Context: an optimization exercise on an open-source flow, tuned for a short achievable clock period and few clock cycles. The choices shown serve that exercise and are no tape-out recipe.
Only simulation tests tie the RTL to the original design; equivalence was not proved.
Some runs may be left out. An edit can pass the tests and still lose a function that they never use.
In runs 5 to 7 the design's own scripts or RTL, not TritonCTS, make the clock network.
The clock port is modelled as an ideal driver, which makes a skipped or thinned clock tree look cheaper than it is; a real chip needs a root buffer or a tree.
No activity file was given, so power comes from the tool's default toggle rates.

==> run_1/pins.png <==
Scale bar: 200 um. Pins as bars across the die edge, other pins in gray.
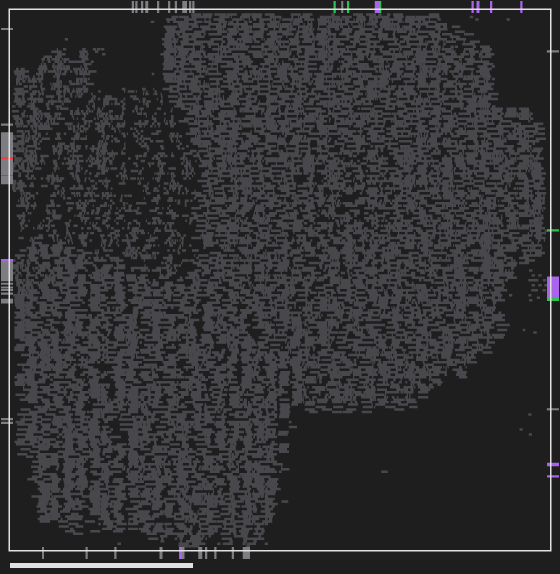
==> run_1/met3.png <==
Scale bar: 200 um.
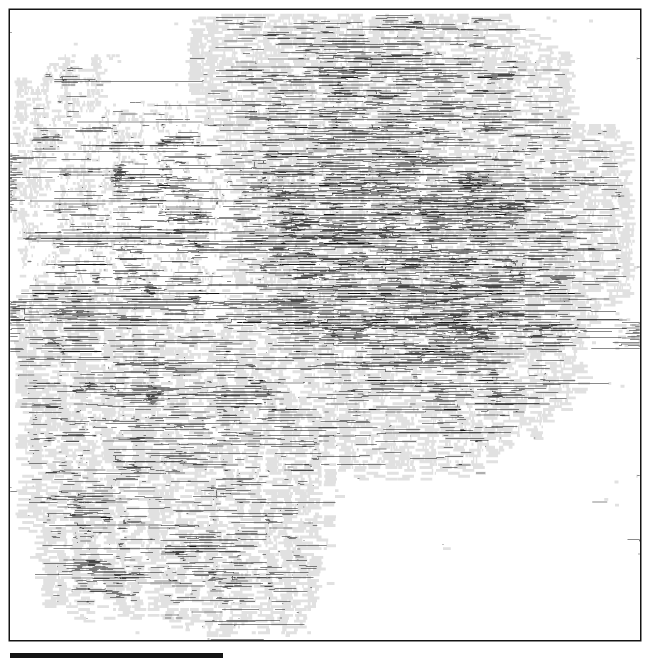
==> run_1/cell_classes.png <==
Fill, decap, tap and diode cells in gray.
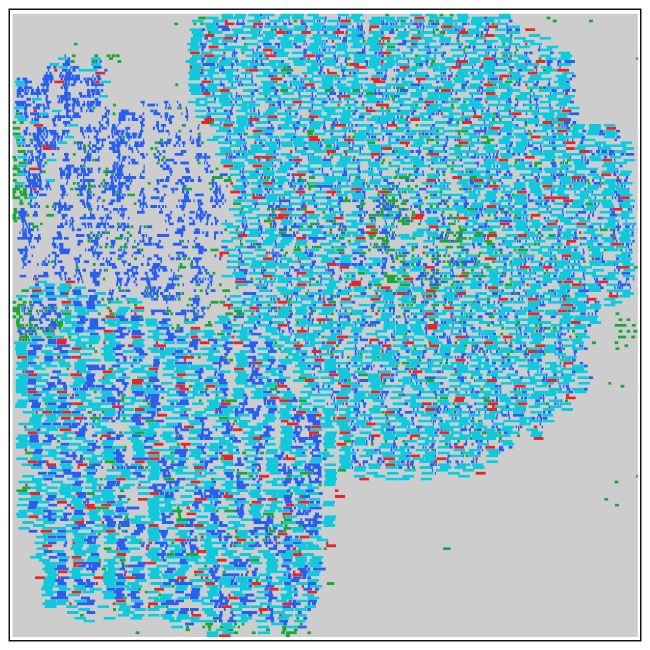
$ cat flow/config.mk
export PLATFORM = sky130hd
export DESIGN_NAME = CPU
export DESIGN_NICKNAME = CPU
export VERILOG_FILES = /design/flow/design.v
export SDC_FILE = /design/flow/constraint.sdc
export NUM_CORES = 4
export LEC_CHECK = 0
export CAP_MARGIN = 20
export CORE_MARGIN = 2
export CORE_UTILIZATION = 40
export SETUP_SLACK_MARGIN = 0.8
export SLEW_MARGIN = 20
$ cat flow/constraint.sdc
create_clock -name core_clock -period 14.0 [get_ports {clk}]
set_input_delay 2.8000 -clock core_clock [delete_from_list [all_inputs] [get_ports {clk}]]
set_output_delay 2.8000 -clock core_clock [all_outputs]
set_load 0.01 [all_outputs]
$ cat flow/design.v
`timescale 1ns / 1ps
module PC(
	input [31:0] next_inst_in,
	input clk,
	input reset,
	output reg [31:0] next_inst_out
);
always @ (posedge clk or posedge reset) 
	begin
		if(reset == 1)
			next_inst_out <= 0;
		else
			next_inst_out <= next_inst_in;
	end
endmodule
`timescale 1ns / 1ps
module RF(
	 input reg_write,
	 input clk,
    input [4:0] read_register1,
    input [4:0] read_register2,
    input [4:0] write_register,
    input [31:0] write_data,
    output reg[31:0] read_data1,
    output reg[31:0] read_data2
    );
reg [31:0] register_space [0:31];
always @ (posedge clk)
begin
	if(reg_write == 1)
	begin
		register_space[write_register] <= write_data;
	end
end
always @ (*)
begin
	read_data1 = register_space[read_register1];
	read_data2 = register_space[read_register2];
end
endmodule
`timescale 1ns / 1ps
module adder(
	input [31:0] A,B,
  output reg [31:0] result
);
	always @ (*) begin
		result <= A+B;
	end
endmodule
`timescale 1ns / 1ps
module alu (in1,in2,shamt,alucontrol,aluresult,zero);
input      [31:0]   in1,in2;
input      [3:0] alucontrol;
input      [4:0] shamt;
output reg [31:0] aluresult;
output zero;
assign zero = (aluresult == 0);
always@(in1,in2,alucontrol,shamt)
case(alucontrol)
4'b0000: aluresult <= in1&in2;
4'b0001: aluresult <= in1|in2;
4'b0010: aluresult <= in1+in2;
4'b0110: aluresult <= in1-in2;
4'b1110: aluresult <= in2<<shamt;
4'b0111: if (in1 < in2) 
              aluresult <= 1; 
         else aluresult <= 0;
default: aluresult <=0;
endcase
endmodule
`timescale 1ns / 1ps
module alu_control (alu_op,func,alu_alu_output);
input[1:0] alu_op;
input[5:0] func;
output reg[3:0] alu_alu_output;
always @(alu_op or func)
begin
if (alu_op==2'b00)
 alu_alu_output<=4'b0010;
else if (alu_op==2'b01)
alu_alu_output<=4'b0110;
else if (alu_op==2'b11)
 alu_alu_output<=4'b0001;
else if(alu_op==2'b10&& func==6'b100000)
 alu_alu_output<=4'b0010;
else if (alu_op==2'b10&& func==6'b100010)
 alu_alu_output<=4'b0110;
else if (alu_op==2'b10&& func==6'b100100)
 alu_alu_output<=4'b0000;
else if (alu_op==2'b10&& func==6'b100101)
 alu_alu_output<=4'b0001;
else if (alu_op==2'b10&& func==6'b101010)
 alu_alu_output<=4'b0111;
else if (alu_op==2'b10&& func==6'b000000)
 alu_alu_output<=4'b1110;
else  alu_alu_output<=4'bxxxx;
end 
endmodule
`timescale 1ns / 1ps
module and_gate(
    input A,
    input B,
    output out
    );
assign out = A&B;
endmodule
`timescale 1ns / 1ps
module control_unit(
    input [5:0] opcode,
    output reg reg_dst, alu_src, mem_to_reg, reg_write, mem_read, mem_write, branch, jump,
    output reg [1:0] alu_op
);
always @(opcode) begin
    case (opcode)
        6'b000000:{reg_dst, alu_src, mem_to_reg, reg_write, mem_read, mem_write, branch, jump, alu_op}<=10'b100100_0_0_10;  
        6'b100011:{reg_dst, alu_src, mem_to_reg, reg_write, mem_read, mem_write, branch, jump, alu_op}<=10'b011110_0_0_00;  
        6'b101011:{reg_dst, alu_src, mem_to_reg, reg_write, mem_read, mem_write, branch, jump, alu_op}<=10'bx1x001_0_0_00;  
        6'b000100:{reg_dst, alu_src, mem_to_reg, reg_write, mem_read, mem_write, branch, jump, alu_op}<=10'bx0x000_1_0_01;  
        6'b000010:{reg_dst, alu_src, mem_to_reg, reg_write, mem_read, mem_write, branch, jump, alu_op}<=10'b000000_0_1_00;  
		  6'b001000:{reg_dst, alu_src, mem_to_reg, reg_write, mem_read, mem_write, branch, jump, alu_op}<=10'b010100_0_0_00;  
        default:{reg_dst, alu_src, mem_to_reg, reg_write, mem_read, mem_write, branch, jump, alu_op}<=9'bxxx_xxx_x_xx;
    endcase
end
endmodule
`timescale 1ns / 1ps
module data_memory(
    input clk,
    input mem_write,
    input [5:0] address,
    input [31:0] write_data,
    output reg [31:0] read_data
    );
reg [31:0] address_space [0:63];
always @ (posedge clk)
begin
	if(mem_write == 1)
	begin
		address_space[address] <= write_data;
	end
end
always @ (*)
begin
	read_data = address_space[address];
end
endmodule
`timescale 1ns / 1ps
module mux2(
    input [31:0] a,
    input [31:0] b,
    input s,
    output reg [31:0] out
);
always @ (*)
begin
    if(s == 0)
        out <= a;
    else 
        out <= b;
end
endmodule
`timescale 1ns / 1ps
module mux5(
    input [4:0] a,
    input [4:0] b,
    input s,
    output reg [4:0] out
);
always @ (*)
begin
    if(s == 0)
        out <= a;
    else 
        out <= b;
end
endmodule
module shift_left26(
    input [25:0] a,
    output [27:0] out
);
assign out = {a, 2'b00}; 
endmodule
module shift_left32(
    input [31:0] a,
    output [31:0] out
);
assign out = {a[29:0], 2'b00}; 
endmodule
`timescale 1ns / 1ps
module sign_ext(
    input [15:0] in_imm,
    output reg[31:0] out_imm
    );
always @ (*)
begin
out_imm <= {{16{in_imm[15]}},in_imm[15:0]};
end
endmodule
`timescale 1ns / 1ps
module CPU(
clk,
reset,
imem_addr,
imem_data,
wb_en, wb_reg, wb_data,
st_en, st_addr, st_data
);
input clk,reset;
output wire [31:0] imem_addr;
input wire [31:0] imem_data;
output wire wb_en;
output wire [4:0] wb_reg;
output wire [31:0] wb_data;
output wire st_en;
output wire [5:0] st_addr;
output wire [31:0] st_data;
wire [31:0] PCout,PCin;
PC pc_instance(
	.clk(clk),
	.reset(reset),
	.next_inst_in(PCin),
	.next_inst_out(PCout)
);
wire [31:0] inst;
assign imem_addr = PCout;
assign inst = imem_data;
wire reg_dst, alu_src, mem_to_reg, reg_write, mem_read, mem_write, branch, jump;
wire [1:0] alu_op;
control_unit cont_unit_instance(
.opcode(inst[31:26]),
.reg_dst(reg_dst),
.alu_src(alu_src),
.mem_to_reg(mem_to_reg),
.reg_write(reg_write),
.mem_read(mem_read),
.mem_write(mem_write),
.branch(branch),
.jump(jump),
.alu_op(alu_op)
);
wire [4:0] write_reg;
mux5 mux5_instance(
.a(inst[20:16]),
.b(inst[15:11]),
.s(reg_dst),
.out(write_reg)
);
wire [31:0] read_data1,read_data2;
wire [31:0] write_data_reg;
RF rf_instance(
.reg_write(reg_write),
.clk(clk),
.read_register1(inst[25:21]),
.read_register2(inst[20:16]),
.write_register(write_reg),
.write_data(write_data_reg),
.read_data1(read_data1),
.read_data2(read_data2)
);
wire [31:0] sign_imm;
sign_ext sign_extn_instance(
.in_imm(inst[15:0]),
.out_imm(sign_imm)
);
wire [31:0] src_b;
mux2 mux2_instance1(
.a(read_data2),
.b(sign_imm),
.s(alu_src),
.out(src_b)
);
wire [31:0] shift_signed;
shift_left32 shift_instance1(
.a(sign_imm),
.out(shift_signed)
);
wire [3:0] alu_control_wire;
alu_control alu_control_instance(
.func(inst[5:0]),
.alu_op(alu_op),
.alu_alu_output(alu_control_wire)
);
wire [31:0] alu_result;
wire zero_flag;
alu alu_instance(
.in1(read_data1),
.in2(src_b),
.alucontrol(alu_control_wire),
.shamt(inst[10:6]),
.aluresult(alu_result),
.zero(zero_flag)
);
wire [31:0] data_mem_out;
data_memory data_mem_instance(
.clk(clk),
.mem_write(mem_write),
.address(alu_result[5:0]),
.write_data(read_data2),
.read_data(data_mem_out)
);
mux2 mux2_instance2(
.a(alu_result),
.b(data_mem_out),
.s(mem_to_reg),
.out(write_data_reg)
);
wire [31:0] pc_plus_4;
adder adder_instance1(
.A(PCout),
.B(32'd4),
.result(pc_plus_4)
);
wire [31:0] pc_branch;
adder adder_instance2(
.A(shift_signed),
.B(pc_plus_4),
.result(pc_branch)
);
wire [27:0] jump_address;
shift_left26 shift_left26_instance(
.a(inst[25:0]),
.out(jump_address)
);
wire pc_src;
and_gate and_gate_instance(
.A(branch),
.B(zero_flag),
.out(pc_src)
);
wire [31:0] mux_branch;
mux2 mux2_instance3(
.a(pc_plus_4),
.b(pc_branch),
.s(pc_src),
.out(mux_branch)
);
mux2 mux_instance4(
.a(mux_branch),
.b({pc_plus_4[31:28],jump_address}),
.s(jump),
.out(PCin)
);
assign wb_en = reg_write;
assign wb_reg = write_reg;
assign wb_data = write_data_reg;
assign st_en = mem_write;
assign st_addr = alu_result[5:0];
assign st_data = read_data2;
endmodule
$ cat flow/run.sh
#!/bin/bash
# synth_recipe.tcl (not shown) runs the flow's synth.tcl, then flattens the netlist and writes it again
# the make line also repeats each setting of config.mk as NAME=value (left out here)
make -C /OpenROAD-flow-scripts/flow DESIGN_CONFIG=/design/flow/config.mk WORK_HOME=/design/flow/orfs CLKGATE_MAP_FILE= SYNTH_SCRIPT=/design/flow/synth_recipe.tcl finish
==> results.yml, run 1 <==
global_route:
  busiest_layer: "met2"
  grt_pass1_vias: 92400
  grt-ovfl-total: 0
  met1_usage: 0.418
  met2_usage: 0.476
flow_run:
  cap_violations: 0
floorplanning:
  initial_core_util: 0.402
  taps: 4557
  dieHeight_um: 591
  die_width_um: 591
yosys:
  ys_types: 96
  yosys_warnings: 10
  syn_area_um2: 138000
  synthAdderAreaFrac: 0.0122
  ys_seq_area_frac: 0.675
  synth-xor-area-share: 0.00381
  synth_most_common_cell: "edfxtp_1"
  synth_top_family_by_area: "multiplexers"
pwr:
  vdd_drop_max_mv: 0.136
  power_leader: "sequential cells"
  power.share.sequential: 0.386
  switching_power_uw: 9890
  comb_power_uw: 8680
  power_switching_share: 0.353
  p_clk_frac: 0.305
worst_setup_path:
  path_buf_inv: 9
  slowest_delay_ps: 700
  start_kind: "input pin"
  rr_worst_depth: 22
  worstReg2RegEnd: "pc_instance.next_inst_out[21]"
  crit_arrival_ps: 10470
cells_and_area:
  comb.multi_input.count: 5456
  clkCellAreaFrac: 0.0634
  fillers: 29200
  layout_commonest_cell: "edfxtp_1"
  inverters: 153
  largest_register: "data_mem_instance.address_space"
  drive_above_1_share: 0.208
  seq_cells: 3102
timing:
  fin_ws_ps: 733
  finClkSkew_ps: 109
  layout_min_cycle_time_ps: 13270
  holdWs_ps: 691
cts:
  cts_tree: "done"
detailed_routing:
  drc: 0
  wl_met2_um: 250000
place:
  place_inst: 14200
run_status:
  status: "no timing/DRC/antenna violations"
hold_path:
  worstHoldPathCells: 2
  holdPathEnd: "pc_instance.next_inst_out[31]"
Testbench counts for the RTL of run 1, summed over its fixed seeds: cycles 32,515.
## Picture notes: pins.png
`st_data`: marked purple, pins 32, direction output, edge 20 east, 10 north, 1 south, 1 west. `st_addr`: marked green, pins 6, direction output, edge 3 north, 3 east. `reset`: marked red, pins 1, direction input, edge west.
All pins by edge: 68 west, 27 north, 25 east, 23 south.

## Picture notes: met3.png
The layer carries 73.8 mm of wire. 1600 nets have wire on it.

## Picture notes: cell_classes.png
all other logic: marked blue, cells 5609. clock drivers and dummy loads: marked red, cells 592. flip-flops: marked cyan, cells 3102. other buffers and delay cells: marked green, cells 990.
post-route cell area: 163000 um^2
Seq/total area: 0.572
core area: 343000 um^2
number of placement rows: 215
Layout Utilization: 0.474

==> run_1/registers.png <==
Scale bar: 200 um. Other cells in gray.
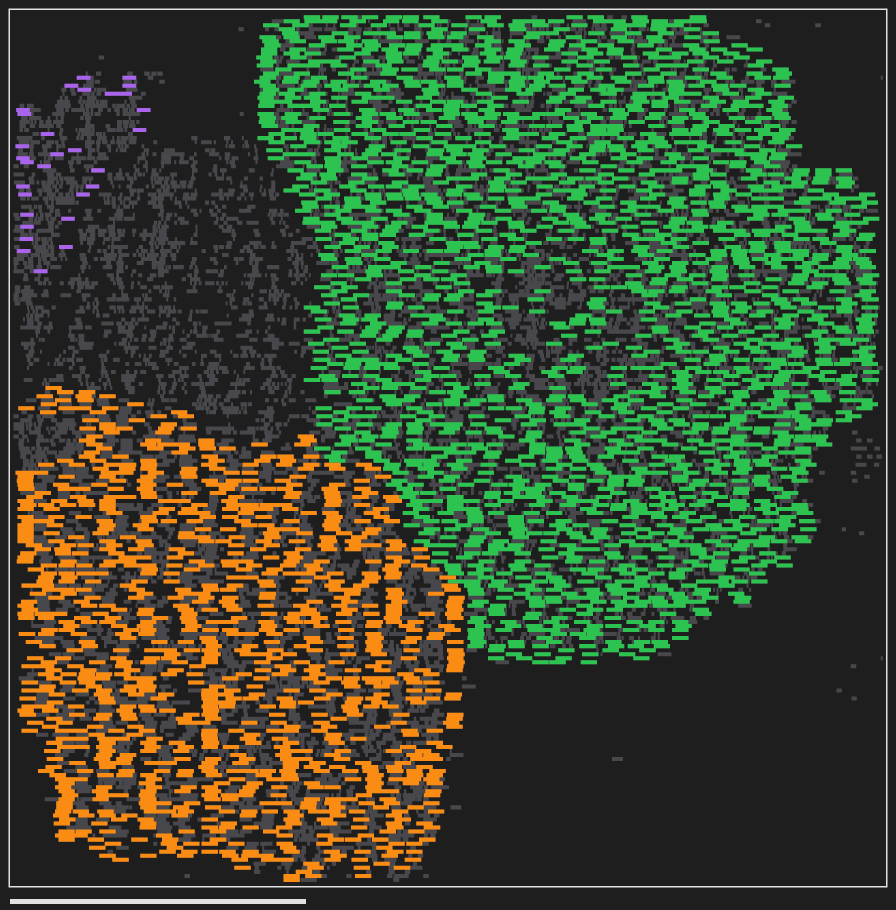

--- run 2 (changed files replaced; the others as in run 1) ---
==> flow/design.v <==
`timescale 1ns / 1ps
module CPU(
clk,
reset,
imem_addr,
imem_data,
wb_en, wb_reg, wb_data,
st_en, st_addr, st_data
);
input clk,reset;
output wire [31:0] imem_addr;
input wire [31:0] imem_data;
output reg wb_en;
output reg [4:0] wb_reg;
output reg [31:0] wb_data;
output reg st_en;
output reg [5:0] st_addr;
output reg [31:0] st_data;
localparam [5:0] OP_R = 6'b000000, OP_LW = 6'b100011, OP_SW = 6'b101011,
                 OP_BEQ = 6'b000100, OP_J = 6'b000010, OP_ADDI = 6'b001000;
reg [31:0] rf [0:31];
reg [31:0] dmem [0:63];
reg  [9:0] pc;
assign imem_addr = {20'd0, pc, 2'b00};
wire [31:0] inst = imem_data;
wire [9:0]  pcp1 = pc + 10'd1;
wire        f_j  = (inst[31:26] == OP_J);
wire        f_pt = (inst[31:26] == OP_BEQ) & ((inst[25:21] == inst[20:16]) | inst[15]);
wire [9:0]  f_bt = pcp1 + inst[9:0];
wire       redirect;
wire [9:0] redirect_pc;
always @(posedge clk or posedge reset)
	if (reset)
		pc <= 10'd0;
	else if (redirect)
		pc <= redirect_pc;
	else if (f_j)
		pc <= inst[9:0];
	else if (f_pt)
		pc <= f_bt;
	else
		pc <= pcp1;
reg        d_valid;
reg [31:0] d_inst;
reg [9:0]  d_pcp1;
reg        d_pt;
always @(posedge clk or posedge reset)
	if (reset)
		d_valid <= 1'b0;
	else
		d_valid <= ~redirect;
always @(posedge clk) begin
	d_inst <= inst;
	d_pcp1 <= pcp1;
	d_pt   <= f_pt;
end
wire [5:0]  d_op = d_inst[31:26];
wire [4:0]  d_rs = d_inst[25:21];
wire [4:0]  d_rt = d_inst[20:16];
wire [4:0]  d_rd = d_inst[15:11];
wire [5:0]  d_fn = d_inst[5:0];
wire [31:0] d_imm = {{16{d_inst[15]}}, d_inst[15:0]};
wire d_is_r    = (d_op == OP_R);
wire d_is_addi = (d_op == OP_ADDI);
wire d_is_lw   = (d_op == OP_LW);
wire d_is_sw   = (d_op == OP_SW);
wire d_is_beq  = (d_op == OP_BEQ);
wire d_writes  = d_is_r | d_is_addi | d_is_lw;
wire [4:0] d_wreg = d_is_r ? d_rd : d_rt;
wire d_useimm  = d_is_addi | d_is_lw | d_is_sw;
reg        e_valid;
reg        e_writes;
reg [4:0]  e_wreg;
wire [31:0] d_a = (wb_en && wb_reg == d_rs) ? wb_data : rf[d_rs];
wire [31:0] d_b = (wb_en && wb_reg == d_rt) ? wb_data : rf[d_rt];
wire d_fwd_a = e_valid & e_writes & (e_wreg == d_rs);
wire d_fwd_b = e_valid & e_writes & (e_wreg == d_rt);
reg        e_is_sw, e_is_beq, e_is_lw, e_pt;
reg        e_fwd_a, e_fwd_b, e_fwd_bi;
reg [31:0] e_a, e_b, e_bi, e_imm;
reg [5:0]  e_addr_nf;
reg [4:0]  e_sh;
reg        e_sub, e_sel_arith, e_sel_and, e_sel_or, e_sel_slt, e_sel_sll;
reg [9:0]  e_alt;
always @(posedge clk or posedge reset)
	if (reset)
		e_valid <= 1'b0;
	else
		e_valid <= d_valid & ~redirect;
always @(posedge clk) begin
	e_writes    <= d_writes;
	e_wreg      <= d_wreg;
	e_is_sw     <= d_is_sw;
	e_is_lw     <= d_is_lw;
	e_is_beq    <= d_is_beq;
	e_pt        <= d_pt;
	e_fwd_a     <= d_fwd_a;
	e_fwd_b     <= d_fwd_b;
	e_fwd_bi    <= d_fwd_b & ~d_useimm;
	e_a         <= d_a;
	e_b         <= d_b;
	e_bi        <= d_useimm ? d_imm : d_b;
	e_imm       <= d_imm;
	e_addr_nf   <= d_a[5:0] + d_imm[5:0];
	e_sh        <= d_inst[10:6];
	e_sub       <= d_is_r & (d_fn == 6'b100010);
	e_sel_arith <= ~d_is_r | (d_fn == 6'b100000) | (d_fn == 6'b100010);
	e_sel_and   <= d_is_r & (d_fn == 6'b100100);
	e_sel_or    <= d_is_r & (d_fn == 6'b100101);
	e_sel_slt   <= d_is_r & (d_fn == 6'b101010);
	e_sel_sll   <= d_is_r & (d_fn == 6'b000000);
	e_alt       <= d_pt ? d_pcp1 : d_pcp1 + d_inst[9:0];
end
wire [31:0] x_a  = e_fwd_a  ? wb_data : e_a;
wire [31:0] x_b  = e_fwd_b  ? wb_data : e_b;
wire [31:0] x_bi = e_fwd_bi ? wb_data : e_bi;
wire [31:0] x_sum = e_sub ? x_a - x_bi : x_a + x_bi;
wire        x_lt  = x_a < x_bi;
wire [31:0] x_sll = x_bi << e_sh;
wire        x_eq  = (x_a == x_bi);
wire [5:0]  x_addr = e_fwd_a ? wb_data[5:0] + e_imm[5:0] : e_addr_nf;
wire [31:0] x_ld   = (st_en && st_addr == x_addr) ? st_data : dmem[x_addr];
wire [31:0] x_res = e_is_lw ? x_ld :
	({32{e_sel_arith}} & x_sum) |
	({32{e_sel_and}} & (x_a & x_bi)) |
	({32{e_sel_or}} & (x_a | x_bi)) |
	({32{e_sel_slt}} & {31'd0, x_lt}) |
	({32{e_sel_sll}} & x_sll);
assign redirect    = e_valid & e_is_beq & (x_eq != e_pt);
assign redirect_pc = e_alt;
always @(posedge clk or posedge reset)
	if (reset) begin
		wb_en <= 1'b0;
		st_en <= 1'b0;
	end else begin
		wb_en <= e_valid & e_writes;
		st_en <= e_valid & e_is_sw;
	end
always @(posedge clk) begin
	wb_reg  <= e_wreg;
	wb_data <= x_res;
	st_addr <= x_addr;
	st_data <= x_b;
end
always @(posedge clk) begin
	if (wb_en)
		rf[wb_reg] <= wb_data;
	if (st_en)
		dmem[st_addr] <= st_data;
end
endmodule
==> run_2/registers.png <==
Scale bar: 200 um. Other sequential cells in the stronger gray, the rest of the logic in the fainter gray.
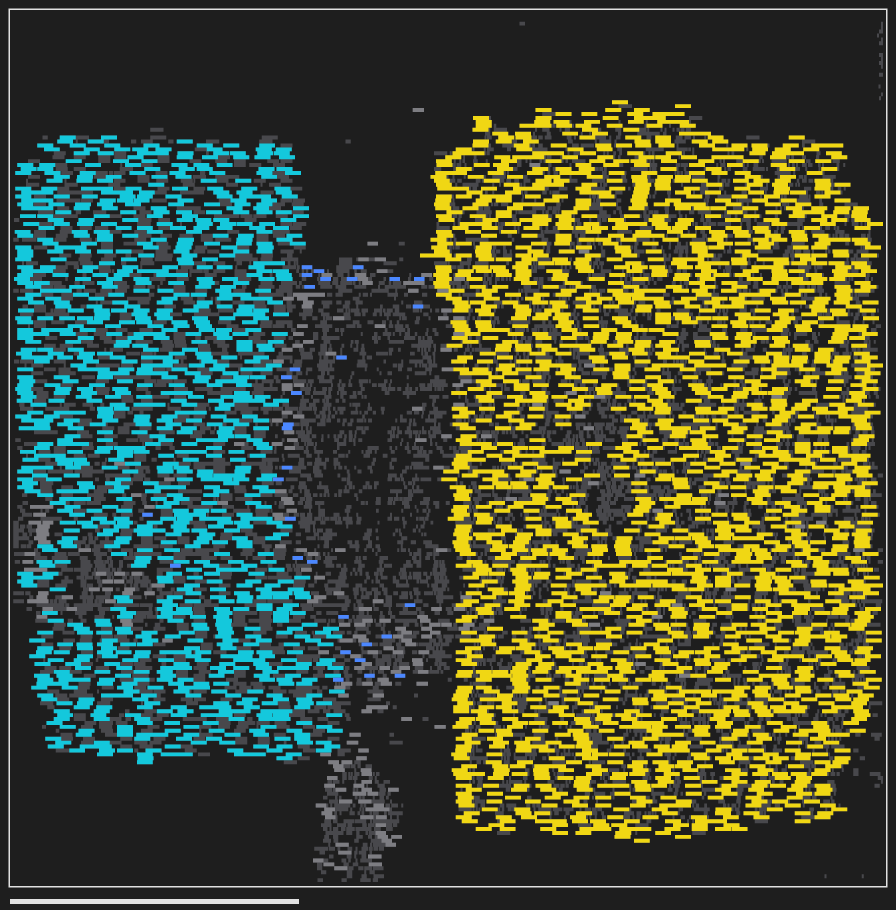
`rf`: marked cyan, sequential cells 1024. `e_bi`: marked blue, sequential cells 32. `dmem`: marked yellow, sequential cells 2048.
Register Area: 97900 um^2
Seq group: 12000 uW
Layout Utilization: 0.454
Seq/total area: 0.596

==> run_2/final_clocks.png <==
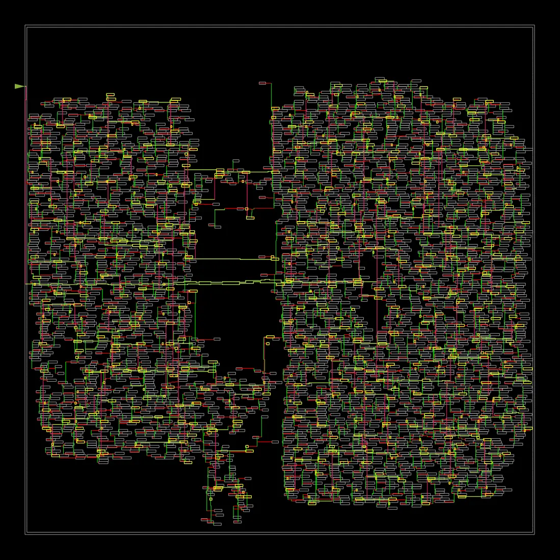
number of buffers created by CTS: 353
FFs & Latches: 3346

==> run 2 against run 1 <==
Worst hold slack got worse by 340 ps. Area after synthesis increased by 5.3%. Non-clock buffer count decreased by 575. Global-route usage decreased by 6.1 points. Highest routed layer unchanged. Largest power group unchanged. Critical path depth decreased by 13. Sequential share of layout area increased by 2.5 points. Worst setup slack improved by 6600 ps. First-iteration DRC count decreased by 19%.
==> results.yml, run 2 <==
run_status:
  status: "no timing/DRC/antenna violations"
cts:
  post_cts_resized: 0
  h-tree-depth: 5
  root_buffer: "clkbuf_16"
  post_cts_buffers: 0
  cts_tree: "done"
  clockBufferDepth: 4
  clock_sinks: 3346
floorplanning:
  dieArea_um2: 368000
  die_width_um: 606
  taps: 4794
  dieHeight_um: 606
  initial_core_util: 0.401
detailed_routing:
  ant_nets: 0
  drc: 0
  wire_per_inst_um: 31.4
  wl_met2_um: 221000
  top_layer: "met5"
  wirelength_um: 482000
  firstDrtPassIters: 8
hold_path:
  holdPathEnd: "e_sh[4]"
  worstHoldPathCells: 0
pwr:
  p_int_uw: 18800
  power_switching_share: 0.317
  p_clk_frac: 0.340
  switching_power_uw: 8690
  comb_power_uw: 6110
  vdd_drop_max_mv: 0.132
  p_leak_uw: 0.0546
  pg_clk_uw: 9340
  finalPower_uw: 27400
  combPwrFrac: 0.223
  power.share.sequential: 0.437
  power_leader: "sequential cells"
cells_and_area:
  reg_top3: "dmem x2048, rf x1024"
  n_antenna_cell: 20
  fillers: 31500
  largest_register: "dmem"
  drive_above_1_share: 0.164
  bufAreaShareNonClock: 0.0225
  largest_class: "sequential cells"
  inverters: 149
  layout_commonest_cell: "edfxtp_1"
  fin_cells: 15400
  comb.multi_input.count: 6010
  multi_input_area_share: 0.272
  clkCellAreaFrac: 0.0693
  signal_buffers: 415
  largest_reg_flops: 2048
yosys:
  ys_seq_area_frac: 0.674
  synth_ff_type: "edfxtp_1"
  synthAdderAreaFrac: 0.0124
  async_flop_share: 0.00418
  yosys.area_share.simple: 0.111
  synthTopCellsByCount: "3072 x edfxtp_1, 2265 x nand2_1, 751 x nand3_1"
  synth_area_leaders: "edfxtp_1 64%, mux4_2 10%, nand2_1 5.9%"
  synth-xor-area-share: 0.00518
  ys_types: 78
  syn_area_um2: 145000
  synth_cells: 10200
  yosys_warnings: 1
  synth_top_family_by_area: "multiplexers"
  synth_most_common_cell: "edfxtp_1"
  synth_top_area_share: 0.635
  synth_top_cell_by_area: "edfxtp_1"
  synth_mux_area_frac: 0.120
flow_run:
  cap_violations: 0
timing:
  fin_ws_ps: 7310
  worst-slew-pin-transition_ps: 1420
  max_freq_ghz: 0.149
  timing.final.crit_share: 0.478
  holdWs_ps: 353
  hold_viol_final: 0
  finClkSkew_ps: 105
  layout_min_cycle_time_ps: 6690
  finalSetupTns_ps: 0
worst_setup_path:
  endpoint: "wb_data[9]"
  slowest_delay_ps: 950
  start_kind: "register"
  crit_arrival_ps: 7540
  cpMostUsedCell: "buf_4"
  path_depth: 16
  required_ps: 14840
  cp_slowest_cell: "a21oi_1"
  worstReg2RegEnd: "wb_data[9]"
  rr_worst_depth: 16
  path_buf_inv: 5
  end_kind: "register"
global_route:
  use_met3: 0.0592
  met2_usage: 0.401
  grt_max_degree: 154
  grt-ovfl-total: 0
  grt_pass1_wl_um: 678000
  busiest_layer: "met2"
  grt_pass1_vias: 91000
  met1_usage: 0.348
  antenna_found_initial: 26
place:
  place.gp.congestion: 0.917
  place_inst: 14700
Testbench counts for the RTL of run 2, summed over its fixed seeds: cycles 33,771.
==> run_2/pins.png <==
Scale bar: 200 um. Pins as bars across the die edge, other pins in gray.
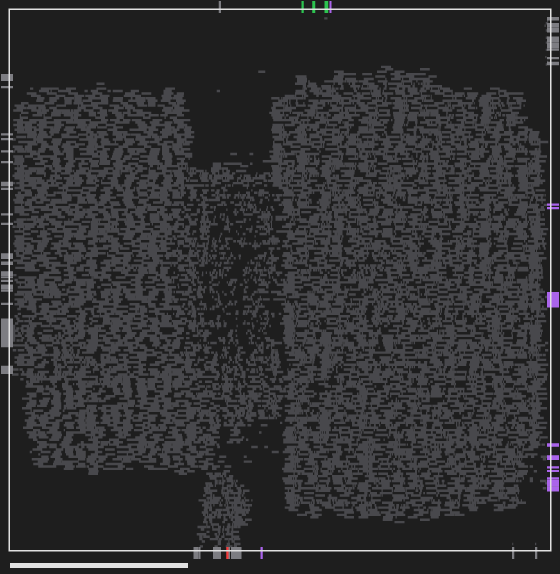
`st_addr`: marked green, pins 6, direction output, edge north. `st_data`: marked purple, pins 32, direction output, edge 30 east, 1 north, 1 south. `reset`: marked red, pins 1, direction input, edge south.

==> run_2/cell_classes.png <==
Fill, decap, tap and diode cells in gray.
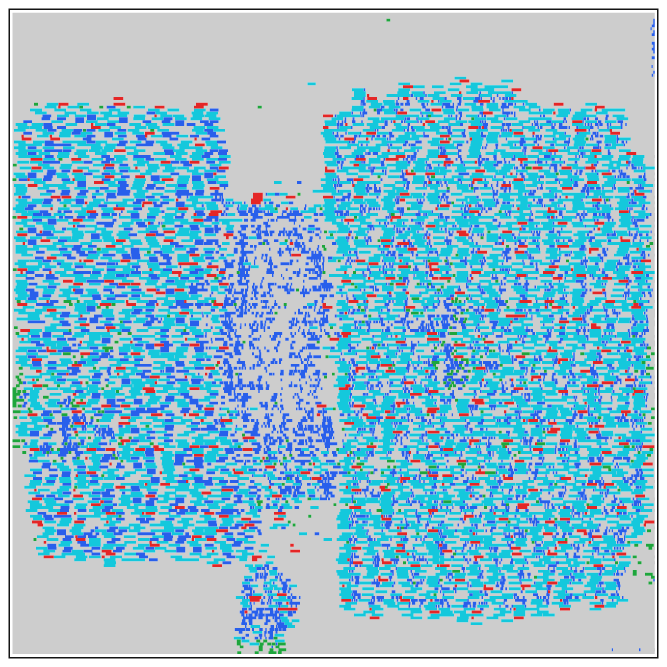
other buffers and delay cells: marked green, cells 415. all other logic: marked blue, cells 6159. flip-flops: marked cyan, cells 3346. clock drivers and dummy loads: marked red, cells 644.
post-route cell area: 164000 um^2
number of placement rows: 221
core area: 362000 um^2

==> run_2/met3.png <==
Scale bar: 200 um.
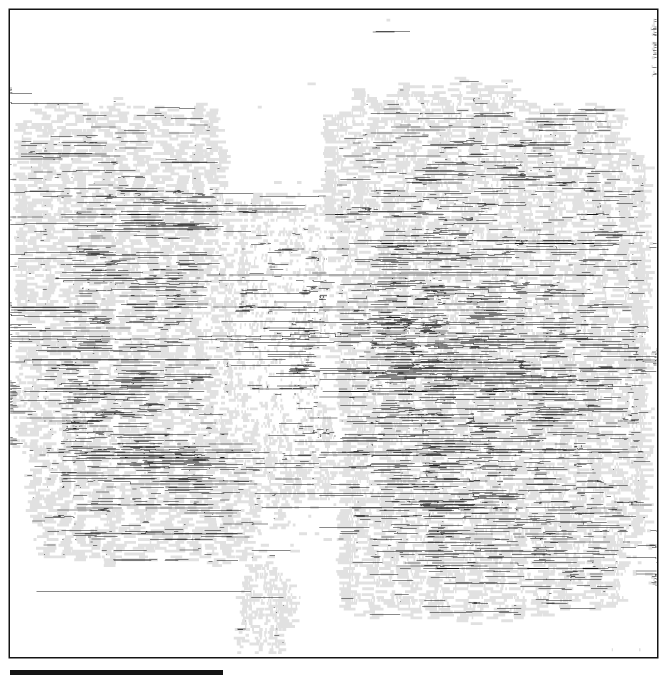

## Run 3: files that changed since run 2, shown whole
removed: flow/run.sh
==> flow/design.v <==
`timescale 1ns / 1ps
module CPU(
clk,
reset,
imem_addr,
imem_data,
wb_en, wb_reg, wb_data,
st_en, st_addr, st_data
);
input clk,reset;
output wire [31:0] imem_addr;
input wire [31:0] imem_data;
output reg wb_en;
output reg [4:0] wb_reg;
output reg [31:0] wb_data;
output reg st_en;
output reg [5:0] st_addr;
output reg [31:0] st_data;
localparam [5:0] OP_R = 6'b000000, OP_LW = 6'b100011, OP_SW = 6'b101011,
                 OP_BEQ = 6'b000100, OP_J = 6'b000010, OP_ADDI = 6'b001000;
integer i;
reg [31:0] rf [0:31];
reg [31:0] dmem [0:63];
wire       redirect;
wire       stall;
reg  [9:0] pc;
reg  [9:0] pc_n;
reg  [9:0] e_alt;          
assign imem_addr = {20'd0, pc, 2'b00};
reg  [9:0] pcp1;
reg        inc_c;
always @(*) begin
	inc_c = 1'b1;
	for (i = 0; i < 10; i = i + 1) begin
		pcp1[i] = ~pc_n[i] ^ inc_c;
		inc_c   = inc_c & ~pc_n[i];
	end
end
wire [31:0] inst = imem_data;
wire        f_is_j = (inst[31:26] == OP_J);
wire        f_pt = (inst[31:26] == OP_BEQ) & ((inst[25:21] == inst[20:16]) | inst[15]);
wire [9:0]  f_bt = pcp1 + inst[9:0];
wire [9:0]  f_next = redirect ? e_alt : stall ? ~pc_n : f_is_j ? inst[9:0] : f_pt ? f_bt : pcp1;
always @(posedge clk or posedge reset)
	if (reset) begin
		pc   <= 10'd0;
		pc_n <= 10'h3ff;
	end else begin
		pc   <= f_next;
		pc_n <= ~f_next;
	end
reg        d_valid;
reg [31:0] d_inst;
reg [9:0]  d_pcp1;
reg        d_pt;
reg [31:0] d_rs_oh, d_rt_oh;
always @(posedge clk or posedge reset)
	if (reset)
		d_valid <= 1'b0;
	else if (redirect)
		d_valid <= 1'b0;
	else if (!stall)
		d_valid <= 1'b1;
always @(posedge clk)
	if (!stall) begin
		d_inst <= inst;
		d_pcp1 <= pcp1;
		d_pt   <= f_pt;
		for (i = 0; i < 32; i = i + 1) begin
			d_rs_oh[i] <= (inst[25:21] == i);
			d_rt_oh[i] <= (inst[20:16] == i);
		end
	end
wire [5:0]  d_op = d_inst[31:26];
wire [4:0]  d_rs = d_inst[25:21];
wire [4:0]  d_rt = d_inst[20:16];
wire [4:0]  d_rd = d_inst[15:11];
wire [5:0]  d_fn = d_inst[5:0];
wire [31:0] d_imm = {{16{d_inst[15]}}, d_inst[15:0]};
wire d_is_r    = (d_op == OP_R);
wire d_is_addi = (d_op == OP_ADDI);
wire d_is_lw   = (d_op == OP_LW);
wire d_is_sw   = (d_op == OP_SW);
wire d_is_beq  = (d_op == OP_BEQ);
wire d_writes  = d_is_r | d_is_addi | d_is_lw;
wire d_useimm  = d_is_addi | d_is_lw | d_is_sw;
wire d_uses_rt = d_is_r | d_is_sw | d_is_beq;
wire [4:0] d_wreg = d_is_r ? d_rd : d_rt;
reg        wbi_en;
reg [31:0] wbi_sel;       
reg [31:0] wbi_data_n;    
reg        sti_en;
reg [63:0] sti_sel;       
reg [31:0] sti_data_n;    
wire [31:0] wbi_data = ~wbi_data_n;
wire [31:0] sti_data = ~sti_data_n;
reg        e_valid;
reg        e_writes;
reg [4:0]  e_wreg;
reg        e_is_sw, e_is_beq, e_is_lw, e_pt;
reg        e_fm_a, e_fm_b, e_fm_bi;     
reg        e_fw_a, e_fw_b, e_fw_bi;     
reg [31:0] e_a, e_b, e_bi;
reg [5:0]  e_imm6;
reg [4:0]  e_sh;
reg        e_sub, e_sel_arith, e_sel_and, e_sel_or, e_sel_slt, e_sel_sll;
reg        m_valid;
reg        m_writes;
reg [4:0]  m_wreg;
reg        m_is_lw, m_is_sw;
reg [31:0] m_res;
reg [63:0] m_sel;
reg [5:0]  m_addr;
reg [31:0] m_sdata;
reg [31:0] d_rf_a, d_rf_b;
always @(*) begin
	d_rf_a = 32'd0;
	d_rf_b = 32'd0;
	for (i = 0; i < 32; i = i + 1) begin
		d_rf_a = d_rf_a | ({32{d_rs_oh[i]}} & rf[i]);
		d_rf_b = d_rf_b | ({32{d_rt_oh[i]}} & rf[i]);
	end
end
wire d_byp_a = wbi_en & |(wbi_sel & d_rs_oh);
wire d_byp_b = wbi_en & |(wbi_sel & d_rt_oh);
wire [31:0] d_a = d_byp_a ? wbi_data : d_rf_a;
wire [31:0] d_b = d_byp_b ? wbi_data : d_rf_b;
wire d_fm_a = e_valid & e_writes & (e_wreg == d_rs);
wire d_fm_b = e_valid & e_writes & (e_wreg == d_rt);
wire d_fw_a = m_valid & m_writes & (m_wreg == d_rs);
wire d_fw_b = m_valid & m_writes & (m_wreg == d_rt);
assign stall = d_valid & e_is_lw & (d_fm_a | (d_fm_b & d_uses_rt));
always @(posedge clk or posedge reset)
	if (reset)
		e_valid <= 1'b0;
	else
		e_valid <= d_valid & ~redirect & ~stall;
always @(posedge clk) begin
	e_writes    <= d_writes;
	e_wreg      <= d_wreg;
	e_is_sw     <= d_is_sw;
	e_is_lw     <= d_is_lw;
	e_is_beq    <= d_is_beq;
	e_pt        <= d_pt;
	e_fm_a      <= d_fm_a;
	e_fm_b      <= d_fm_b;
	e_fm_bi     <= d_fm_b & ~d_useimm;
	e_fw_a      <= d_fw_a & ~d_fm_a;
	e_fw_b      <= d_fw_b & ~d_fm_b;
	e_fw_bi     <= d_fw_b & ~d_fm_b & ~d_useimm;
	e_a         <= d_a;
	e_b         <= d_b;
	e_bi        <= d_useimm ? d_imm : d_b;
	e_imm6      <= d_inst[5:0];
	e_sh        <= d_inst[10:6];
	e_sub       <= d_is_r & (d_fn == 6'b100010);
	e_sel_arith <= ~d_is_r | (d_fn == 6'b100000) | (d_fn == 6'b100010);
	e_sel_and   <= d_is_r & (d_fn == 6'b100100);
	e_sel_or    <= d_is_r & (d_fn == 6'b100101);
	e_sel_slt   <= d_is_r & (d_fn == 6'b101010);
	e_sel_sll   <= d_is_r & (d_fn == 6'b000000);
	e_alt       <= d_pt ? d_pcp1 : d_pcp1 + d_inst[9:0];
end
wire [31:0] x_a  = e_fm_a  ? m_res : e_fw_a  ? wbi_data : e_a;
wire [31:0] x_b  = e_fm_b  ? m_res : e_fw_b  ? wbi_data : e_b;
wire [31:0] x_bi = e_fm_bi ? m_res : e_fw_bi ? wbi_data : e_bi;
wire [31:0] x_sum = e_sub ? x_a - x_bi : x_a + x_bi;
wire        x_lt  = x_a < x_bi;
wire [31:0] x_sll = x_bi << e_sh;
wire        x_eq  = (x_a == x_bi);
wire [31:0] x_res =
	({32{e_sel_arith}} & x_sum) |
	({32{e_sel_and}} & (x_a & x_bi)) |
	({32{e_sel_or}} & (x_a | x_bi)) |
	({32{e_sel_slt}} & {31'd0, x_lt}) |
	({32{e_sel_sll}} & x_sll);
wire [5:0] x_addr = x_a[5:0] + e_imm6;
assign redirect = e_valid & e_is_beq & (x_eq != e_pt);
always @(posedge clk or posedge reset)
	if (reset)
		m_valid <= 1'b0;
	else
		m_valid <= e_valid;
always @(posedge clk) begin
	m_writes <= e_writes;
	m_wreg   <= e_wreg;
	m_is_lw  <= e_is_lw;
	m_is_sw  <= e_is_sw;
	m_res    <= x_res;
	m_addr   <= x_addr;
	for (i = 0; i < 64; i = i + 1)
		m_sel[i] <= (x_addr == i);
	m_sdata  <= x_b;
end
reg  [31:0] y_mem;
always @(*) begin
	y_mem = 32'd0;
	for (i = 0; i < 64; i = i + 1)
		y_mem = y_mem | ({32{m_sel[i]}} & dmem[i]);
end
wire        y_ld_byp = sti_en & |(sti_sel & m_sel);
wire [31:0] y_res = !m_is_lw ? m_res : y_ld_byp ? sti_data : y_mem;
always @(posedge clk or posedge reset)
	if (reset) begin
		wb_en <= 1'b0;
		st_en <= 1'b0;
	end else begin
		wb_en <= m_valid & m_writes;
		st_en <= m_valid & m_is_sw;
	end
always @(posedge clk) begin
	wb_reg  <= m_wreg;
	wb_data <= y_res;
	st_addr <= m_addr;
	st_data <= m_sdata;
end
always @(posedge clk) begin
	wbi_en     <= m_valid & m_writes;
	for (i = 0; i < 32; i = i + 1)
		wbi_sel[i] <= (m_wreg == i);
	wbi_data_n <= ~y_res;
	sti_en     <= m_valid & m_is_sw;
	sti_sel    <= m_sel;
	sti_data_n <= ~m_sdata;
end
always @(posedge clk) begin
	for (i = 0; i < 32; i = i + 1)
		if (wbi_en && wbi_sel[i])
			rf[i] <= wbi_data;
	for (i = 0; i < 64; i = i + 1)
		if (sti_en && sti_sel[i])
			dmem[i] <= sti_data;
end
endmodule
==> flow/flow/run.sh <==
#!/bin/bash
set -euo pipefail
bash standard.sh synth > synth.log 2>&1
sed 's|"\${@:-finish}"|SETUP_SLACK_MARGIN=10 MATCH_CELL_FOOTPRINT=0 "BUFFER_PORTS_ARGS=-buffer_cell sky130_fd_sc_hd__buf_4" "${@:-finish}"|' standard.sh > tuned.sh
grep -q 'SETUP_SLACK_MARGIN=10 MATCH_CELL_FOOTPRINT=0' tuned.sh
bash tuned.sh > layout.log 2>&1
==> flow/standard.sh <==
#!/bin/bash
# synth_recipe.tcl (not shown) runs the flow's synth.tcl, then flattens the netlist and writes it again
# the make line also repeats each setting of config.mk as NAME=value (left out here)
make -C /OpenROAD-flow-scripts/flow DESIGN_CONFIG=/design/flow/config.mk WORK_HOME=/design/flow/orfs CLKGATE_MAP_FILE= SYNTH_SCRIPT=/design/flow/synth_recipe.tcl "${@:-finish}"
==> flow/config.mk <==
export PLATFORM = sky130hd
export DESIGN_NAME = CPU
export DESIGN_NICKNAME = CPU
export VERILOG_FILES = /design/flow/design.v
export SDC_FILE = /design/flow/constraint.sdc
export NUM_CORES = 4
export LEC_CHECK = 0
export CAP_MARGIN = 20
export CORE_MARGIN = 2
export CORE_UTILIZATION = 55
export SLEW_MARGIN = 20
==> run_3/met3.png <==
Scale bar: 200 um.
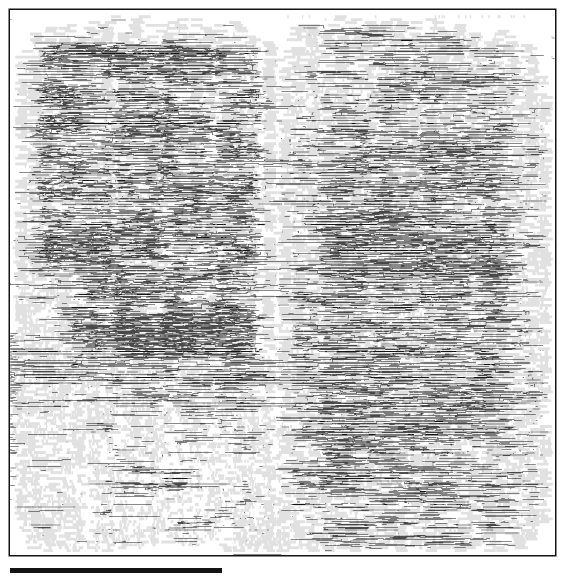
The longest straight run is 191 um. 1643 nets have wire on it. The layer holds 16% of the routed length.

==> run_3/pins.png <==
Scale bar: 200 um. Pins as bars across the die edge, other pins in gray.
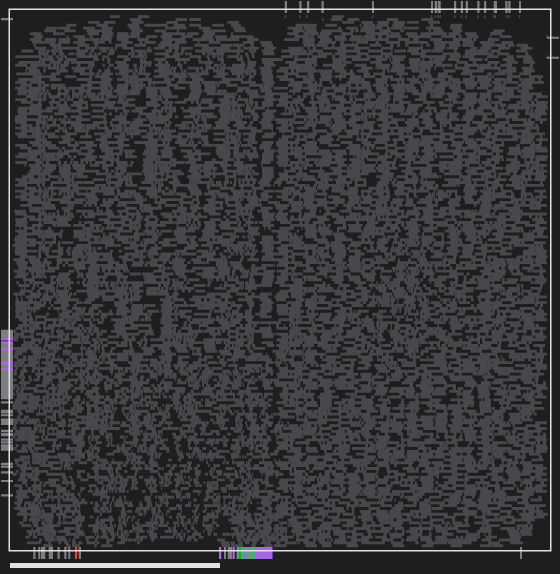
`reset`: marked red, pins 1, direction input, edge south. `st_addr`: marked green, pins 6, direction output, edge south. `st_data`: marked purple, pins 32, direction output, edge 26 south, 6 west.
All pins by edge: 70 west, 52 south, 19 north, 2 east.
die height: 514 um
Die X: 514 um
Buffers on Ports: 120

==> run_3/registers.png <==
Scale bar: 200 um. Other sequential cells in the stronger gray, the rest of the logic in the fainter gray.
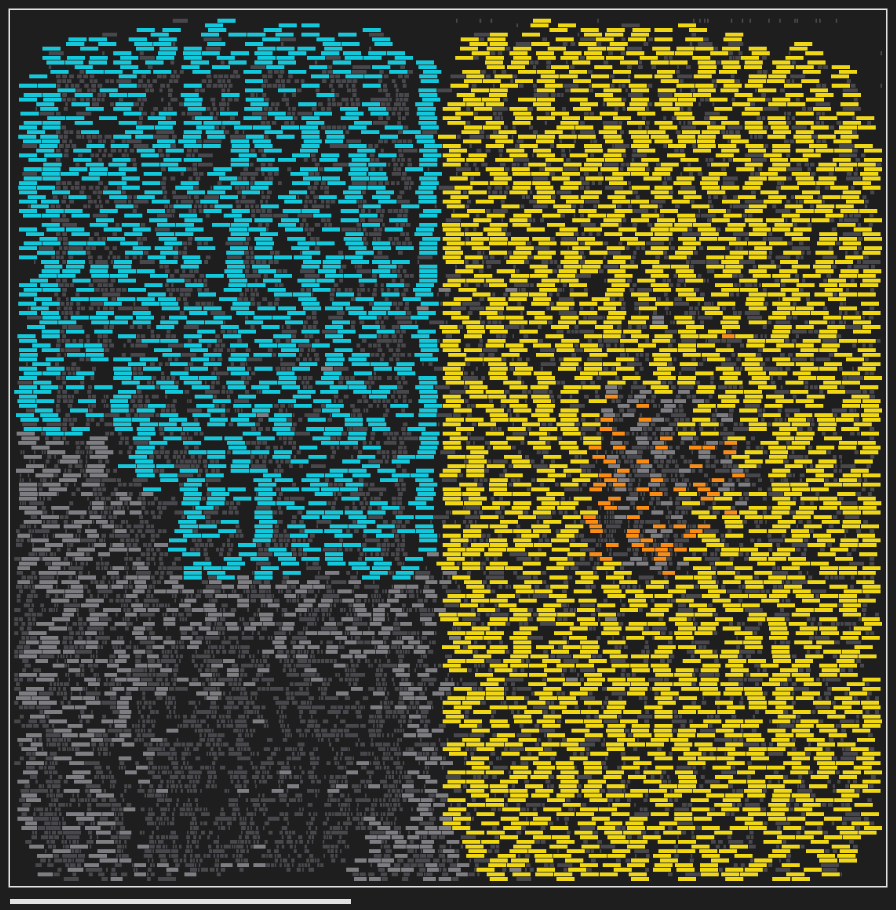
Seq group: 13600 uW
Seq/total area: 0.652

==> run_3/cell_classes.png <==
Fill, decap, tap and diode cells in gray.
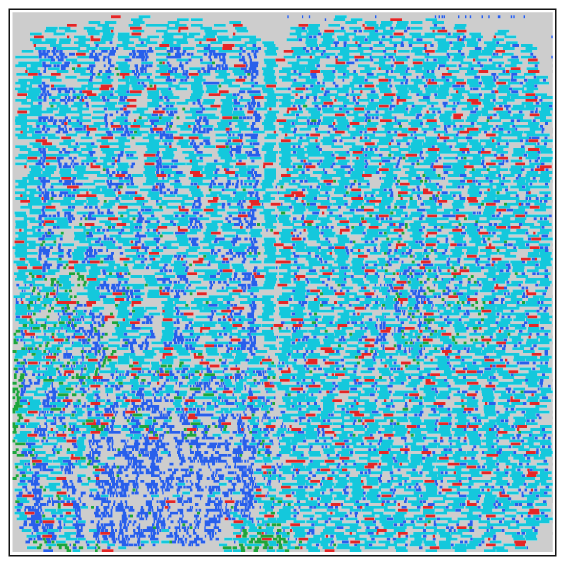
all other logic: marked blue, cells 4864. flip-flops: marked cyan, cells 3722. other buffers and delay cells: marked green, cells 550. clock drivers and dummy loads: marked red, cells 686.
Layout Utilization: 0.632
core area: 259000 um^2
number of placement rows: 187

==> run 3 against run 2 <==
Design area down 0.35%. Non-clock buffer count up 135. Worst hold slack worse by 25 ps.
==> results.yml, run 3 <==
pwr:
  p_clk_frac: 0.358
  comb_power_uw: 4840
  finalPower_uw: 28800
  combPwrFrac: 0.168
  pg_clk_uw: 10300
  switching_power_uw: 8380
  vdd_drop_max_mv: 0.140
  power.share.sequential: 0.474
  p_int_uw: 20400
  power_switching_share: 0.291
  p_leak_uw: 0.0545
  power_leader: "sequential cells"
global_route:
  met1_usage: 0.597
  grt_max_degree: 88
  met2_usage: 0.699
  grt_pass1_wl_um: 852000
  grt_pass1_vias: 96200
  grt-ovfl-total: 0
  grt_util_all_layers: 0.483
  busiest_layer: "met2"
  antenna_found_initial: 47
  use_met3: 0.175
cts:
  post_cts_buffers: 13
  post_cts_resized: 263
  clockBufferDepth: 4
  clock_sinks: 3722
  cts_tree: "done"
  root_buffer: "clkbuf_16"
  numCtsBuffers: 385
  hold_buffers: 0
  h-tree-depth: 5
timing:
  finalSetupTns_ps: 0
  layout_min_cycle_time_ps: 4390
  fin_ws_ps: 9610
  worst-slew-pin-transition_ps: 1360
  holdWs_ps: 328
  finClkSkew_ps: 88.9
  timing.final.crit_share: 0.314
  hold_viol_final: 0
yosys:
  synth_compound_area_frac: 0.147
  synthAdderAreaFrac: 0.0118
  avgSynthCellArea_um2: 15.6
  synth_top_family_by_area: "compound AO/OA/AOI/OAI gates"
  yosys.area_share.simple: 0.0526
  synth_cells: 9143
  synth_most_common_cell: "edfxtp_1"
  synthTopCellsByCount: "3179 x edfxtp_1, 1059 x a22oi_1, 532 x a221oi_1"
  synth_top_area_share: 0.668
  synth_top_cell_by_area: "edfxtp_1"
  ys_seq_area_frac: 0.745
  synth_mux_area_frac: 0.0161
  synth_area_leaders: "edfxtp_1 67%, dfxtp_1 7.3%, a22oi_1 5.6%"
  ys_types: 84
  yosys_warnings: 3
  syn_area_um2: 143000
  synth-xor-area-share: 0.00417
  async_flop_share: 0.00672
floorplanning:
  taps: 3402
  initial_core_util: 0.551
  dieArea_um2: 264000
cells_and_area:
  n_antenna_cell: 26
  signal_buffers: 550
  reg_top3: "dmem x2048, rf x1024"
  comb.multi_input.count: 4608
  bufAreaShareNonClock: 0.0294
  seq_cells: 3722
  clkCellAreaFrac: 0.0761
  largest_class: "sequential cells"
  final_cell_mix: "3179 x edfxtp_1, 1059 x a22oi_1, 530 x a221oi_1"
  fin_cells: 13300
  largest_register: "dmem"
  drive_above_1_share: 0.163
  layout_commonest_cell: "edfxtp_1"
  largest_reg_flops: 2048
  inverters: 256
  multi_input_area_share: 0.210
  fin_area_um2: 164000
  fillers: 18800
  seqCellArea_um2: 107000
worst_setup_path:
  crit_arrival_ps: 1590
  end_kind: "output port"
  start_kind: "register"
  rr_worst_depth: 8
  path_depth: 1
  reg2reg_setup_slack_ps: 9820
  worstReg2RegEnd: "e_bi[18]"
  slowest_delay_ps: 450
  cp_slowest_cell: "dfxtp_4"
  path_buf_inv: 1
  required_ps: 11200
  endpoint: "wb_data[22]"
run_status:
  status: "no timing/DRC/antenna violations"
hold_path:
  holdPathEnd: "st_addr[5]"
  worstHoldPathCells: 0
detailed_routing:
  wl_met2_um: 272000
  met3_length_um: 107000
  top_layer: "met5"
  wire_per_inst_um: 49.1
  firstDrtPassIters: 7
  wirelength_um: 651000
  drc: 0
place:
  post-place-ws_ps: 8910
  place.gp.congestion: 0.974
  place_inst: 12500
flow_run:
  cap_violations: 0
Testbench counts for the RTL of run 3, summed over its fixed seeds: cycles 34,077.
==> run_3/final_clocks.png <==
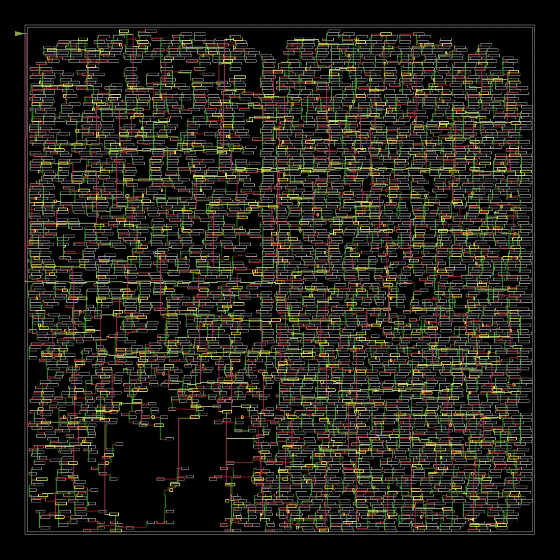

==> run 4: changes to the inputs <==
--- a/flow/design.v
+++ b/flow/design.v
@@ -40,7 +40,11 @@
 wire        f_is_j = (inst[31:26] == OP_J);
 wire        f_pt = (inst[31:26] == OP_BEQ) & ((inst[25:21] == inst[20:16]) | inst[15]);
 wire [9:0]  f_bt = pcp1 + inst[9:0];
-wire [9:0]  f_next = redirect ? e_alt : stall ? ~pc_n : f_is_j ? inst[9:0] : f_pt ? f_bt : pcp1;
+wire        f_hold  = redirect | stall;
+wire [9:0]  f_base  = redirect ? e_alt : stall ? ~pc_n : pcp1;
+wire        f_taken = f_is_j | f_pt;
+wire [9:0]  f_tgt   = f_is_j ? inst[9:0] : f_bt;
+wire [9:0]  f_next  = (f_taken & ~f_hold) ? f_tgt : f_base;
 always @(posedge clk or posedge reset)
 	if (reset) begin
 		pc   <= 10'd0;
@@ -54,6 +58,7 @@
 reg [9:0]  d_pcp1;
 reg        d_pt;
 reg [31:0] d_rs_oh, d_rt_oh;
+reg        d_byp_a, d_byp_b;    
 always @(posedge clk or posedge reset)
 	if (reset)
 		d_valid <= 1'b0;
@@ -112,6 +117,11 @@
 reg [63:0] m_sel;
 reg [5:0]  m_addr;
 reg [31:0] m_sdata;
+reg        m_ld_byp;    
+always @(posedge clk) begin
+	d_byp_a <= m_valid & m_writes & (m_wreg == (stall ? d_inst[25:21] : inst[25:21]));
+	d_byp_b <= m_valid & m_writes & (m_wreg == (stall ? d_inst[20:16] : inst[20:16]));
+end
 reg [31:0] d_rf_a, d_rf_b;
 always @(*) begin
 	d_rf_a = 32'd0;
@@ -121,8 +131,6 @@
 		d_rf_b = d_rf_b | ({32{d_rt_oh[i]}} & rf[i]);
 	end
 end
-wire d_byp_a = wbi_en & |(wbi_sel & d_rs_oh);
-wire d_byp_b = wbi_en & |(wbi_sel & d_rt_oh);
 wire [31:0] d_a = d_byp_a ? wbi_data : d_rf_a;
 wire [31:0] d_b = d_byp_b ? wbi_data : d_rf_b;
 wire d_fm_a = e_valid & e_writes & (e_wreg == d_rs);
@@ -191,6 +199,7 @@
 	for (i = 0; i < 64; i = i + 1)
 		m_sel[i] <= (x_addr == i);
 	m_sdata  <= x_b;
+	m_ld_byp <= m_valid & m_is_sw & (m_addr == x_addr);
 end
 reg  [31:0] y_mem;
 always @(*) begin
@@ -198,8 +207,7 @@
 	for (i = 0; i < 64; i = i + 1)
 		y_mem = y_mem | ({32{m_sel[i]}} & dmem[i]);
 end
-wire        y_ld_byp = sti_en & |(sti_sel & m_sel);
-wire [31:0] y_res = !m_is_lw ? m_res : y_ld_byp ? sti_data : y_mem;
+wire [31:0] y_res = !m_is_lw ? m_res : m_ld_byp ? sti_data : y_mem;
 always @(posedge clk or posedge reset)
 	if (reset) begin
 		wb_en <= 1'b0;
--- a/flow/config.mk
+++ b/flow/config.mk
@@ -8,4 +8,6 @@
 export CAP_MARGIN = 20
 export CORE_MARGIN = 2
 export CORE_UTILIZATION = 55
+export CTS_CLUSTER_DIAMETER = 80
+export CTS_CLUSTER_SIZE = 25
 export SLEW_MARGIN = 20
==> run_4/final_clocks.png <==
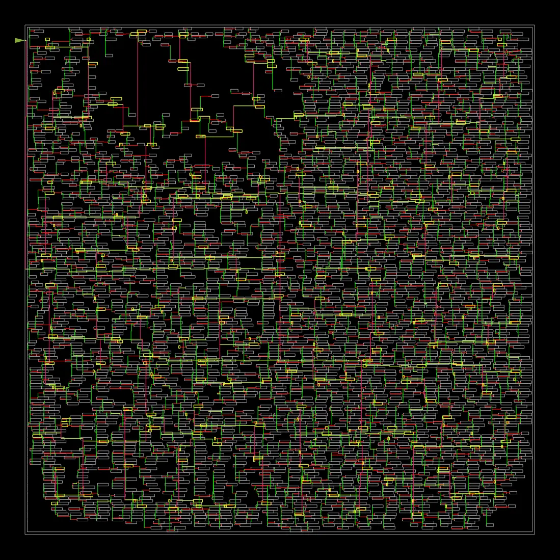
FFs & Latches: 3725
Clk. pwr: 6210 uW
insertion delay to the later sink of the worst-skew pair: 930 ps
number of buffers created by CTS: 179

==> run_4/cell_classes.png <==
Fill, decap, tap and diode cells in gray.
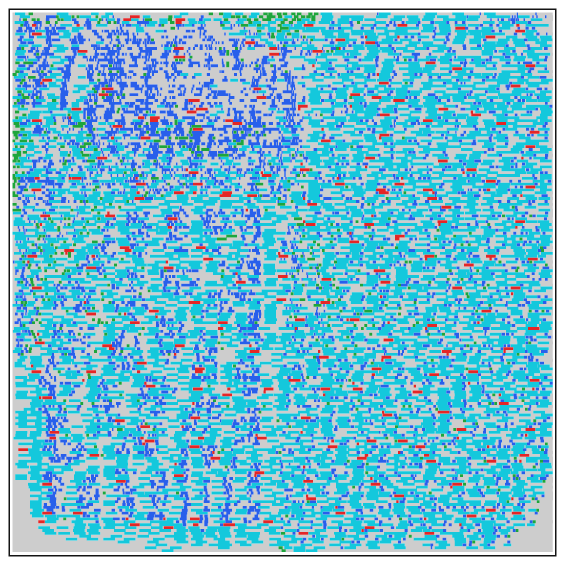
flip-flops: marked cyan, cells 3725. clock drivers and dummy loads: marked red, cells 323. all other logic: marked blue, cells 4849. other buffers and delay cells: marked green, cells 615.

==> run_4/registers.png <==
Scale bar: 200 um. Other sequential cells in the stronger gray, the rest of the logic in the fainter gray.
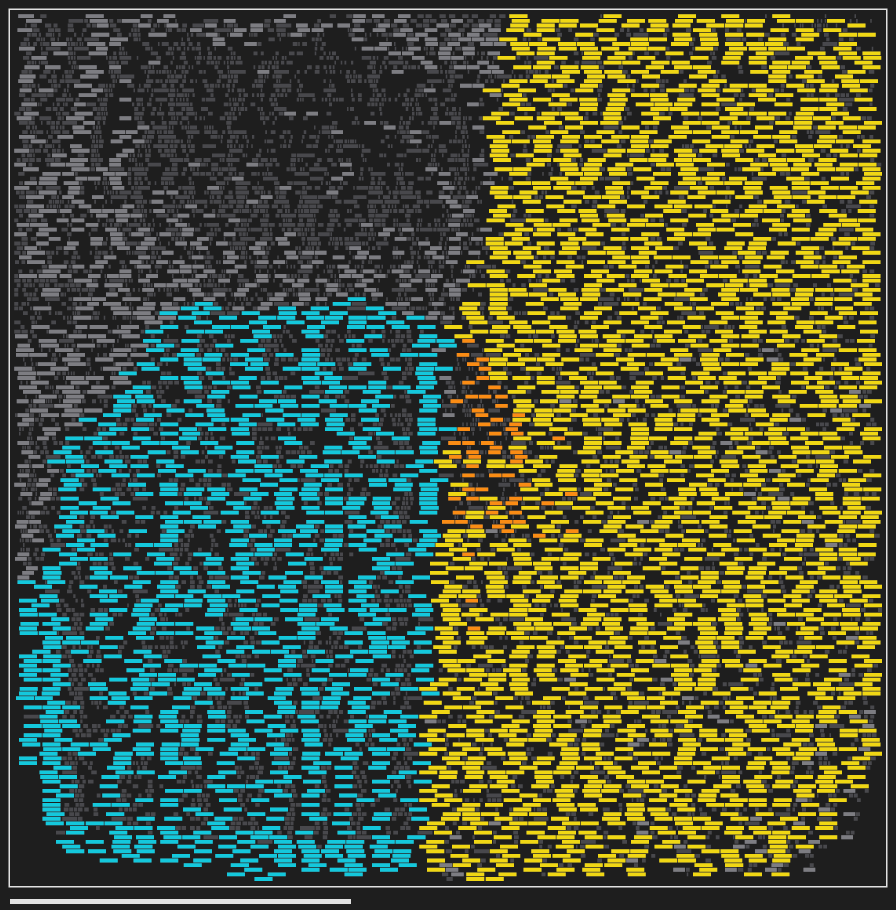
Register Area: 107000 um^2
Layout Utilization: 0.606
Seq/total area: 0.680

==> run_4/pins.png <==
Scale bar: 200 um. Pins as bars across the die edge, other pins in gray.
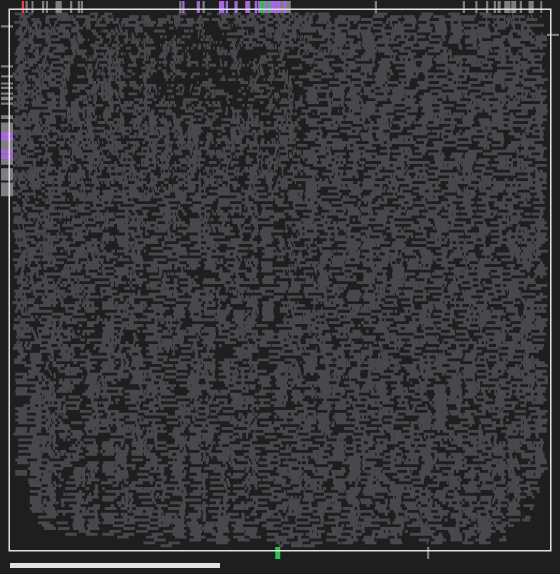
`st_data`: marked purple, pins 32, direction output, edge 24 north, 8 west. `st_addr`: marked green, pins 6, direction output, edge 3 south, 3 north. `reset`: marked red, pins 1, direction input, edge north.
die height: 514 um
Die X: 514 um

==> run 4 against run 3 <==
Synthesized cell count is essentially flat. Sequential power is essentially flat. Sequential share of layout area grew 2.8 points. Highest routed layer unchanged. Cell count shrank 2.2%. Design area shrank 4.1%. Register-to-register slack lost 30 ps. Sequential cell count grew 3. Clock-buffer cell count shrank 230. Area after synthesis is essentially flat. Core utilization shrank 2.6 points.
==> results.yml, run 4 <==
yosys:
  synth_top_family_by_area: "compound AO/OA/AOI/OAI gates"
  synthAdderAreaFrac: 0.0118
  synth_top_area_share: 0.668
  synth_most_common_cell: "edfxtp_1"
  synth_cells: 9140
  syn_area_um2: 143000
  synth_compound_area_frac: 0.146
  avgSynthCellArea_um2: 15.6
  ys_seq_area_frac: 0.746
  yosys_warnings: 3
  async_flop_share: 0.00671
  synthTopCellsByCount: "3179 x edfxtp_1, 643 x a22oi_1, 618 x a221oi_1"
  synth_top_cell_by_area: "edfxtp_1"
  synth-xor-area-share: 0.00497
  ys_types: 95
  yosys.area_share.simple: 0.0542
cells_and_area:
  fin_area_um2: 157000
  signal_buffers: 615
  drive_above_1_share: 0.139
  n_antenna_cell: 39
  largest_register: "dmem"
  fillers: 19600
  layout_commonest_cell: "edfxtp_1"
  clkCellAreaFrac: 0.0354
  largest_class: "sequential cells"
  reg_top3: "dmem x2048, rf x1024"
  fin_cells: 13000
  final_cell_mix: "3179 x edfxtp_1, 643 x a22oi_1, 617 x a221oi_1"
  inverters: 272
  largest_reg_flops: 2048
  comb.multi_input.count: 4577
  multi_input_area_share: 0.217
  bufAreaShareNonClock: 0.0337
cts:
  post_cts_resized: 231
  post_cts_buffers: 18
  root_buffer: "clkbuf_16"
  path_clk_slew_ps: 100
  hold_buffers: 0
  cts_tree: "done"
  clockBufferDepth: 3
  clock_sinks: 3725
  h-tree-depth: 4
worst_setup_path:
  path_depth: 1
  reg2reg_setup_slack_ps: 9790
  rr_worst_depth: 8
  cp_slowest_cell: "dfrtp_1"
  end_kind: "output port"
  endpoint: "imem_addr[10]"
  start_kind: "register"
  required_ps: 11200
  slowest_delay_ps: 400
  crit_arrival_ps: 1430
  worstReg2RegEnd: "wb_data[4]"
  cpLargestDelayFamily: "flip-flops"
  path_buf_inv: 1
pwr:
  p_int_uw: 17000
  switching_power_uw: 7550
  power_switching_share: 0.308
  power_leader: "sequential cells"
  power.share.sequential: 0.552
  comb_power_uw: 4770
  p_clk_frac: 0.254
  finalPower_uw: 24500
  vdd_drop_max_mv: 0.153
  seq-power_uw: 13500
  p_leak_uw: 0.0517
  combPwrFrac: 0.194
detailed_routing:
  ant_nets: 0
  met3_length_um: 103000
  drc: 0
  wl_met2_um: 273000
  firstDrtPassIters: 10
  wirelength_um: 643000
  wire_per_inst_um: 49.7
  top_layer: "met5"
timing:
  finalSetupTns_ps: 0
  timing.final.crit_share: 0.302
  max_freq_ghz: 0.236
  layout_min_cycle_time_ps: 4230
  worst-slew-pin-transition_ps: 1290
  holdWs_ps: 322
  hold_viol_final: 0
  finClkSkew_ps: 68.0
  fin_ws_ps: 9770
global_route:
  met1_usage: 0.596
  grt_util_all_layers: 0.477
  use_met3: 0.160
  met2_usage: 0.695
  grt-ovfl-total: 0
  grt_pass1_wl_um: 841000
  antenna_found_initial: 42
  grt_pass1_vias: 94100
  grt_max_degree: 88
  busiest_layer: "met2"
hold_path:
  worstHoldPathCells: 0
  holdPathEnd: "st_data[26]"
floorplanning:
  rows: 187
  core_um2: 259000
  initial_core_util: 0.552
  dieArea_um2: 264000
place:
  place_inst: 12500
  dp_hpwl_um: 353000
  place.gp.congestion: 0.966
flow_run:
  cap_violations: 0
run_status:
  status: "no timing/DRC/antenna violations"
Testbench counts for the RTL of run 4, summed over its fixed seeds: cycles 34,077.
==> run_4/met3.png <==
Scale bar: 200 um.
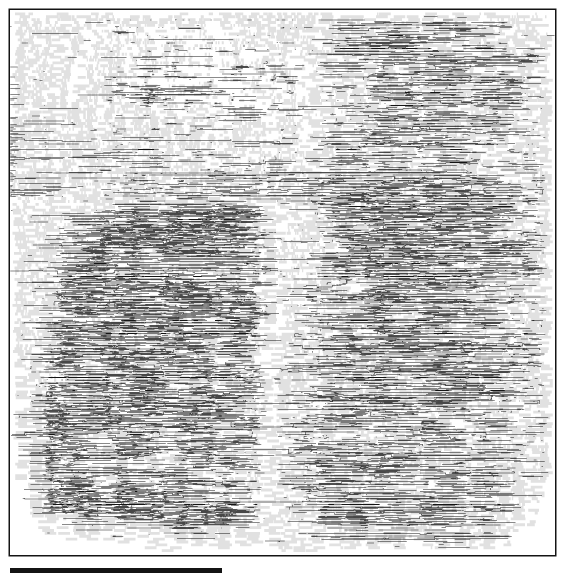

## Run 5: files that changed since run 4, shown whole
==> flow/design.v <==
`timescale 1ns / 1ps
module CPU(
clk,
reset,
imem_addr,
imem_data,
wb_en, wb_reg, wb_data,
st_en, st_addr, st_data
);
input clk,reset;
output wire [31:0] imem_addr;
input wire [31:0] imem_data;
output reg wb_en;
output reg [4:0] wb_reg;
output reg [31:0] wb_data;
output reg st_en;
output reg [5:0] st_addr;
output reg [31:0] st_data;
localparam [5:0] OP_R = 6'b000000, OP_LW = 6'b100011, OP_SW = 6'b101011,
                 OP_BEQ = 6'b000100, OP_J = 6'b000010, OP_ADDI = 6'b001000;
integer i;
reg [31:0] rf [0:31];
reg [31:0] dmem [0:63];
wire       redirect;
wire       stall;
reg  [9:0] pc;
reg  [9:0] pc_n;
reg  [9:0] e_alt;          
assign imem_addr = {20'd0, pc, 2'b00};
reg  [9:0] pcp1;
reg        inc_c;
always @(*) begin
	inc_c = 1'b1;
	for (i = 0; i < 10; i = i + 1) begin
		pcp1[i] = ~pc_n[i] ^ inc_c;
		inc_c   = inc_c & ~pc_n[i];
	end
end
wire [31:0] inst = imem_data;
wire        f_is_j = (inst[31:26] == OP_J);
wire        f_pt = (inst[31:26] == OP_BEQ) & ((inst[25:21] == inst[20:16]) | inst[15]);
wire [9:0]  f_bt = pcp1 + inst[9:0];
wire        f_hold  = redirect | stall;
wire [9:0]  f_base  = redirect ? e_alt : stall ? ~pc_n : pcp1;
wire        f_taken = f_is_j | f_pt;
wire [9:0]  f_tgt   = f_is_j ? inst[9:0] : f_bt;
wire [9:0]  f_next  = (f_taken & ~f_hold) ? f_tgt : f_base;
always @(posedge clk or posedge reset)
	if (reset)
		pc_n <= 10'h3ff;
	else
		pc_n <= ~f_next;
always @(posedge clk)
	pc <= reset ? 10'd0 : f_next;
reg        d_valid;
reg [31:0] d_inst;
reg [9:0]  d_pcp1;
reg        d_pt;
reg [31:0] d_rs_oh, d_rt_oh;
reg        d_byp_a, d_byp_b;    
always @(posedge clk or posedge reset)
	if (reset)
		d_valid <= 1'b0;
	else if (redirect)
		d_valid <= 1'b0;
	else if (!stall)
		d_valid <= 1'b1;
always @(posedge clk)
	if (!stall) begin
		d_inst <= inst;
		d_pcp1 <= pcp1;
		d_pt   <= f_pt;
		for (i = 0; i < 32; i = i + 1) begin
			d_rs_oh[i] <= (inst[25:21] == i);
			d_rt_oh[i] <= (inst[20:16] == i);
		end
	end
wire [5:0]  d_op = d_inst[31:26];
wire [4:0]  d_rs = d_inst[25:21];
wire [4:0]  d_rt = d_inst[20:16];
wire [4:0]  d_rd = d_inst[15:11];
wire [5:0]  d_fn = d_inst[5:0];
wire [31:0] d_imm = {{16{d_inst[15]}}, d_inst[15:0]};
wire d_is_r    = (d_op == OP_R);
wire d_is_addi = (d_op == OP_ADDI);
wire d_is_lw   = (d_op == OP_LW);
wire d_is_sw   = (d_op == OP_SW);
wire d_is_beq  = (d_op == OP_BEQ);
wire d_writes  = d_is_r | d_is_addi | d_is_lw;
wire d_useimm  = d_is_addi | d_is_lw | d_is_sw;
wire d_uses_rt = d_is_r | d_is_sw | d_is_beq;
wire d_is_sub  = d_is_r & (d_fn == 6'b100010);
wire [4:0] d_wreg = d_is_r ? d_rd : d_rt;
reg [31:0] wbi_sel;       
reg [31:0] wbi_data_n;    
reg [63:0] sti_sel;       
reg [31:0] sti_data_n;    
wire [31:0] wbi_data = ~wbi_data_n;
wire [31:0] sti_data = ~sti_data_n;
reg        e_valid;
reg        e_writes;
reg [4:0]  e_wreg;
reg        e_is_sw, e_is_beq, e_is_lw, e_pt;
reg        e_fm_a, e_fm_b, e_fm_bi;     
reg        e_fw_a, e_fw_b, e_fw_bi;     
reg [31:0] e_a, e_b, e_bs;    
reg [5:0]  e_imm6;
reg [4:0]  e_sh;
reg        e_sub, e_sel_arith, e_sel_and, e_sel_or, e_sel_slt, e_sel_sll;
reg        m_valid;
reg        m_writes;
reg [4:0]  m_wreg;
reg        m_is_lw, m_is_sw;
reg [31:0] m_res;
reg [63:0] m_sel;
reg [5:0]  m_addr;
reg [31:0] m_sdata;
reg        m_ld_byp;    
always @(posedge clk) begin
	d_byp_a <= m_valid & m_writes & (m_wreg == (stall ? d_inst[25:21] : inst[25:21]));
	d_byp_b <= m_valid & m_writes & (m_wreg == (stall ? d_inst[20:16] : inst[20:16]));
end
reg [31:0] d_rf_a, d_rf_b;
always @(*) begin
	d_rf_a = 32'd0;
	d_rf_b = 32'd0;
	for (i = 0; i < 32; i = i + 1) begin
		d_rf_a = d_rf_a | ({32{d_rs_oh[i]}} & rf[i]);
		d_rf_b = d_rf_b | ({32{d_rt_oh[i]}} & rf[i]);
	end
end
wire [31:0] d_a = d_byp_a ? wbi_data : d_rf_a;
wire [31:0] d_b = d_byp_b ? wbi_data : d_rf_b;
wire d_fm_a = e_valid & e_writes & (e_wreg == d_rs);
wire d_fm_b = e_valid & e_writes & (e_wreg == d_rt);
wire d_fw_a = m_valid & m_writes & (m_wreg == d_rs);
wire d_fw_b = m_valid & m_writes & (m_wreg == d_rt);
assign stall = d_valid & e_is_lw & (d_fm_a | (d_fm_b & d_uses_rt));
always @(posedge clk or posedge reset)
	if (reset)
		e_valid <= 1'b0;
	else
		e_valid <= d_valid & ~redirect & ~stall;
always @(posedge clk) begin
	e_writes    <= d_writes;
	e_wreg      <= d_wreg;
	e_is_sw     <= d_is_sw;
	e_is_lw     <= d_is_lw;
	e_is_beq    <= d_is_beq;
	e_pt        <= d_pt;
	e_fm_a      <= d_fm_a;
	e_fm_b      <= d_fm_b;
	e_fm_bi     <= d_fm_b & ~d_useimm;
	e_fw_a      <= d_fw_a & ~d_fm_a;
	e_fw_b      <= d_fw_b & ~d_fm_b;
	e_fw_bi     <= d_fw_b & ~d_fm_b & ~d_useimm;
	e_a         <= d_a;
	e_b         <= d_b;
	e_bs        <= d_useimm ? d_imm : d_is_sub ? ~d_b : d_b;
	e_imm6      <= d_inst[5:0];
	e_sh        <= d_inst[10:6];
	e_sub       <= d_is_sub;
	e_sel_arith <= ~d_is_r | (d_fn == 6'b100000) | (d_fn == 6'b100010);
	e_sel_and   <= d_is_r & (d_fn == 6'b100100);
	e_sel_or    <= d_is_r & (d_fn == 6'b100101);
	e_sel_slt   <= d_is_r & (d_fn == 6'b101010);
	e_sel_sll   <= d_is_r & (d_fn == 6'b000000);
	e_alt       <= d_pt ? d_pcp1 : d_pcp1 + d_inst[9:0];
end
wire [31:0] x_a  = e_fm_a  ? m_res : e_fw_a  ? wbi_data : e_a;
wire [31:0] x_b  = e_fm_b  ? m_res : e_fw_b  ? wbi_data : e_b;
wire [31:0] x_bs = e_fm_bi ? m_res ^ {32{e_sub}} : e_fw_bi ? wbi_data ^ {32{e_sub}} : e_bs;
wire [31:0] x_sum = x_a + x_bs + {31'd0, e_sub};
wire        x_lt  = x_a < x_b;
wire [31:0] x_sll = x_b << e_sh;
wire        x_eq  = (x_a == x_b);
wire [31:0] x_res =
	({32{e_sel_arith}} & x_sum) |
	({32{e_sel_and}} & (x_a & x_b)) |
	({32{e_sel_or}} & (x_a | x_b)) |
	({32{e_sel_slt}} & {31'd0, x_lt}) |
	({32{e_sel_sll}} & x_sll);
wire [5:0] x_addr = x_a[5:0] + e_imm6;
assign redirect = e_valid & e_is_beq & (x_eq != e_pt);
always @(posedge clk or posedge reset)
	if (reset)
		m_valid <= 1'b0;
	else
		m_valid <= e_valid;
always @(posedge clk) begin
	m_writes <= e_writes;
	m_wreg   <= e_wreg;
	m_is_lw  <= e_is_lw;
	m_is_sw  <= e_is_sw;
	m_res    <= x_res;
	m_addr   <= x_addr;
	for (i = 0; i < 64; i = i + 1)
		m_sel[i] <= (x_addr == i);
	m_sdata  <= x_b;
	m_ld_byp <= m_valid & m_is_sw & (m_addr == x_addr);
end
reg  [31:0] y_mem;
always @(*) begin
	y_mem = 32'd0;
	for (i = 0; i < 64; i = i + 1)
		y_mem = y_mem | ({32{m_sel[i]}} & dmem[i]);
end
wire [31:0] y_res = !m_is_lw ? m_res : m_ld_byp ? sti_data : y_mem;
always @(posedge clk) begin
	wb_en   <= m_valid & m_writes;
	st_en   <= m_valid & m_is_sw;
	wb_reg  <= m_wreg;
	wb_data <= y_res;
	st_addr <= m_addr;
	st_data <= m_sdata;
end
always @(posedge clk) begin
	for (i = 0; i < 32; i = i + 1)
		wbi_sel[i] <= m_valid & m_writes & (m_wreg == i);
	wbi_data_n <= ~y_res;
	for (i = 0; i < 64; i = i + 1)
		sti_sel[i] <= m_valid & m_is_sw & m_sel[i];
	sti_data_n <= ~m_sdata;
end
always @(posedge clk) begin
	for (i = 0; i < 32; i = i + 1)
		if (wbi_sel[i])
			rf[i] <= wbi_data;
	for (i = 0; i < 64; i = i + 1)
		if (sti_sel[i])
			dmem[i] <= sti_data;
end
endmodule
==> flow/flow/run.sh <==
#!/bin/bash
set -euo pipefail
bash standard.sh synth > synth.log 2>&1
sed "s|\"\\\${@:-finish}\"|SETUP_SLACK_MARGIN=10 MATCH_CELL_FOOTPRINT=0 \"BUFFER_PORTS_ARGS=-buffer_cell sky130_fd_sc_hd__buf_4\" PRE_DETAIL_PLACE_TCL=$PWD/flow/outflops.tcl PRE_CTS_TCL=$PWD/flow/mycts.tcl \"\${@:-finish}\"|" standard.sh > tuned.sh
grep -q 'PRE_CTS_TCL=' tuned.sh
bash tuned.sh > layout.log 2>&1
==> flow/flow/mycts.tcl <==

rename clock_tree_synthesis orfs_tritoncts_unused

proc mycts_spread {pts idx} {
  set lo 1e18; set hi -1e18
  foreach p $pts { set v [lindex $p $idx]; if {$v < $lo} {set lo $v}; if {$v > $hi} {set hi $v} }
  return [expr {$hi - $lo}]
}

# split a list of {obj x y} in two halves across its longer side
proc mycts_halves {pts} {
  set idx [expr {[mycts_spread $pts 1] >= [mycts_spread $pts 2] ? 1 : 2}]
  set s [lsort -real -index $idx $pts]
  set h [expr {[llength $s] / 2}]
  return [list [lrange $s 0 [expr {$h - 1}]] [lrange $s $h end]]
}

proc mycts_clusters {pts maxn {maxspan 1e18}} {
  if {[llength $pts] <= $maxn && [mycts_spread $pts 1] + [mycts_spread $pts 2] <= $maxspan} { return [list $pts] }
  set out {}
  foreach half [mycts_halves $pts] { lappend out {*}[mycts_clusters $half $maxn $maxspan] }
  return $out
}

proc mycts_centroid {pts} {
  set sx 0.0; set sy 0.0
  foreach p $pts { set sx [expr {$sx + [lindex $p 1]}]; set sy [expr {$sy + [lindex $p 2]}] }
  set n [llength $pts]
  return [list [expr {int($sx / $n)}] [expr {int($sy / $n)}]]
}

proc mycts_buffer {block master name x y innet outnet} {
  set inst [odb::dbInst_create $block $master $name]
  set w [[$inst getMaster] getWidth]
  set h [[$inst getMaster] getHeight]
  $inst setLocation [expr {$x - $w / 2}] [expr {$y - $h / 2}]
  $inst setPlacementStatus PLACED
  [$inst findITerm A] connect $innet
  [$inst findITerm X] connect $outnet
  return $inst
}

proc clock_tree_synthesis {args} {
  # MYCTS_LEVELS bisection levels below the 4 top buffers: the first
  # MYCTS_MID_LEVELS of them make mid buffer groups, the rest leaf clusters.
  set db [ord::get_db]
  set block [ord::get_db_block]
  set env_or {apply {{n d} { expr {[info exists ::env($n)] ? $::env($n) : $d} }}}
  set leaf_size [{*}$env_or MYCTS_LEAF_SIZE 24]
  # largest width + height of a leaf cluster, in database units
  set leaf_span [expr {[{*}$env_or MYCTS_LEAF_SPAN 90] * [$block getDbUnitsPerMicron]}]
  set mid_levels [{*}$env_or MYCTS_MID_LEVELS 3]
  set leaf_cell [{*}$env_or MYCTS_LEAF_CELL sky130_fd_sc_hd__clkbuf_16]
  set mid_cell [{*}$env_or MYCTS_MID_CELL sky130_fd_sc_hd__clkbuf_16]
  set top_cell [{*}$env_or MYCTS_TOP_CELL sky130_fd_sc_hd__clkbuf_16]
  set db [ord::get_db]
  set block [ord::get_db_block]
  set clk_net [$block findNet clk]
  set sinks {}
  foreach it [$clk_net getITerms] {
    set bb [[$it getInst] getBBox]
    lappend sinks [list $it [expr {([$bb xMin] + [$bb xMax]) / 2}] [expr {([$bb yMin] + [$bb yMax]) / 2}]]
  }
  puts "mycts: [llength $sinks] sinks; leaf size $leaf_size, mid levels $mid_levels, cells $top_cell $mid_cell $leaf_cell"
  set quarters {}
  foreach half [mycts_halves $sinks] { lappend quarters {*}[mycts_halves $half] }
  set nleaf 0
  set nmid 0
  set q 0
  foreach quarter $quarters {
    set topnet [odb::dbNet_create $block "clknet_top_$q"]
    $topnet setSigType CLOCK
    set groups [list $quarter]
    for {set l 0} {$l < $mid_levels} {incr l} {
      set ng {}
      foreach g $groups { lappend ng {*}[mycts_halves $g] }
      set groups $ng
    }
    set midpos {}
    foreach g $groups {
      if {$mid_levels > 0} {
        set midnet [odb::dbNet_create $block "clknet_mid_$nmid"]
        $midnet setSigType CLOCK
      } else {
        set midnet $topnet
      }
      set leafpos {}
      foreach cl [mycts_clusters $g $leaf_size $leaf_span] {
        set net [odb::dbNet_create $block "clknet_leaf_$nleaf"]
        $net setSigType CLOCK
        foreach p $cl {
          set it [lindex $p 0]
          $it disconnect
          $it connect $net
        }
        lassign [mycts_centroid $cl] x y
        mycts_buffer $block [$db findMaster $leaf_cell] "clkbuf_leaf_$nleaf" $x $y $midnet $net
        lappend leafpos [list {} $x $y]
        incr nleaf
      }
      if {$mid_levels > 0} {
        lassign [mycts_centroid $leafpos] x y
        mycts_buffer $block [$db findMaster $mid_cell] "clkbuf_mid_$nmid" $x $y $topnet $midnet
        lappend midpos [list {} $x $y]
        incr nmid
      } else {
        lappend midpos {*}$leafpos
      }
    }
    lassign [mycts_centroid $midpos] x y
    mycts_buffer $block [$db findMaster $top_cell] "clkbuf_top_$q" $x $y $clk_net $topnet
    incr q
  }
  puts "mycts: 4 top, $nmid mid, $nleaf leaf buffers"
  global_connect
  set_propagated_clock [all_clocks]
}
==> flow/flow/outflops.tcl <==
# Sourced by ORFS's detail_place.tcl (PRE_DETAIL_PLACE_TCL): put each flip-flop
# that drives an output port's buffer (and nothing else) right beside that
# buffer, so the clock-to-output path has no long wire. Detailed placement
# then legalizes the moved cells.
set block [ord::get_db_block]
set moved 0
foreach bterm [$block getBTerms] {
  if {[$bterm getIoType] != "OUTPUT"} { continue }
  set net [$bterm getNet]
  if {$net == "NULL"} { continue }
  set buf ""
  foreach it [$net getITerms] { if {[$it isOutputSignal]} { set buf [$it getInst] } }
  if {$buf == ""} { continue }
  set drv ""
  set others 0
  foreach it [$buf getITerms] {
    if {![$it isInputSignal]} { continue }
    set n2 [$it getNet]
    if {$n2 == "NULL"} { continue }
    foreach it2 [$n2 getITerms] {
      if {[$it2 isOutputSignal]} { set drv [$it2 getInst] } elseif {[$it2 getInst] != $buf} { incr others }
    }
  }
  if {$drv == "" || $others != 0} { continue }
  if {![string match "*__df*" [[$drv getMaster] getName]]} { continue }
  lassign [$buf getLocation] bx by
  set w [[$drv getMaster] getWidth]
  $drv setLocation [expr {$bx - $w}] $by
  incr moved
}
puts "outflops: moved $moved output flip-flops beside their port buffers"
==> flow/config.mk <==
export PLATFORM = sky130hd
export DESIGN_NAME = CPU
export DESIGN_NICKNAME = CPU
export VERILOG_FILES = /design/flow/design.v
export SDC_FILE = /design/flow/constraint.sdc
export NUM_CORES = 4
export LEC_CHECK = 0
export CAP_MARGIN = 20
export CORE_MARGIN = 2
export CORE_UTILIZATION = 55
export SLEW_MARGIN = 20
==> run_5/met3.png <==
Scale bar: 200 um.
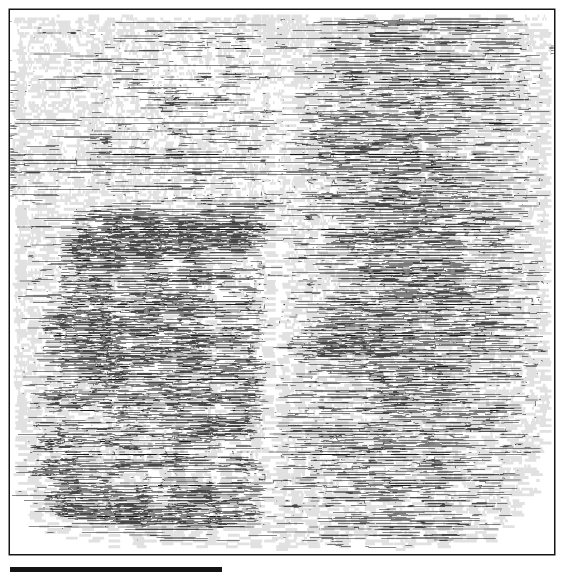
The longest straight run is 239 um. The wires run mostly horizontal.

==> run_5/final_clocks.png <==
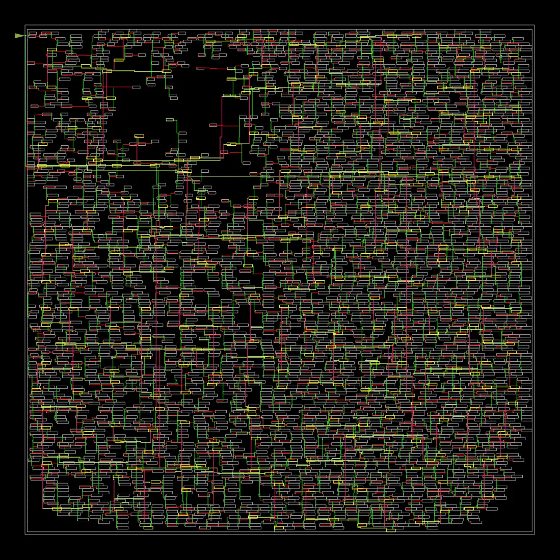
insertion delay to the later sink of the worst-skew pair: 770 ps
Fin Clk Skew: 97.4 ps

==> run_5/cell_classes.png <==
Fill, decap, tap and diode cells in gray.
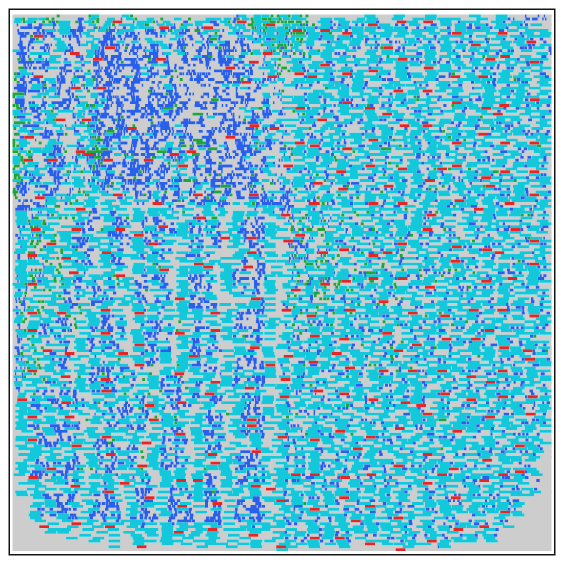
cells driving clock nets: marked red, cells 298. other buffers and delay cells: marked green, cells 569. all other logic: marked blue, cells 4793. flip-flops: marked cyan, cells 3723.
number of placement rows: 186
Seq/total area: 0.675
Layout Utilization: 0.615

==> run_5/pins.png <==
Scale bar: 200 um. Pins as bars across the die edge, other pins in gray.
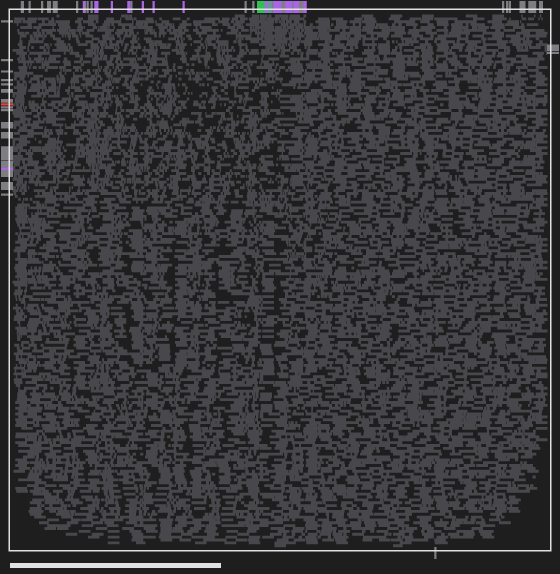
`reset`: marked red, pins 1, direction input, edge west. `st_data`: marked purple, pins 32, direction output, edge 31 north, 1 west. `st_addr`: marked green, pins 6, direction output, edge north.
die height: 513 um
Die X: 513 um

==> run 5 against run 4 <==
Still clean. Sequential cell count fell by 2. Clock skew rose by 29 ps. First-iteration DRC count fell by 4.8%. Die area fell by 0.25%. Clock power rose by about 20%. Critical path depth rose by 8. Synthesized cell count fell by 0.86%. Largest power group unchanged.
==> results.yml, run 5 <==
cells_and_area:
  reg_top3: "dmem x2048, rf x1024"
  nNetsFinal: 9581
  multi_input_area_share: 0.214
  n_antenna_cell: 28
  seq_cells: 3723
  seqCellArea_um2: 107000
  drive_above_1_share: 0.141
  inverters: 272
  largest_class: "sequential cells"
  final_cell_mix: "3179 x edfxtp_1, 642 x a22oi_1, 608 x a22o_1, 608 x a221oi_1, 536 x buf_4"
  comb.multi_input.count: 4521
  fillers: 19000
  largest_register: "dmem"
  largest_reg_flops: 2048
yosys:
  synth_mux_area_frac: 0.0107
  synth_most_common_cell: "edfxtp_1"
  synth_cells: 9061
  synth_top_cell_by_area: "edfxtp_1"
  yosys.area_share.simple: 0.0498
  synth_top_area_share: 0.670
  synth_top_family_by_area: "compound AO/OA/AOI/OAI gates"
  synth_area_leaders: "edfxtp_1 67%, dfxtp_1 7.5%, a221oi_1 3.8%"
  syn_area_um2: 142000
  synthAdderAreaFrac: 0.0145
  synth_ff_type: "edfxtp_1"
  async_flop_share: 0.00349
  synthTopCellsByCount: "3179 x edfxtp_1, 642 x a22oi_1, 614 x a221oi_1"
  yosys_warnings: 3
  avgSynthCellArea_um2: 15.7
  synth_compound_area_frac: 0.148
  ys_seq_area_frac: 0.747
  synth-xor-area-share: 0.00695
run_status:
  status: "no timing/DRC/antenna violations"
place:
  place_inst: 12400
  io_buffers: 120
  place.gp.congestion: 0.949
detailed_routing:
  dr_total_vias: 103000
  met3_length_um: 104000
  drc: 0
  wl_met2_um: 271000
  wire_per_inst_um: 50.5
  wirelength_um: 647000
  top_layer: "met5"
  ant_nets: 0
floorplanning:
  initial_core_util: 0.554
  dieArea_um2: 263000
global_route:
  grt-ovfl-total: 0
  grt_util_all_layers: 0.479
  met1_usage: 0.588
  grt_pass1_vias: 94700
  grt_max_degree: 81
  antenna_found_initial: 36
  grt_pass1_wl_um: 846000
  met2_usage: 0.693
worst_setup_path:
  rr_worst_depth: 9
  required_ps: 14610
  start_kind: "register"
  path_buf_inv: 3
  path_depth: 9
  endpoint: "wb_data[14]"
  end_kind: "register"
  cpLargestDelayFamily: "simple AND/OR/NAND/NOR gates"
  crit_arrival_ps: 4840
  slowest_delay_ps: 870
pwr:
  comb_power_uw: 4780
  seq-power_uw: 13700
  p_leak_uw: 0.0523
  power.share.sequential: 0.528
  switching_power_uw: 7740
  p_int_uw: 18200
  power_leader: "sequential cells"
  p_clk_frac: 0.288
  pg_clk_uw: 7460
  power_switching_share: 0.299
  combPwrFrac: 0.185
timing:
  layout_min_cycle_time_ps: 4230
  holdWs_ps: 318
  max_freq_ghz: 0.237
  hold_viol_final: 0
  fin_ws_ps: 9770
  timing.final.crit_share: 0.302
cts:
  path_clk_slew_ps: 70
  post_cts_resized: 134
  post_cts_buffers: 48
flow_run:
  cap_violations: 0
hold_path:
  worstHoldPathCells: 0
  holdPathEnd: "m_is_sw"
Testbench counts for the RTL of run 5, summed over its fixed seeds: cycles 34,077.
==> run_5/registers.png <==
Scale bar: 200 um. Other sequential cells in the stronger gray, the rest of the logic in the fainter gray.
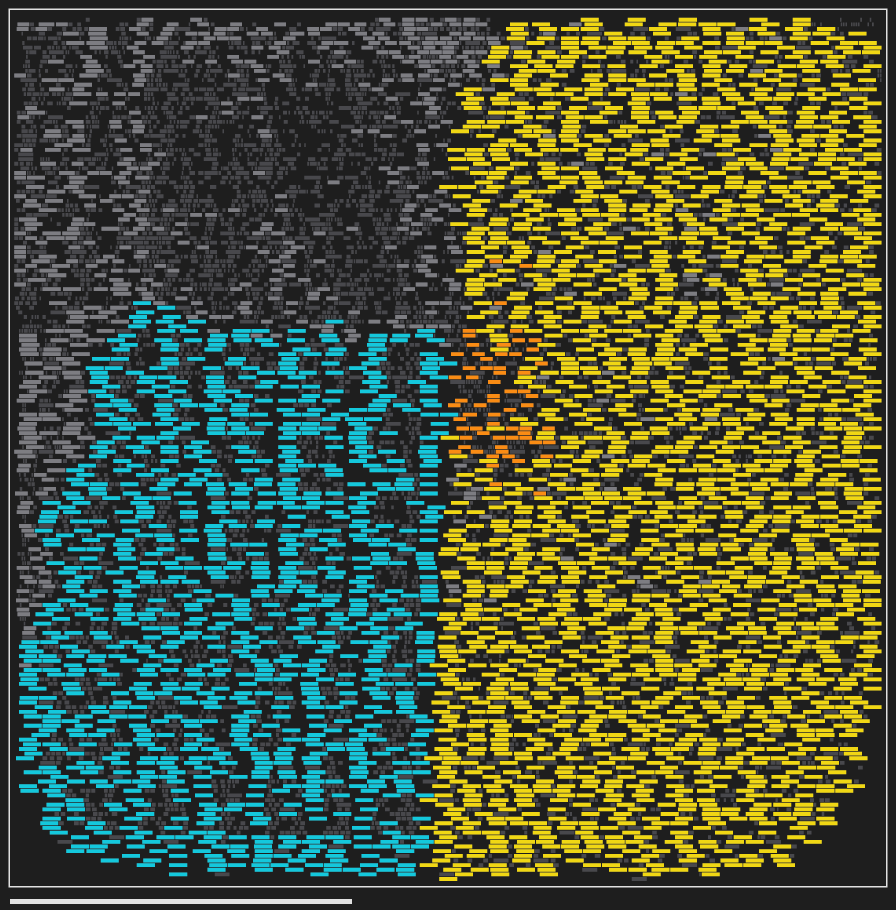

==> run 6: changes to the inputs <==
==> flow/flow/run.sh (replaced) <==
#!/bin/bash
set -euo pipefail
bash standard.sh synth > synth.log 2>&1
sed "s|\"\\\${@:-finish}\"|SETUP_SLACK_MARGIN=10.5 MATCH_CELL_FOOTPRINT=0 \"BUFFER_PORTS_ARGS=-buffer_cell sky130_fd_sc_hd__buf_4\" PRE_DETAIL_PLACE_TCL=$PWD/flow/outflops.tcl PRE_CTS_TCL=$PWD/flow/mycts.tcl \"\${@:-finish}\"|" standard.sh > tuned.sh
grep -q 'PRE_CTS_TCL=' tuned.sh
bash tuned.sh > layout.log 2>&1
==> run_6/registers.png <==
Scale bar: 200 um. Other sequential cells in the stronger gray, the rest of the logic in the fainter gray.
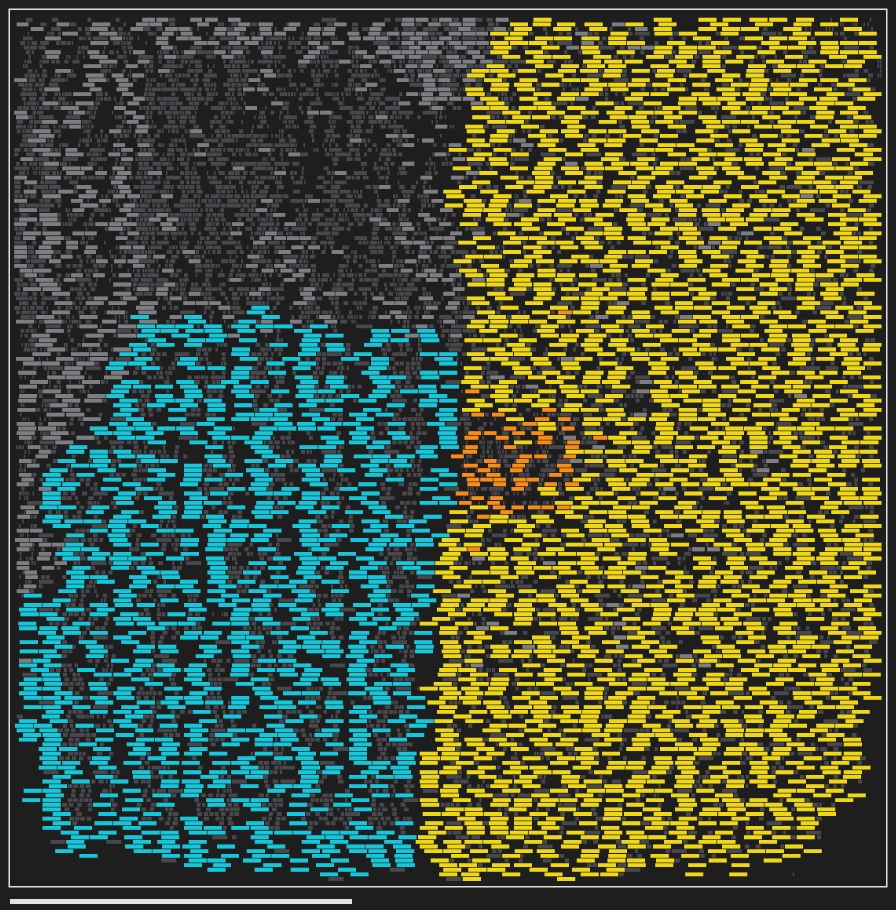
`dmem`: marked yellow, sequential cells 2048. `rf`: marked cyan, sequential cells 1024. `m_sel`: marked orange, sequential cells 64, where center.
Seq/total area: 0.662
Register Area: 107000 um^2
Layout Utilization: 0.628

==> run_6/final_clocks.png <==
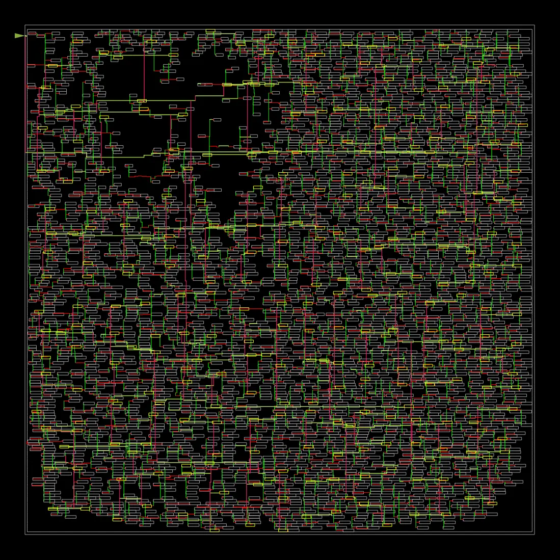
FFs & Latches: 3723
Clk. pwr: 7450 uW
Fin Clk Skew: 85.4 ps

==> run_6/cell_classes.png <==
Fill, decap, tap and diode cells in gray.
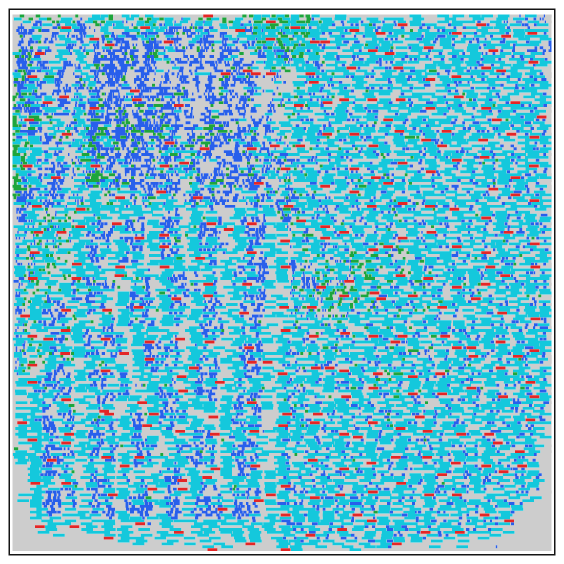
cells driving clock nets: marked red, cells 296. all other logic: marked blue, cells 4797. flip-flops: marked cyan, cells 3723. other buffers and delay cells: marked green, cells 724.

==> run_6/pins.png <==
Scale bar: 200 um. Pins as bars across the die edge, other pins in gray.
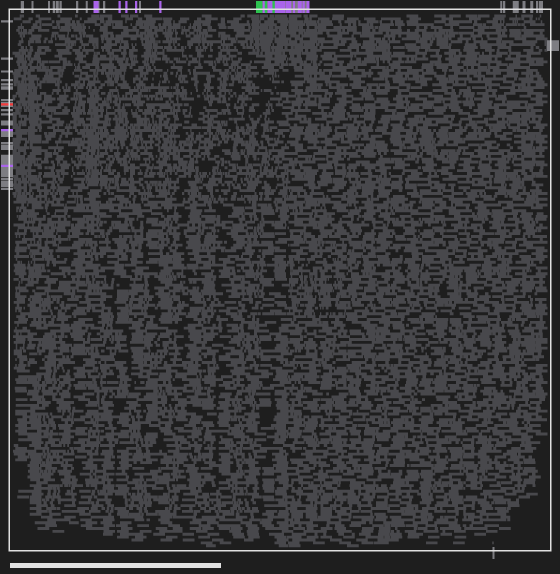
`st_addr`: marked green, pins 6, direction output, edge north. `reset`: marked red, pins 1, direction input, edge west. `st_data`: marked purple, pins 32, direction output, edge 30 north, 2 west.

==> run 6 against run 5 <==
Design area is 2.2% higher. Sequential cell count stayed put. Routed wire length is 1.9% higher. Combinational power is 12% higher. Die area stayed put. Worst setup slack better by 110 ps.
==> results.yml, run 6 <==
global_route:
  grt_pass1_vias: 95900
  grt_pass1_wl_um: 857000
  grt_util_all_layers: 0.486
  met2_usage: 0.705
  busiest_layer: "met2"
  grt-ovfl-total: 0
  grt_max_degree: 86
floorplanning:
  die_width_um: 513
  dieHeight_um: 513
  dieArea_um2: 263000
  core_um2: 257000
  initial_core_util: 0.554
  rows: 186
yosys:
  synth-xor-area-share: 0.00695
  synth_mux_area_frac: 0.0107
  synth_top_area_share: 0.670
  async_flop_share: 0.00349
  synth_compound_area_frac: 0.148
  synth_area_leaders: "edfxtp_1 67%, dfxtp_1 7.5%, a221oi_1 3.8%"
  synthTopCellsByCount: "3179 x edfxtp_1, 642 x a22oi_1, 614 x a221oi_1"
  synth_cells: 9061
  yosys_warnings: 3
  avgSynthCellArea_um2: 15.7
  ys_types: 84
  synth_ff_type: "edfxtp_1"
  synth_top_cell_by_area: "edfxtp_1"
  yosys.area_share.simple: 0.0498
flow_run:
  cap_violations: 0
detailed_routing:
  top_layer: "met5"
  wirelength_um: 659000
  wire_per_inst_um: 50.9
  drc: 0
  dr_total_vias: 105000
  wl_met2_um: 275000
cells_and_area:
  reg_top3: "dmem x2048, rf x1024"
  layout_commonest_cell: "edfxtp_1"
  largest_class: "sequential cells"
  final_cell_mix: "3179 x edfxtp_1, 642 x a22oi_1, 608 x a22o_1"
  fillers: 18700
  largest_register: "dmem"
  multi_input_area_share: 0.216
  nNetsFinal: 9738
  n_antenna_cell: 24
  inverters: 275
  fin_area_um2: 161000
pwr:
  power_switching_share: 0.303
  comb_power_uw: 5360
  p_leak_uw: 0.0536
  finalPower_uw: 26500
  combPwrFrac: 0.202
  power_leader: "sequential cells"
  p_int_uw: 18500
worst_setup_path:
  path_depth: 11
  start_kind: "input pin"
  endpoint: "pc[9]"
  crit_arrival_ps: 4710
  slowest_delay_ps: 410
  path_buf_inv: 1
  cp_slowest_cell: "o41ai_2"
  worstReg2RegEnd: "pc[3]"
  required_ps: 14600
  end_kind: "register"
  cpLargestDelayFamily: "compound AO/OA/AOI/OAI gates"
place:
  place.gp.congestion: 0.970
  io_buffers: 120
  dp_hpwl_um: 349000
  place_inst: 12400
  post-place-ws_ps: 8260
timing:
  timing.final.crit_share: 0.294
  worst-slew-pin-transition_ps: 1360
  finalSetupTns_ps: 0
  layout_min_cycle_time_ps: 4120
  max_freq_ghz: 0.243
  holdWs_ps: 329
  fin_ws_ps: 9880
cts:
  clk_latency_ps: 740
  path_clk_slew_ps: 70
hold_path:
  worstHoldPathCells: 0
run_status:
  status: "no timing/DRC/antenna violations"
==> run_6/met3.png <==
Scale bar: 200 um.
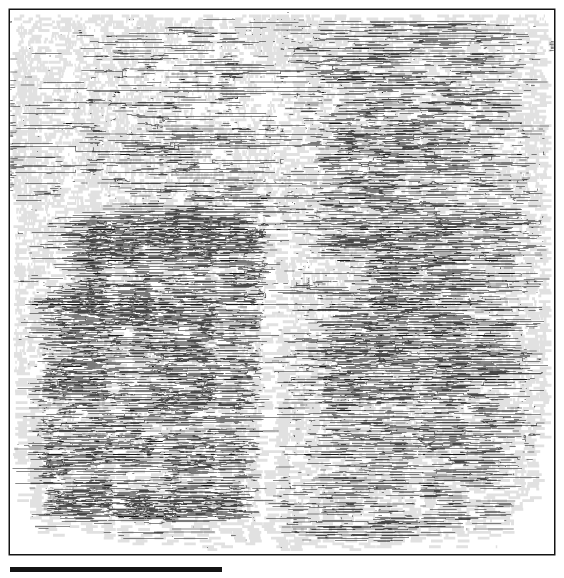

==> run 7: changes to the inputs <==
--- a/flow/design.v
+++ b/flow/design.v
@@ -46,12 +46,13 @@
 wire [9:0]  f_tgt   = f_is_j ? inst[9:0] : f_bt;
 wire [9:0]  f_next  = (f_taken & ~f_hold) ? f_tgt : f_base;
 always @(posedge clk or posedge reset)
-	if (reset)
+	if (reset) begin
+		pc   <= 10'd0;
 		pc_n <= 10'h3ff;
-	else
+	end else begin
+		pc   <= f_next;
 		pc_n <= ~f_next;
-always @(posedge clk)
-	pc <= reset ? 10'd0 : f_next;
+	end
 reg        d_valid;
 reg [31:0] d_inst;
 reg [9:0]  d_pcp1;
==> run_7/met3.png <==
Scale bar: 200 um.
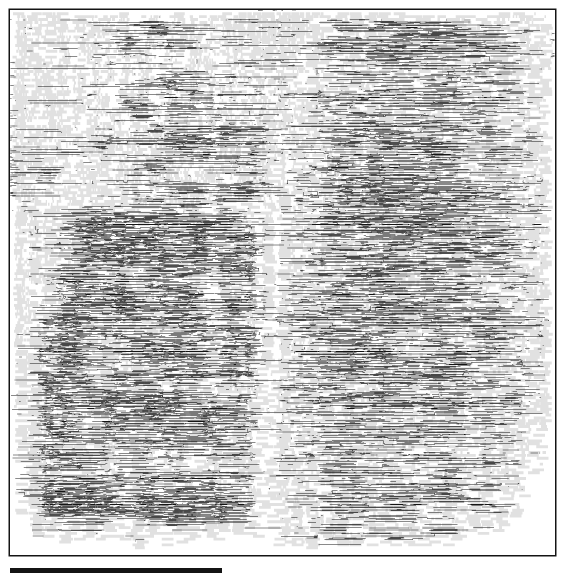
The longest straight run is 216 um. The layer holds 16% of the routed length.
GR Util met3: 0.166
WL final: 664000 um

==> run_7/registers.png <==
Scale bar: 200 um. Other sequential cells in the stronger gray, the rest of the logic in the fainter gray.
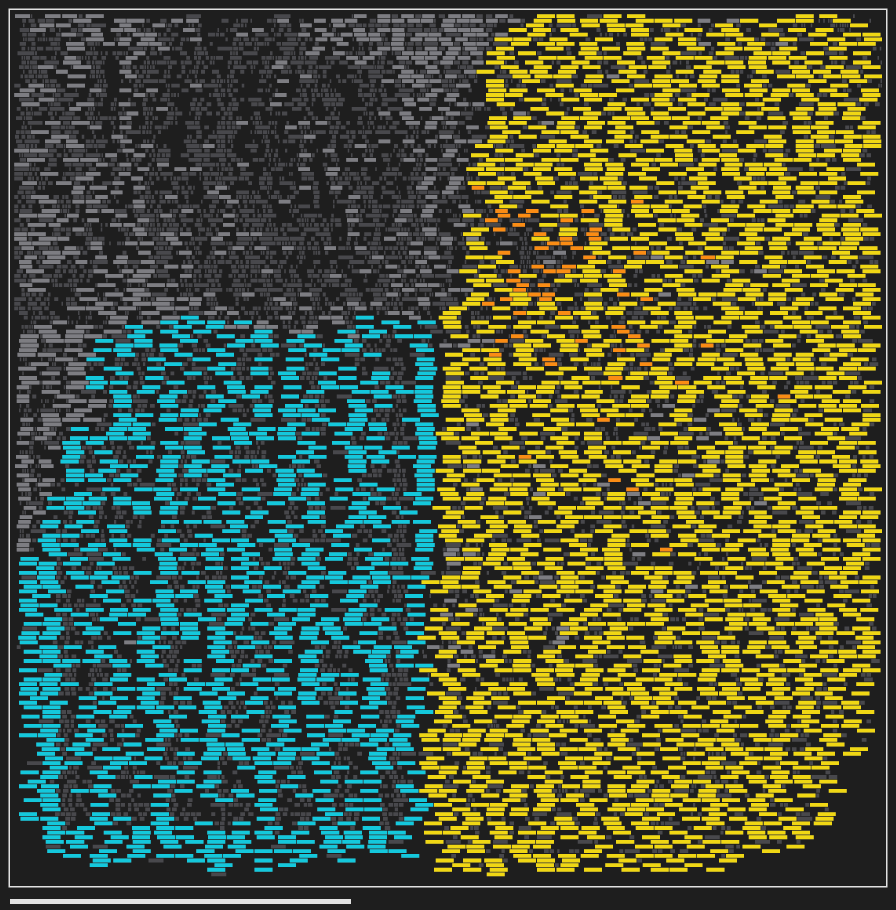
`m_sel`: marked orange, sequential cells 64. `dmem`: marked yellow, sequential cells 2048. `rf`: marked cyan, sequential cells 1024.

==> run 7 against run 6 <==
Synthesized cell count grew 0.56%. Die area grew 0.23%. Combinational power shrank 3%. Core utilization shrank 0.13 points. Via count grew 0.58%. Area after synthesis grew 0.23%. Largest cell class unchanged.
==> results.yml, run 7 <==
run_status:
  status: "no timing/DRC/antenna violations"
yosys:
  synth-xor-area-share: 0.00619
  synthAdderAreaFrac: 0.0145
  async_flop_share: 0.00618
  synth_top_family_by_area: "compound AO/OA/AOI/OAI gates"
  avgSynthCellArea_um2: 15.7
  synth_compound_area_frac: 0.148
  yosys.area_share.simple: 0.0514
  ys_types: 82
  syn_area_um2: 143000
  synth_area_leaders: "edfxtp_1 67%, dfxtp_1 7.3%, a221oi_1 3.8%"
  ys_seq_area_frac: 0.746
  synth_top_area_share: 0.668
global_route:
  grt_max_degree: 77
  grt_pass1_vias: 97200
  antenna_found_initial: 51
  busiest_layer: "met2"
  grt_util_all_layers: 0.491
  grt-ovfl-total: 0
detailed_routing:
  dr_total_vias: 105000
  ant_nets: 0
  drc: 0
  top_layer: "met5"
  firstDrtPassIters: 11
  wire_per_inst_um: 50.9
floorplanning:
  taps: 3402
  dieArea_um2: 264000
  core_um2: 259000
  die_width_um: 514
cells_and_area:
  final_cell_mix: "3179 x edfxtp_1, 640 x a22oi_1, 609 x a22o_1"
  largest_register: "dmem"
  nNetsFinal: 9815
  fin_cells: 13000
  comb.multi_input.count: 4572
  seq_cells: 3723
  layout_commonest_cell: "edfxtp_1"
  inverters: 277
  largest_class: "sequential cells"
worst_setup_path:
  reg2reg_setup_slack_ps: 10050
  required_ps: 11200
  end_kind: "output port"
  cpLargestDelayFamily: "flip-flops"
  path_buf_inv: 1
  rr_worst_depth: 16
  cp_slowest_cell: "dfrtp_1"
  start_kind: "register"
  crit_arrival_ps: 1290
timing:
  layout_min_cycle_time_ps: 4090
  timing.final.crit_share: 0.292
  worst-slew-pin-transition_ps: 1380
  hold_viol_final: 0
  finalSetupTns_ps: 0
  holdWs_ps: 346
  fin_ws_ps: 9910
cts:
  post_cts_resized: 515
  clk_latency_ps: 770
  hold_buffers: 0
place:
  io_buffers: 120
  place_inst: 12500
  dp_hpwl_um: 361000
  post-place-ws_ps: 8780
pwr:
  finalPower_uw: 26300
  power_switching_share: 0.302
  combPwrFrac: 0.197
  vdd_drop_max_mv: 0.123
  p_clk_frac: 0.282
  power_leader: "sequential cells"
  comb_power_uw: 5190
  p_leak_uw: 0.0538
flow_run:
  cap_violations: 0
hold_path:
  holdPathEnd: "st_data[3]"
Testbench counts for the RTL of run 7, summed over its fixed seeds: cycles 34,077.
==> run_7/final_clocks.png <==
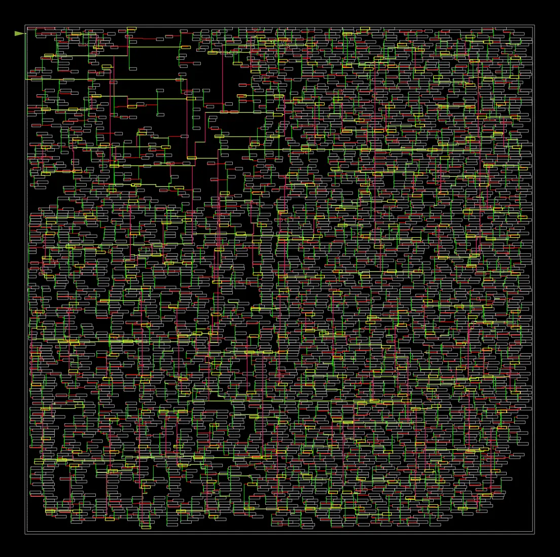
Fin Clk Skew: 122 ps
Clk. pwr: 7440 uW

==> run_7/cell_classes.png <==
Fill, decap, tap and diode cells in gray.
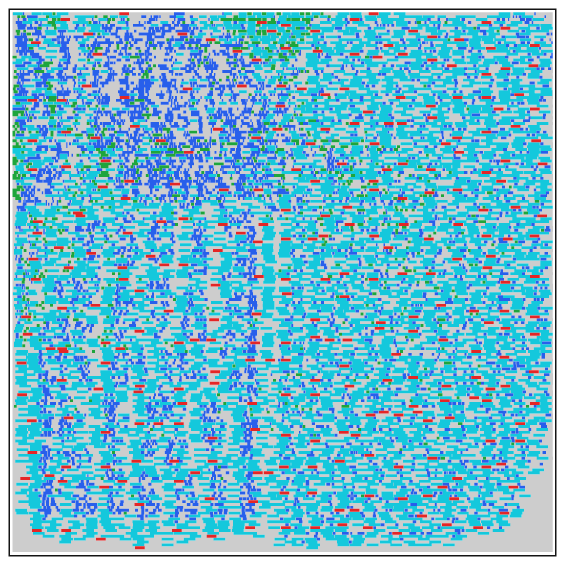
post-route cell area: 162000 um^2
Layout Utilization: 0.627
number of placement rows: 187
Seq/total area: 0.659

==> port drivers added, routing unchanged <==
In the flow no input, the clock included, has a driving cell. The finished layouts below were timed again as built, in two steps. Step 1 sets driving cells, clkbuf_16 on the clock port and buf_2 on the other inputs (assumed; they add their load-dependent delay and slew). Step 2 times the ports against the registers' clock, not the clock port: input delays grow and output delays shrink by t, the midpoint of the rising clock arrivals with the driver on. a / b / c = no drivers / after step 1 / after step 2; a / b = the first two.
run	t, ns	slack for setup (ns)	worst hold slack (ns)	worst setup path at the end
run 1	1.034	0.733 / 0.554 / 0.554	0.691 / 0.691 / 0.691	input to output
run 2	1.001	7.306 / 7.306 / 7.306	0.353 / 0.353 / 0.353	register to register
run 3	1.082	9.605 / 9.500 / 9.021	0.328 / 0.328 / 0.328	input to register
run 4	1.008	9.771 / 9.660 / 9.171	0.322 / 0.322 / 0.322	input to register
run 5	0.925	9.775 / 9.762 / 9.227	0.318 / 0.318 / 0.318	input to register
run 6	0.948	9.882 / 9.771 / 9.141	0.329 / 0.329 / 0.329	input to register
run 7	0.956	9.915 / 9.673 / 9.327	0.346 / 0.346 / 0.346	input to register
After both steps every run listed still meets setup and hold. The setup slack of run 6, which loses most, moves by -0.111 ns with the drivers and by -0.741 ns with both steps.
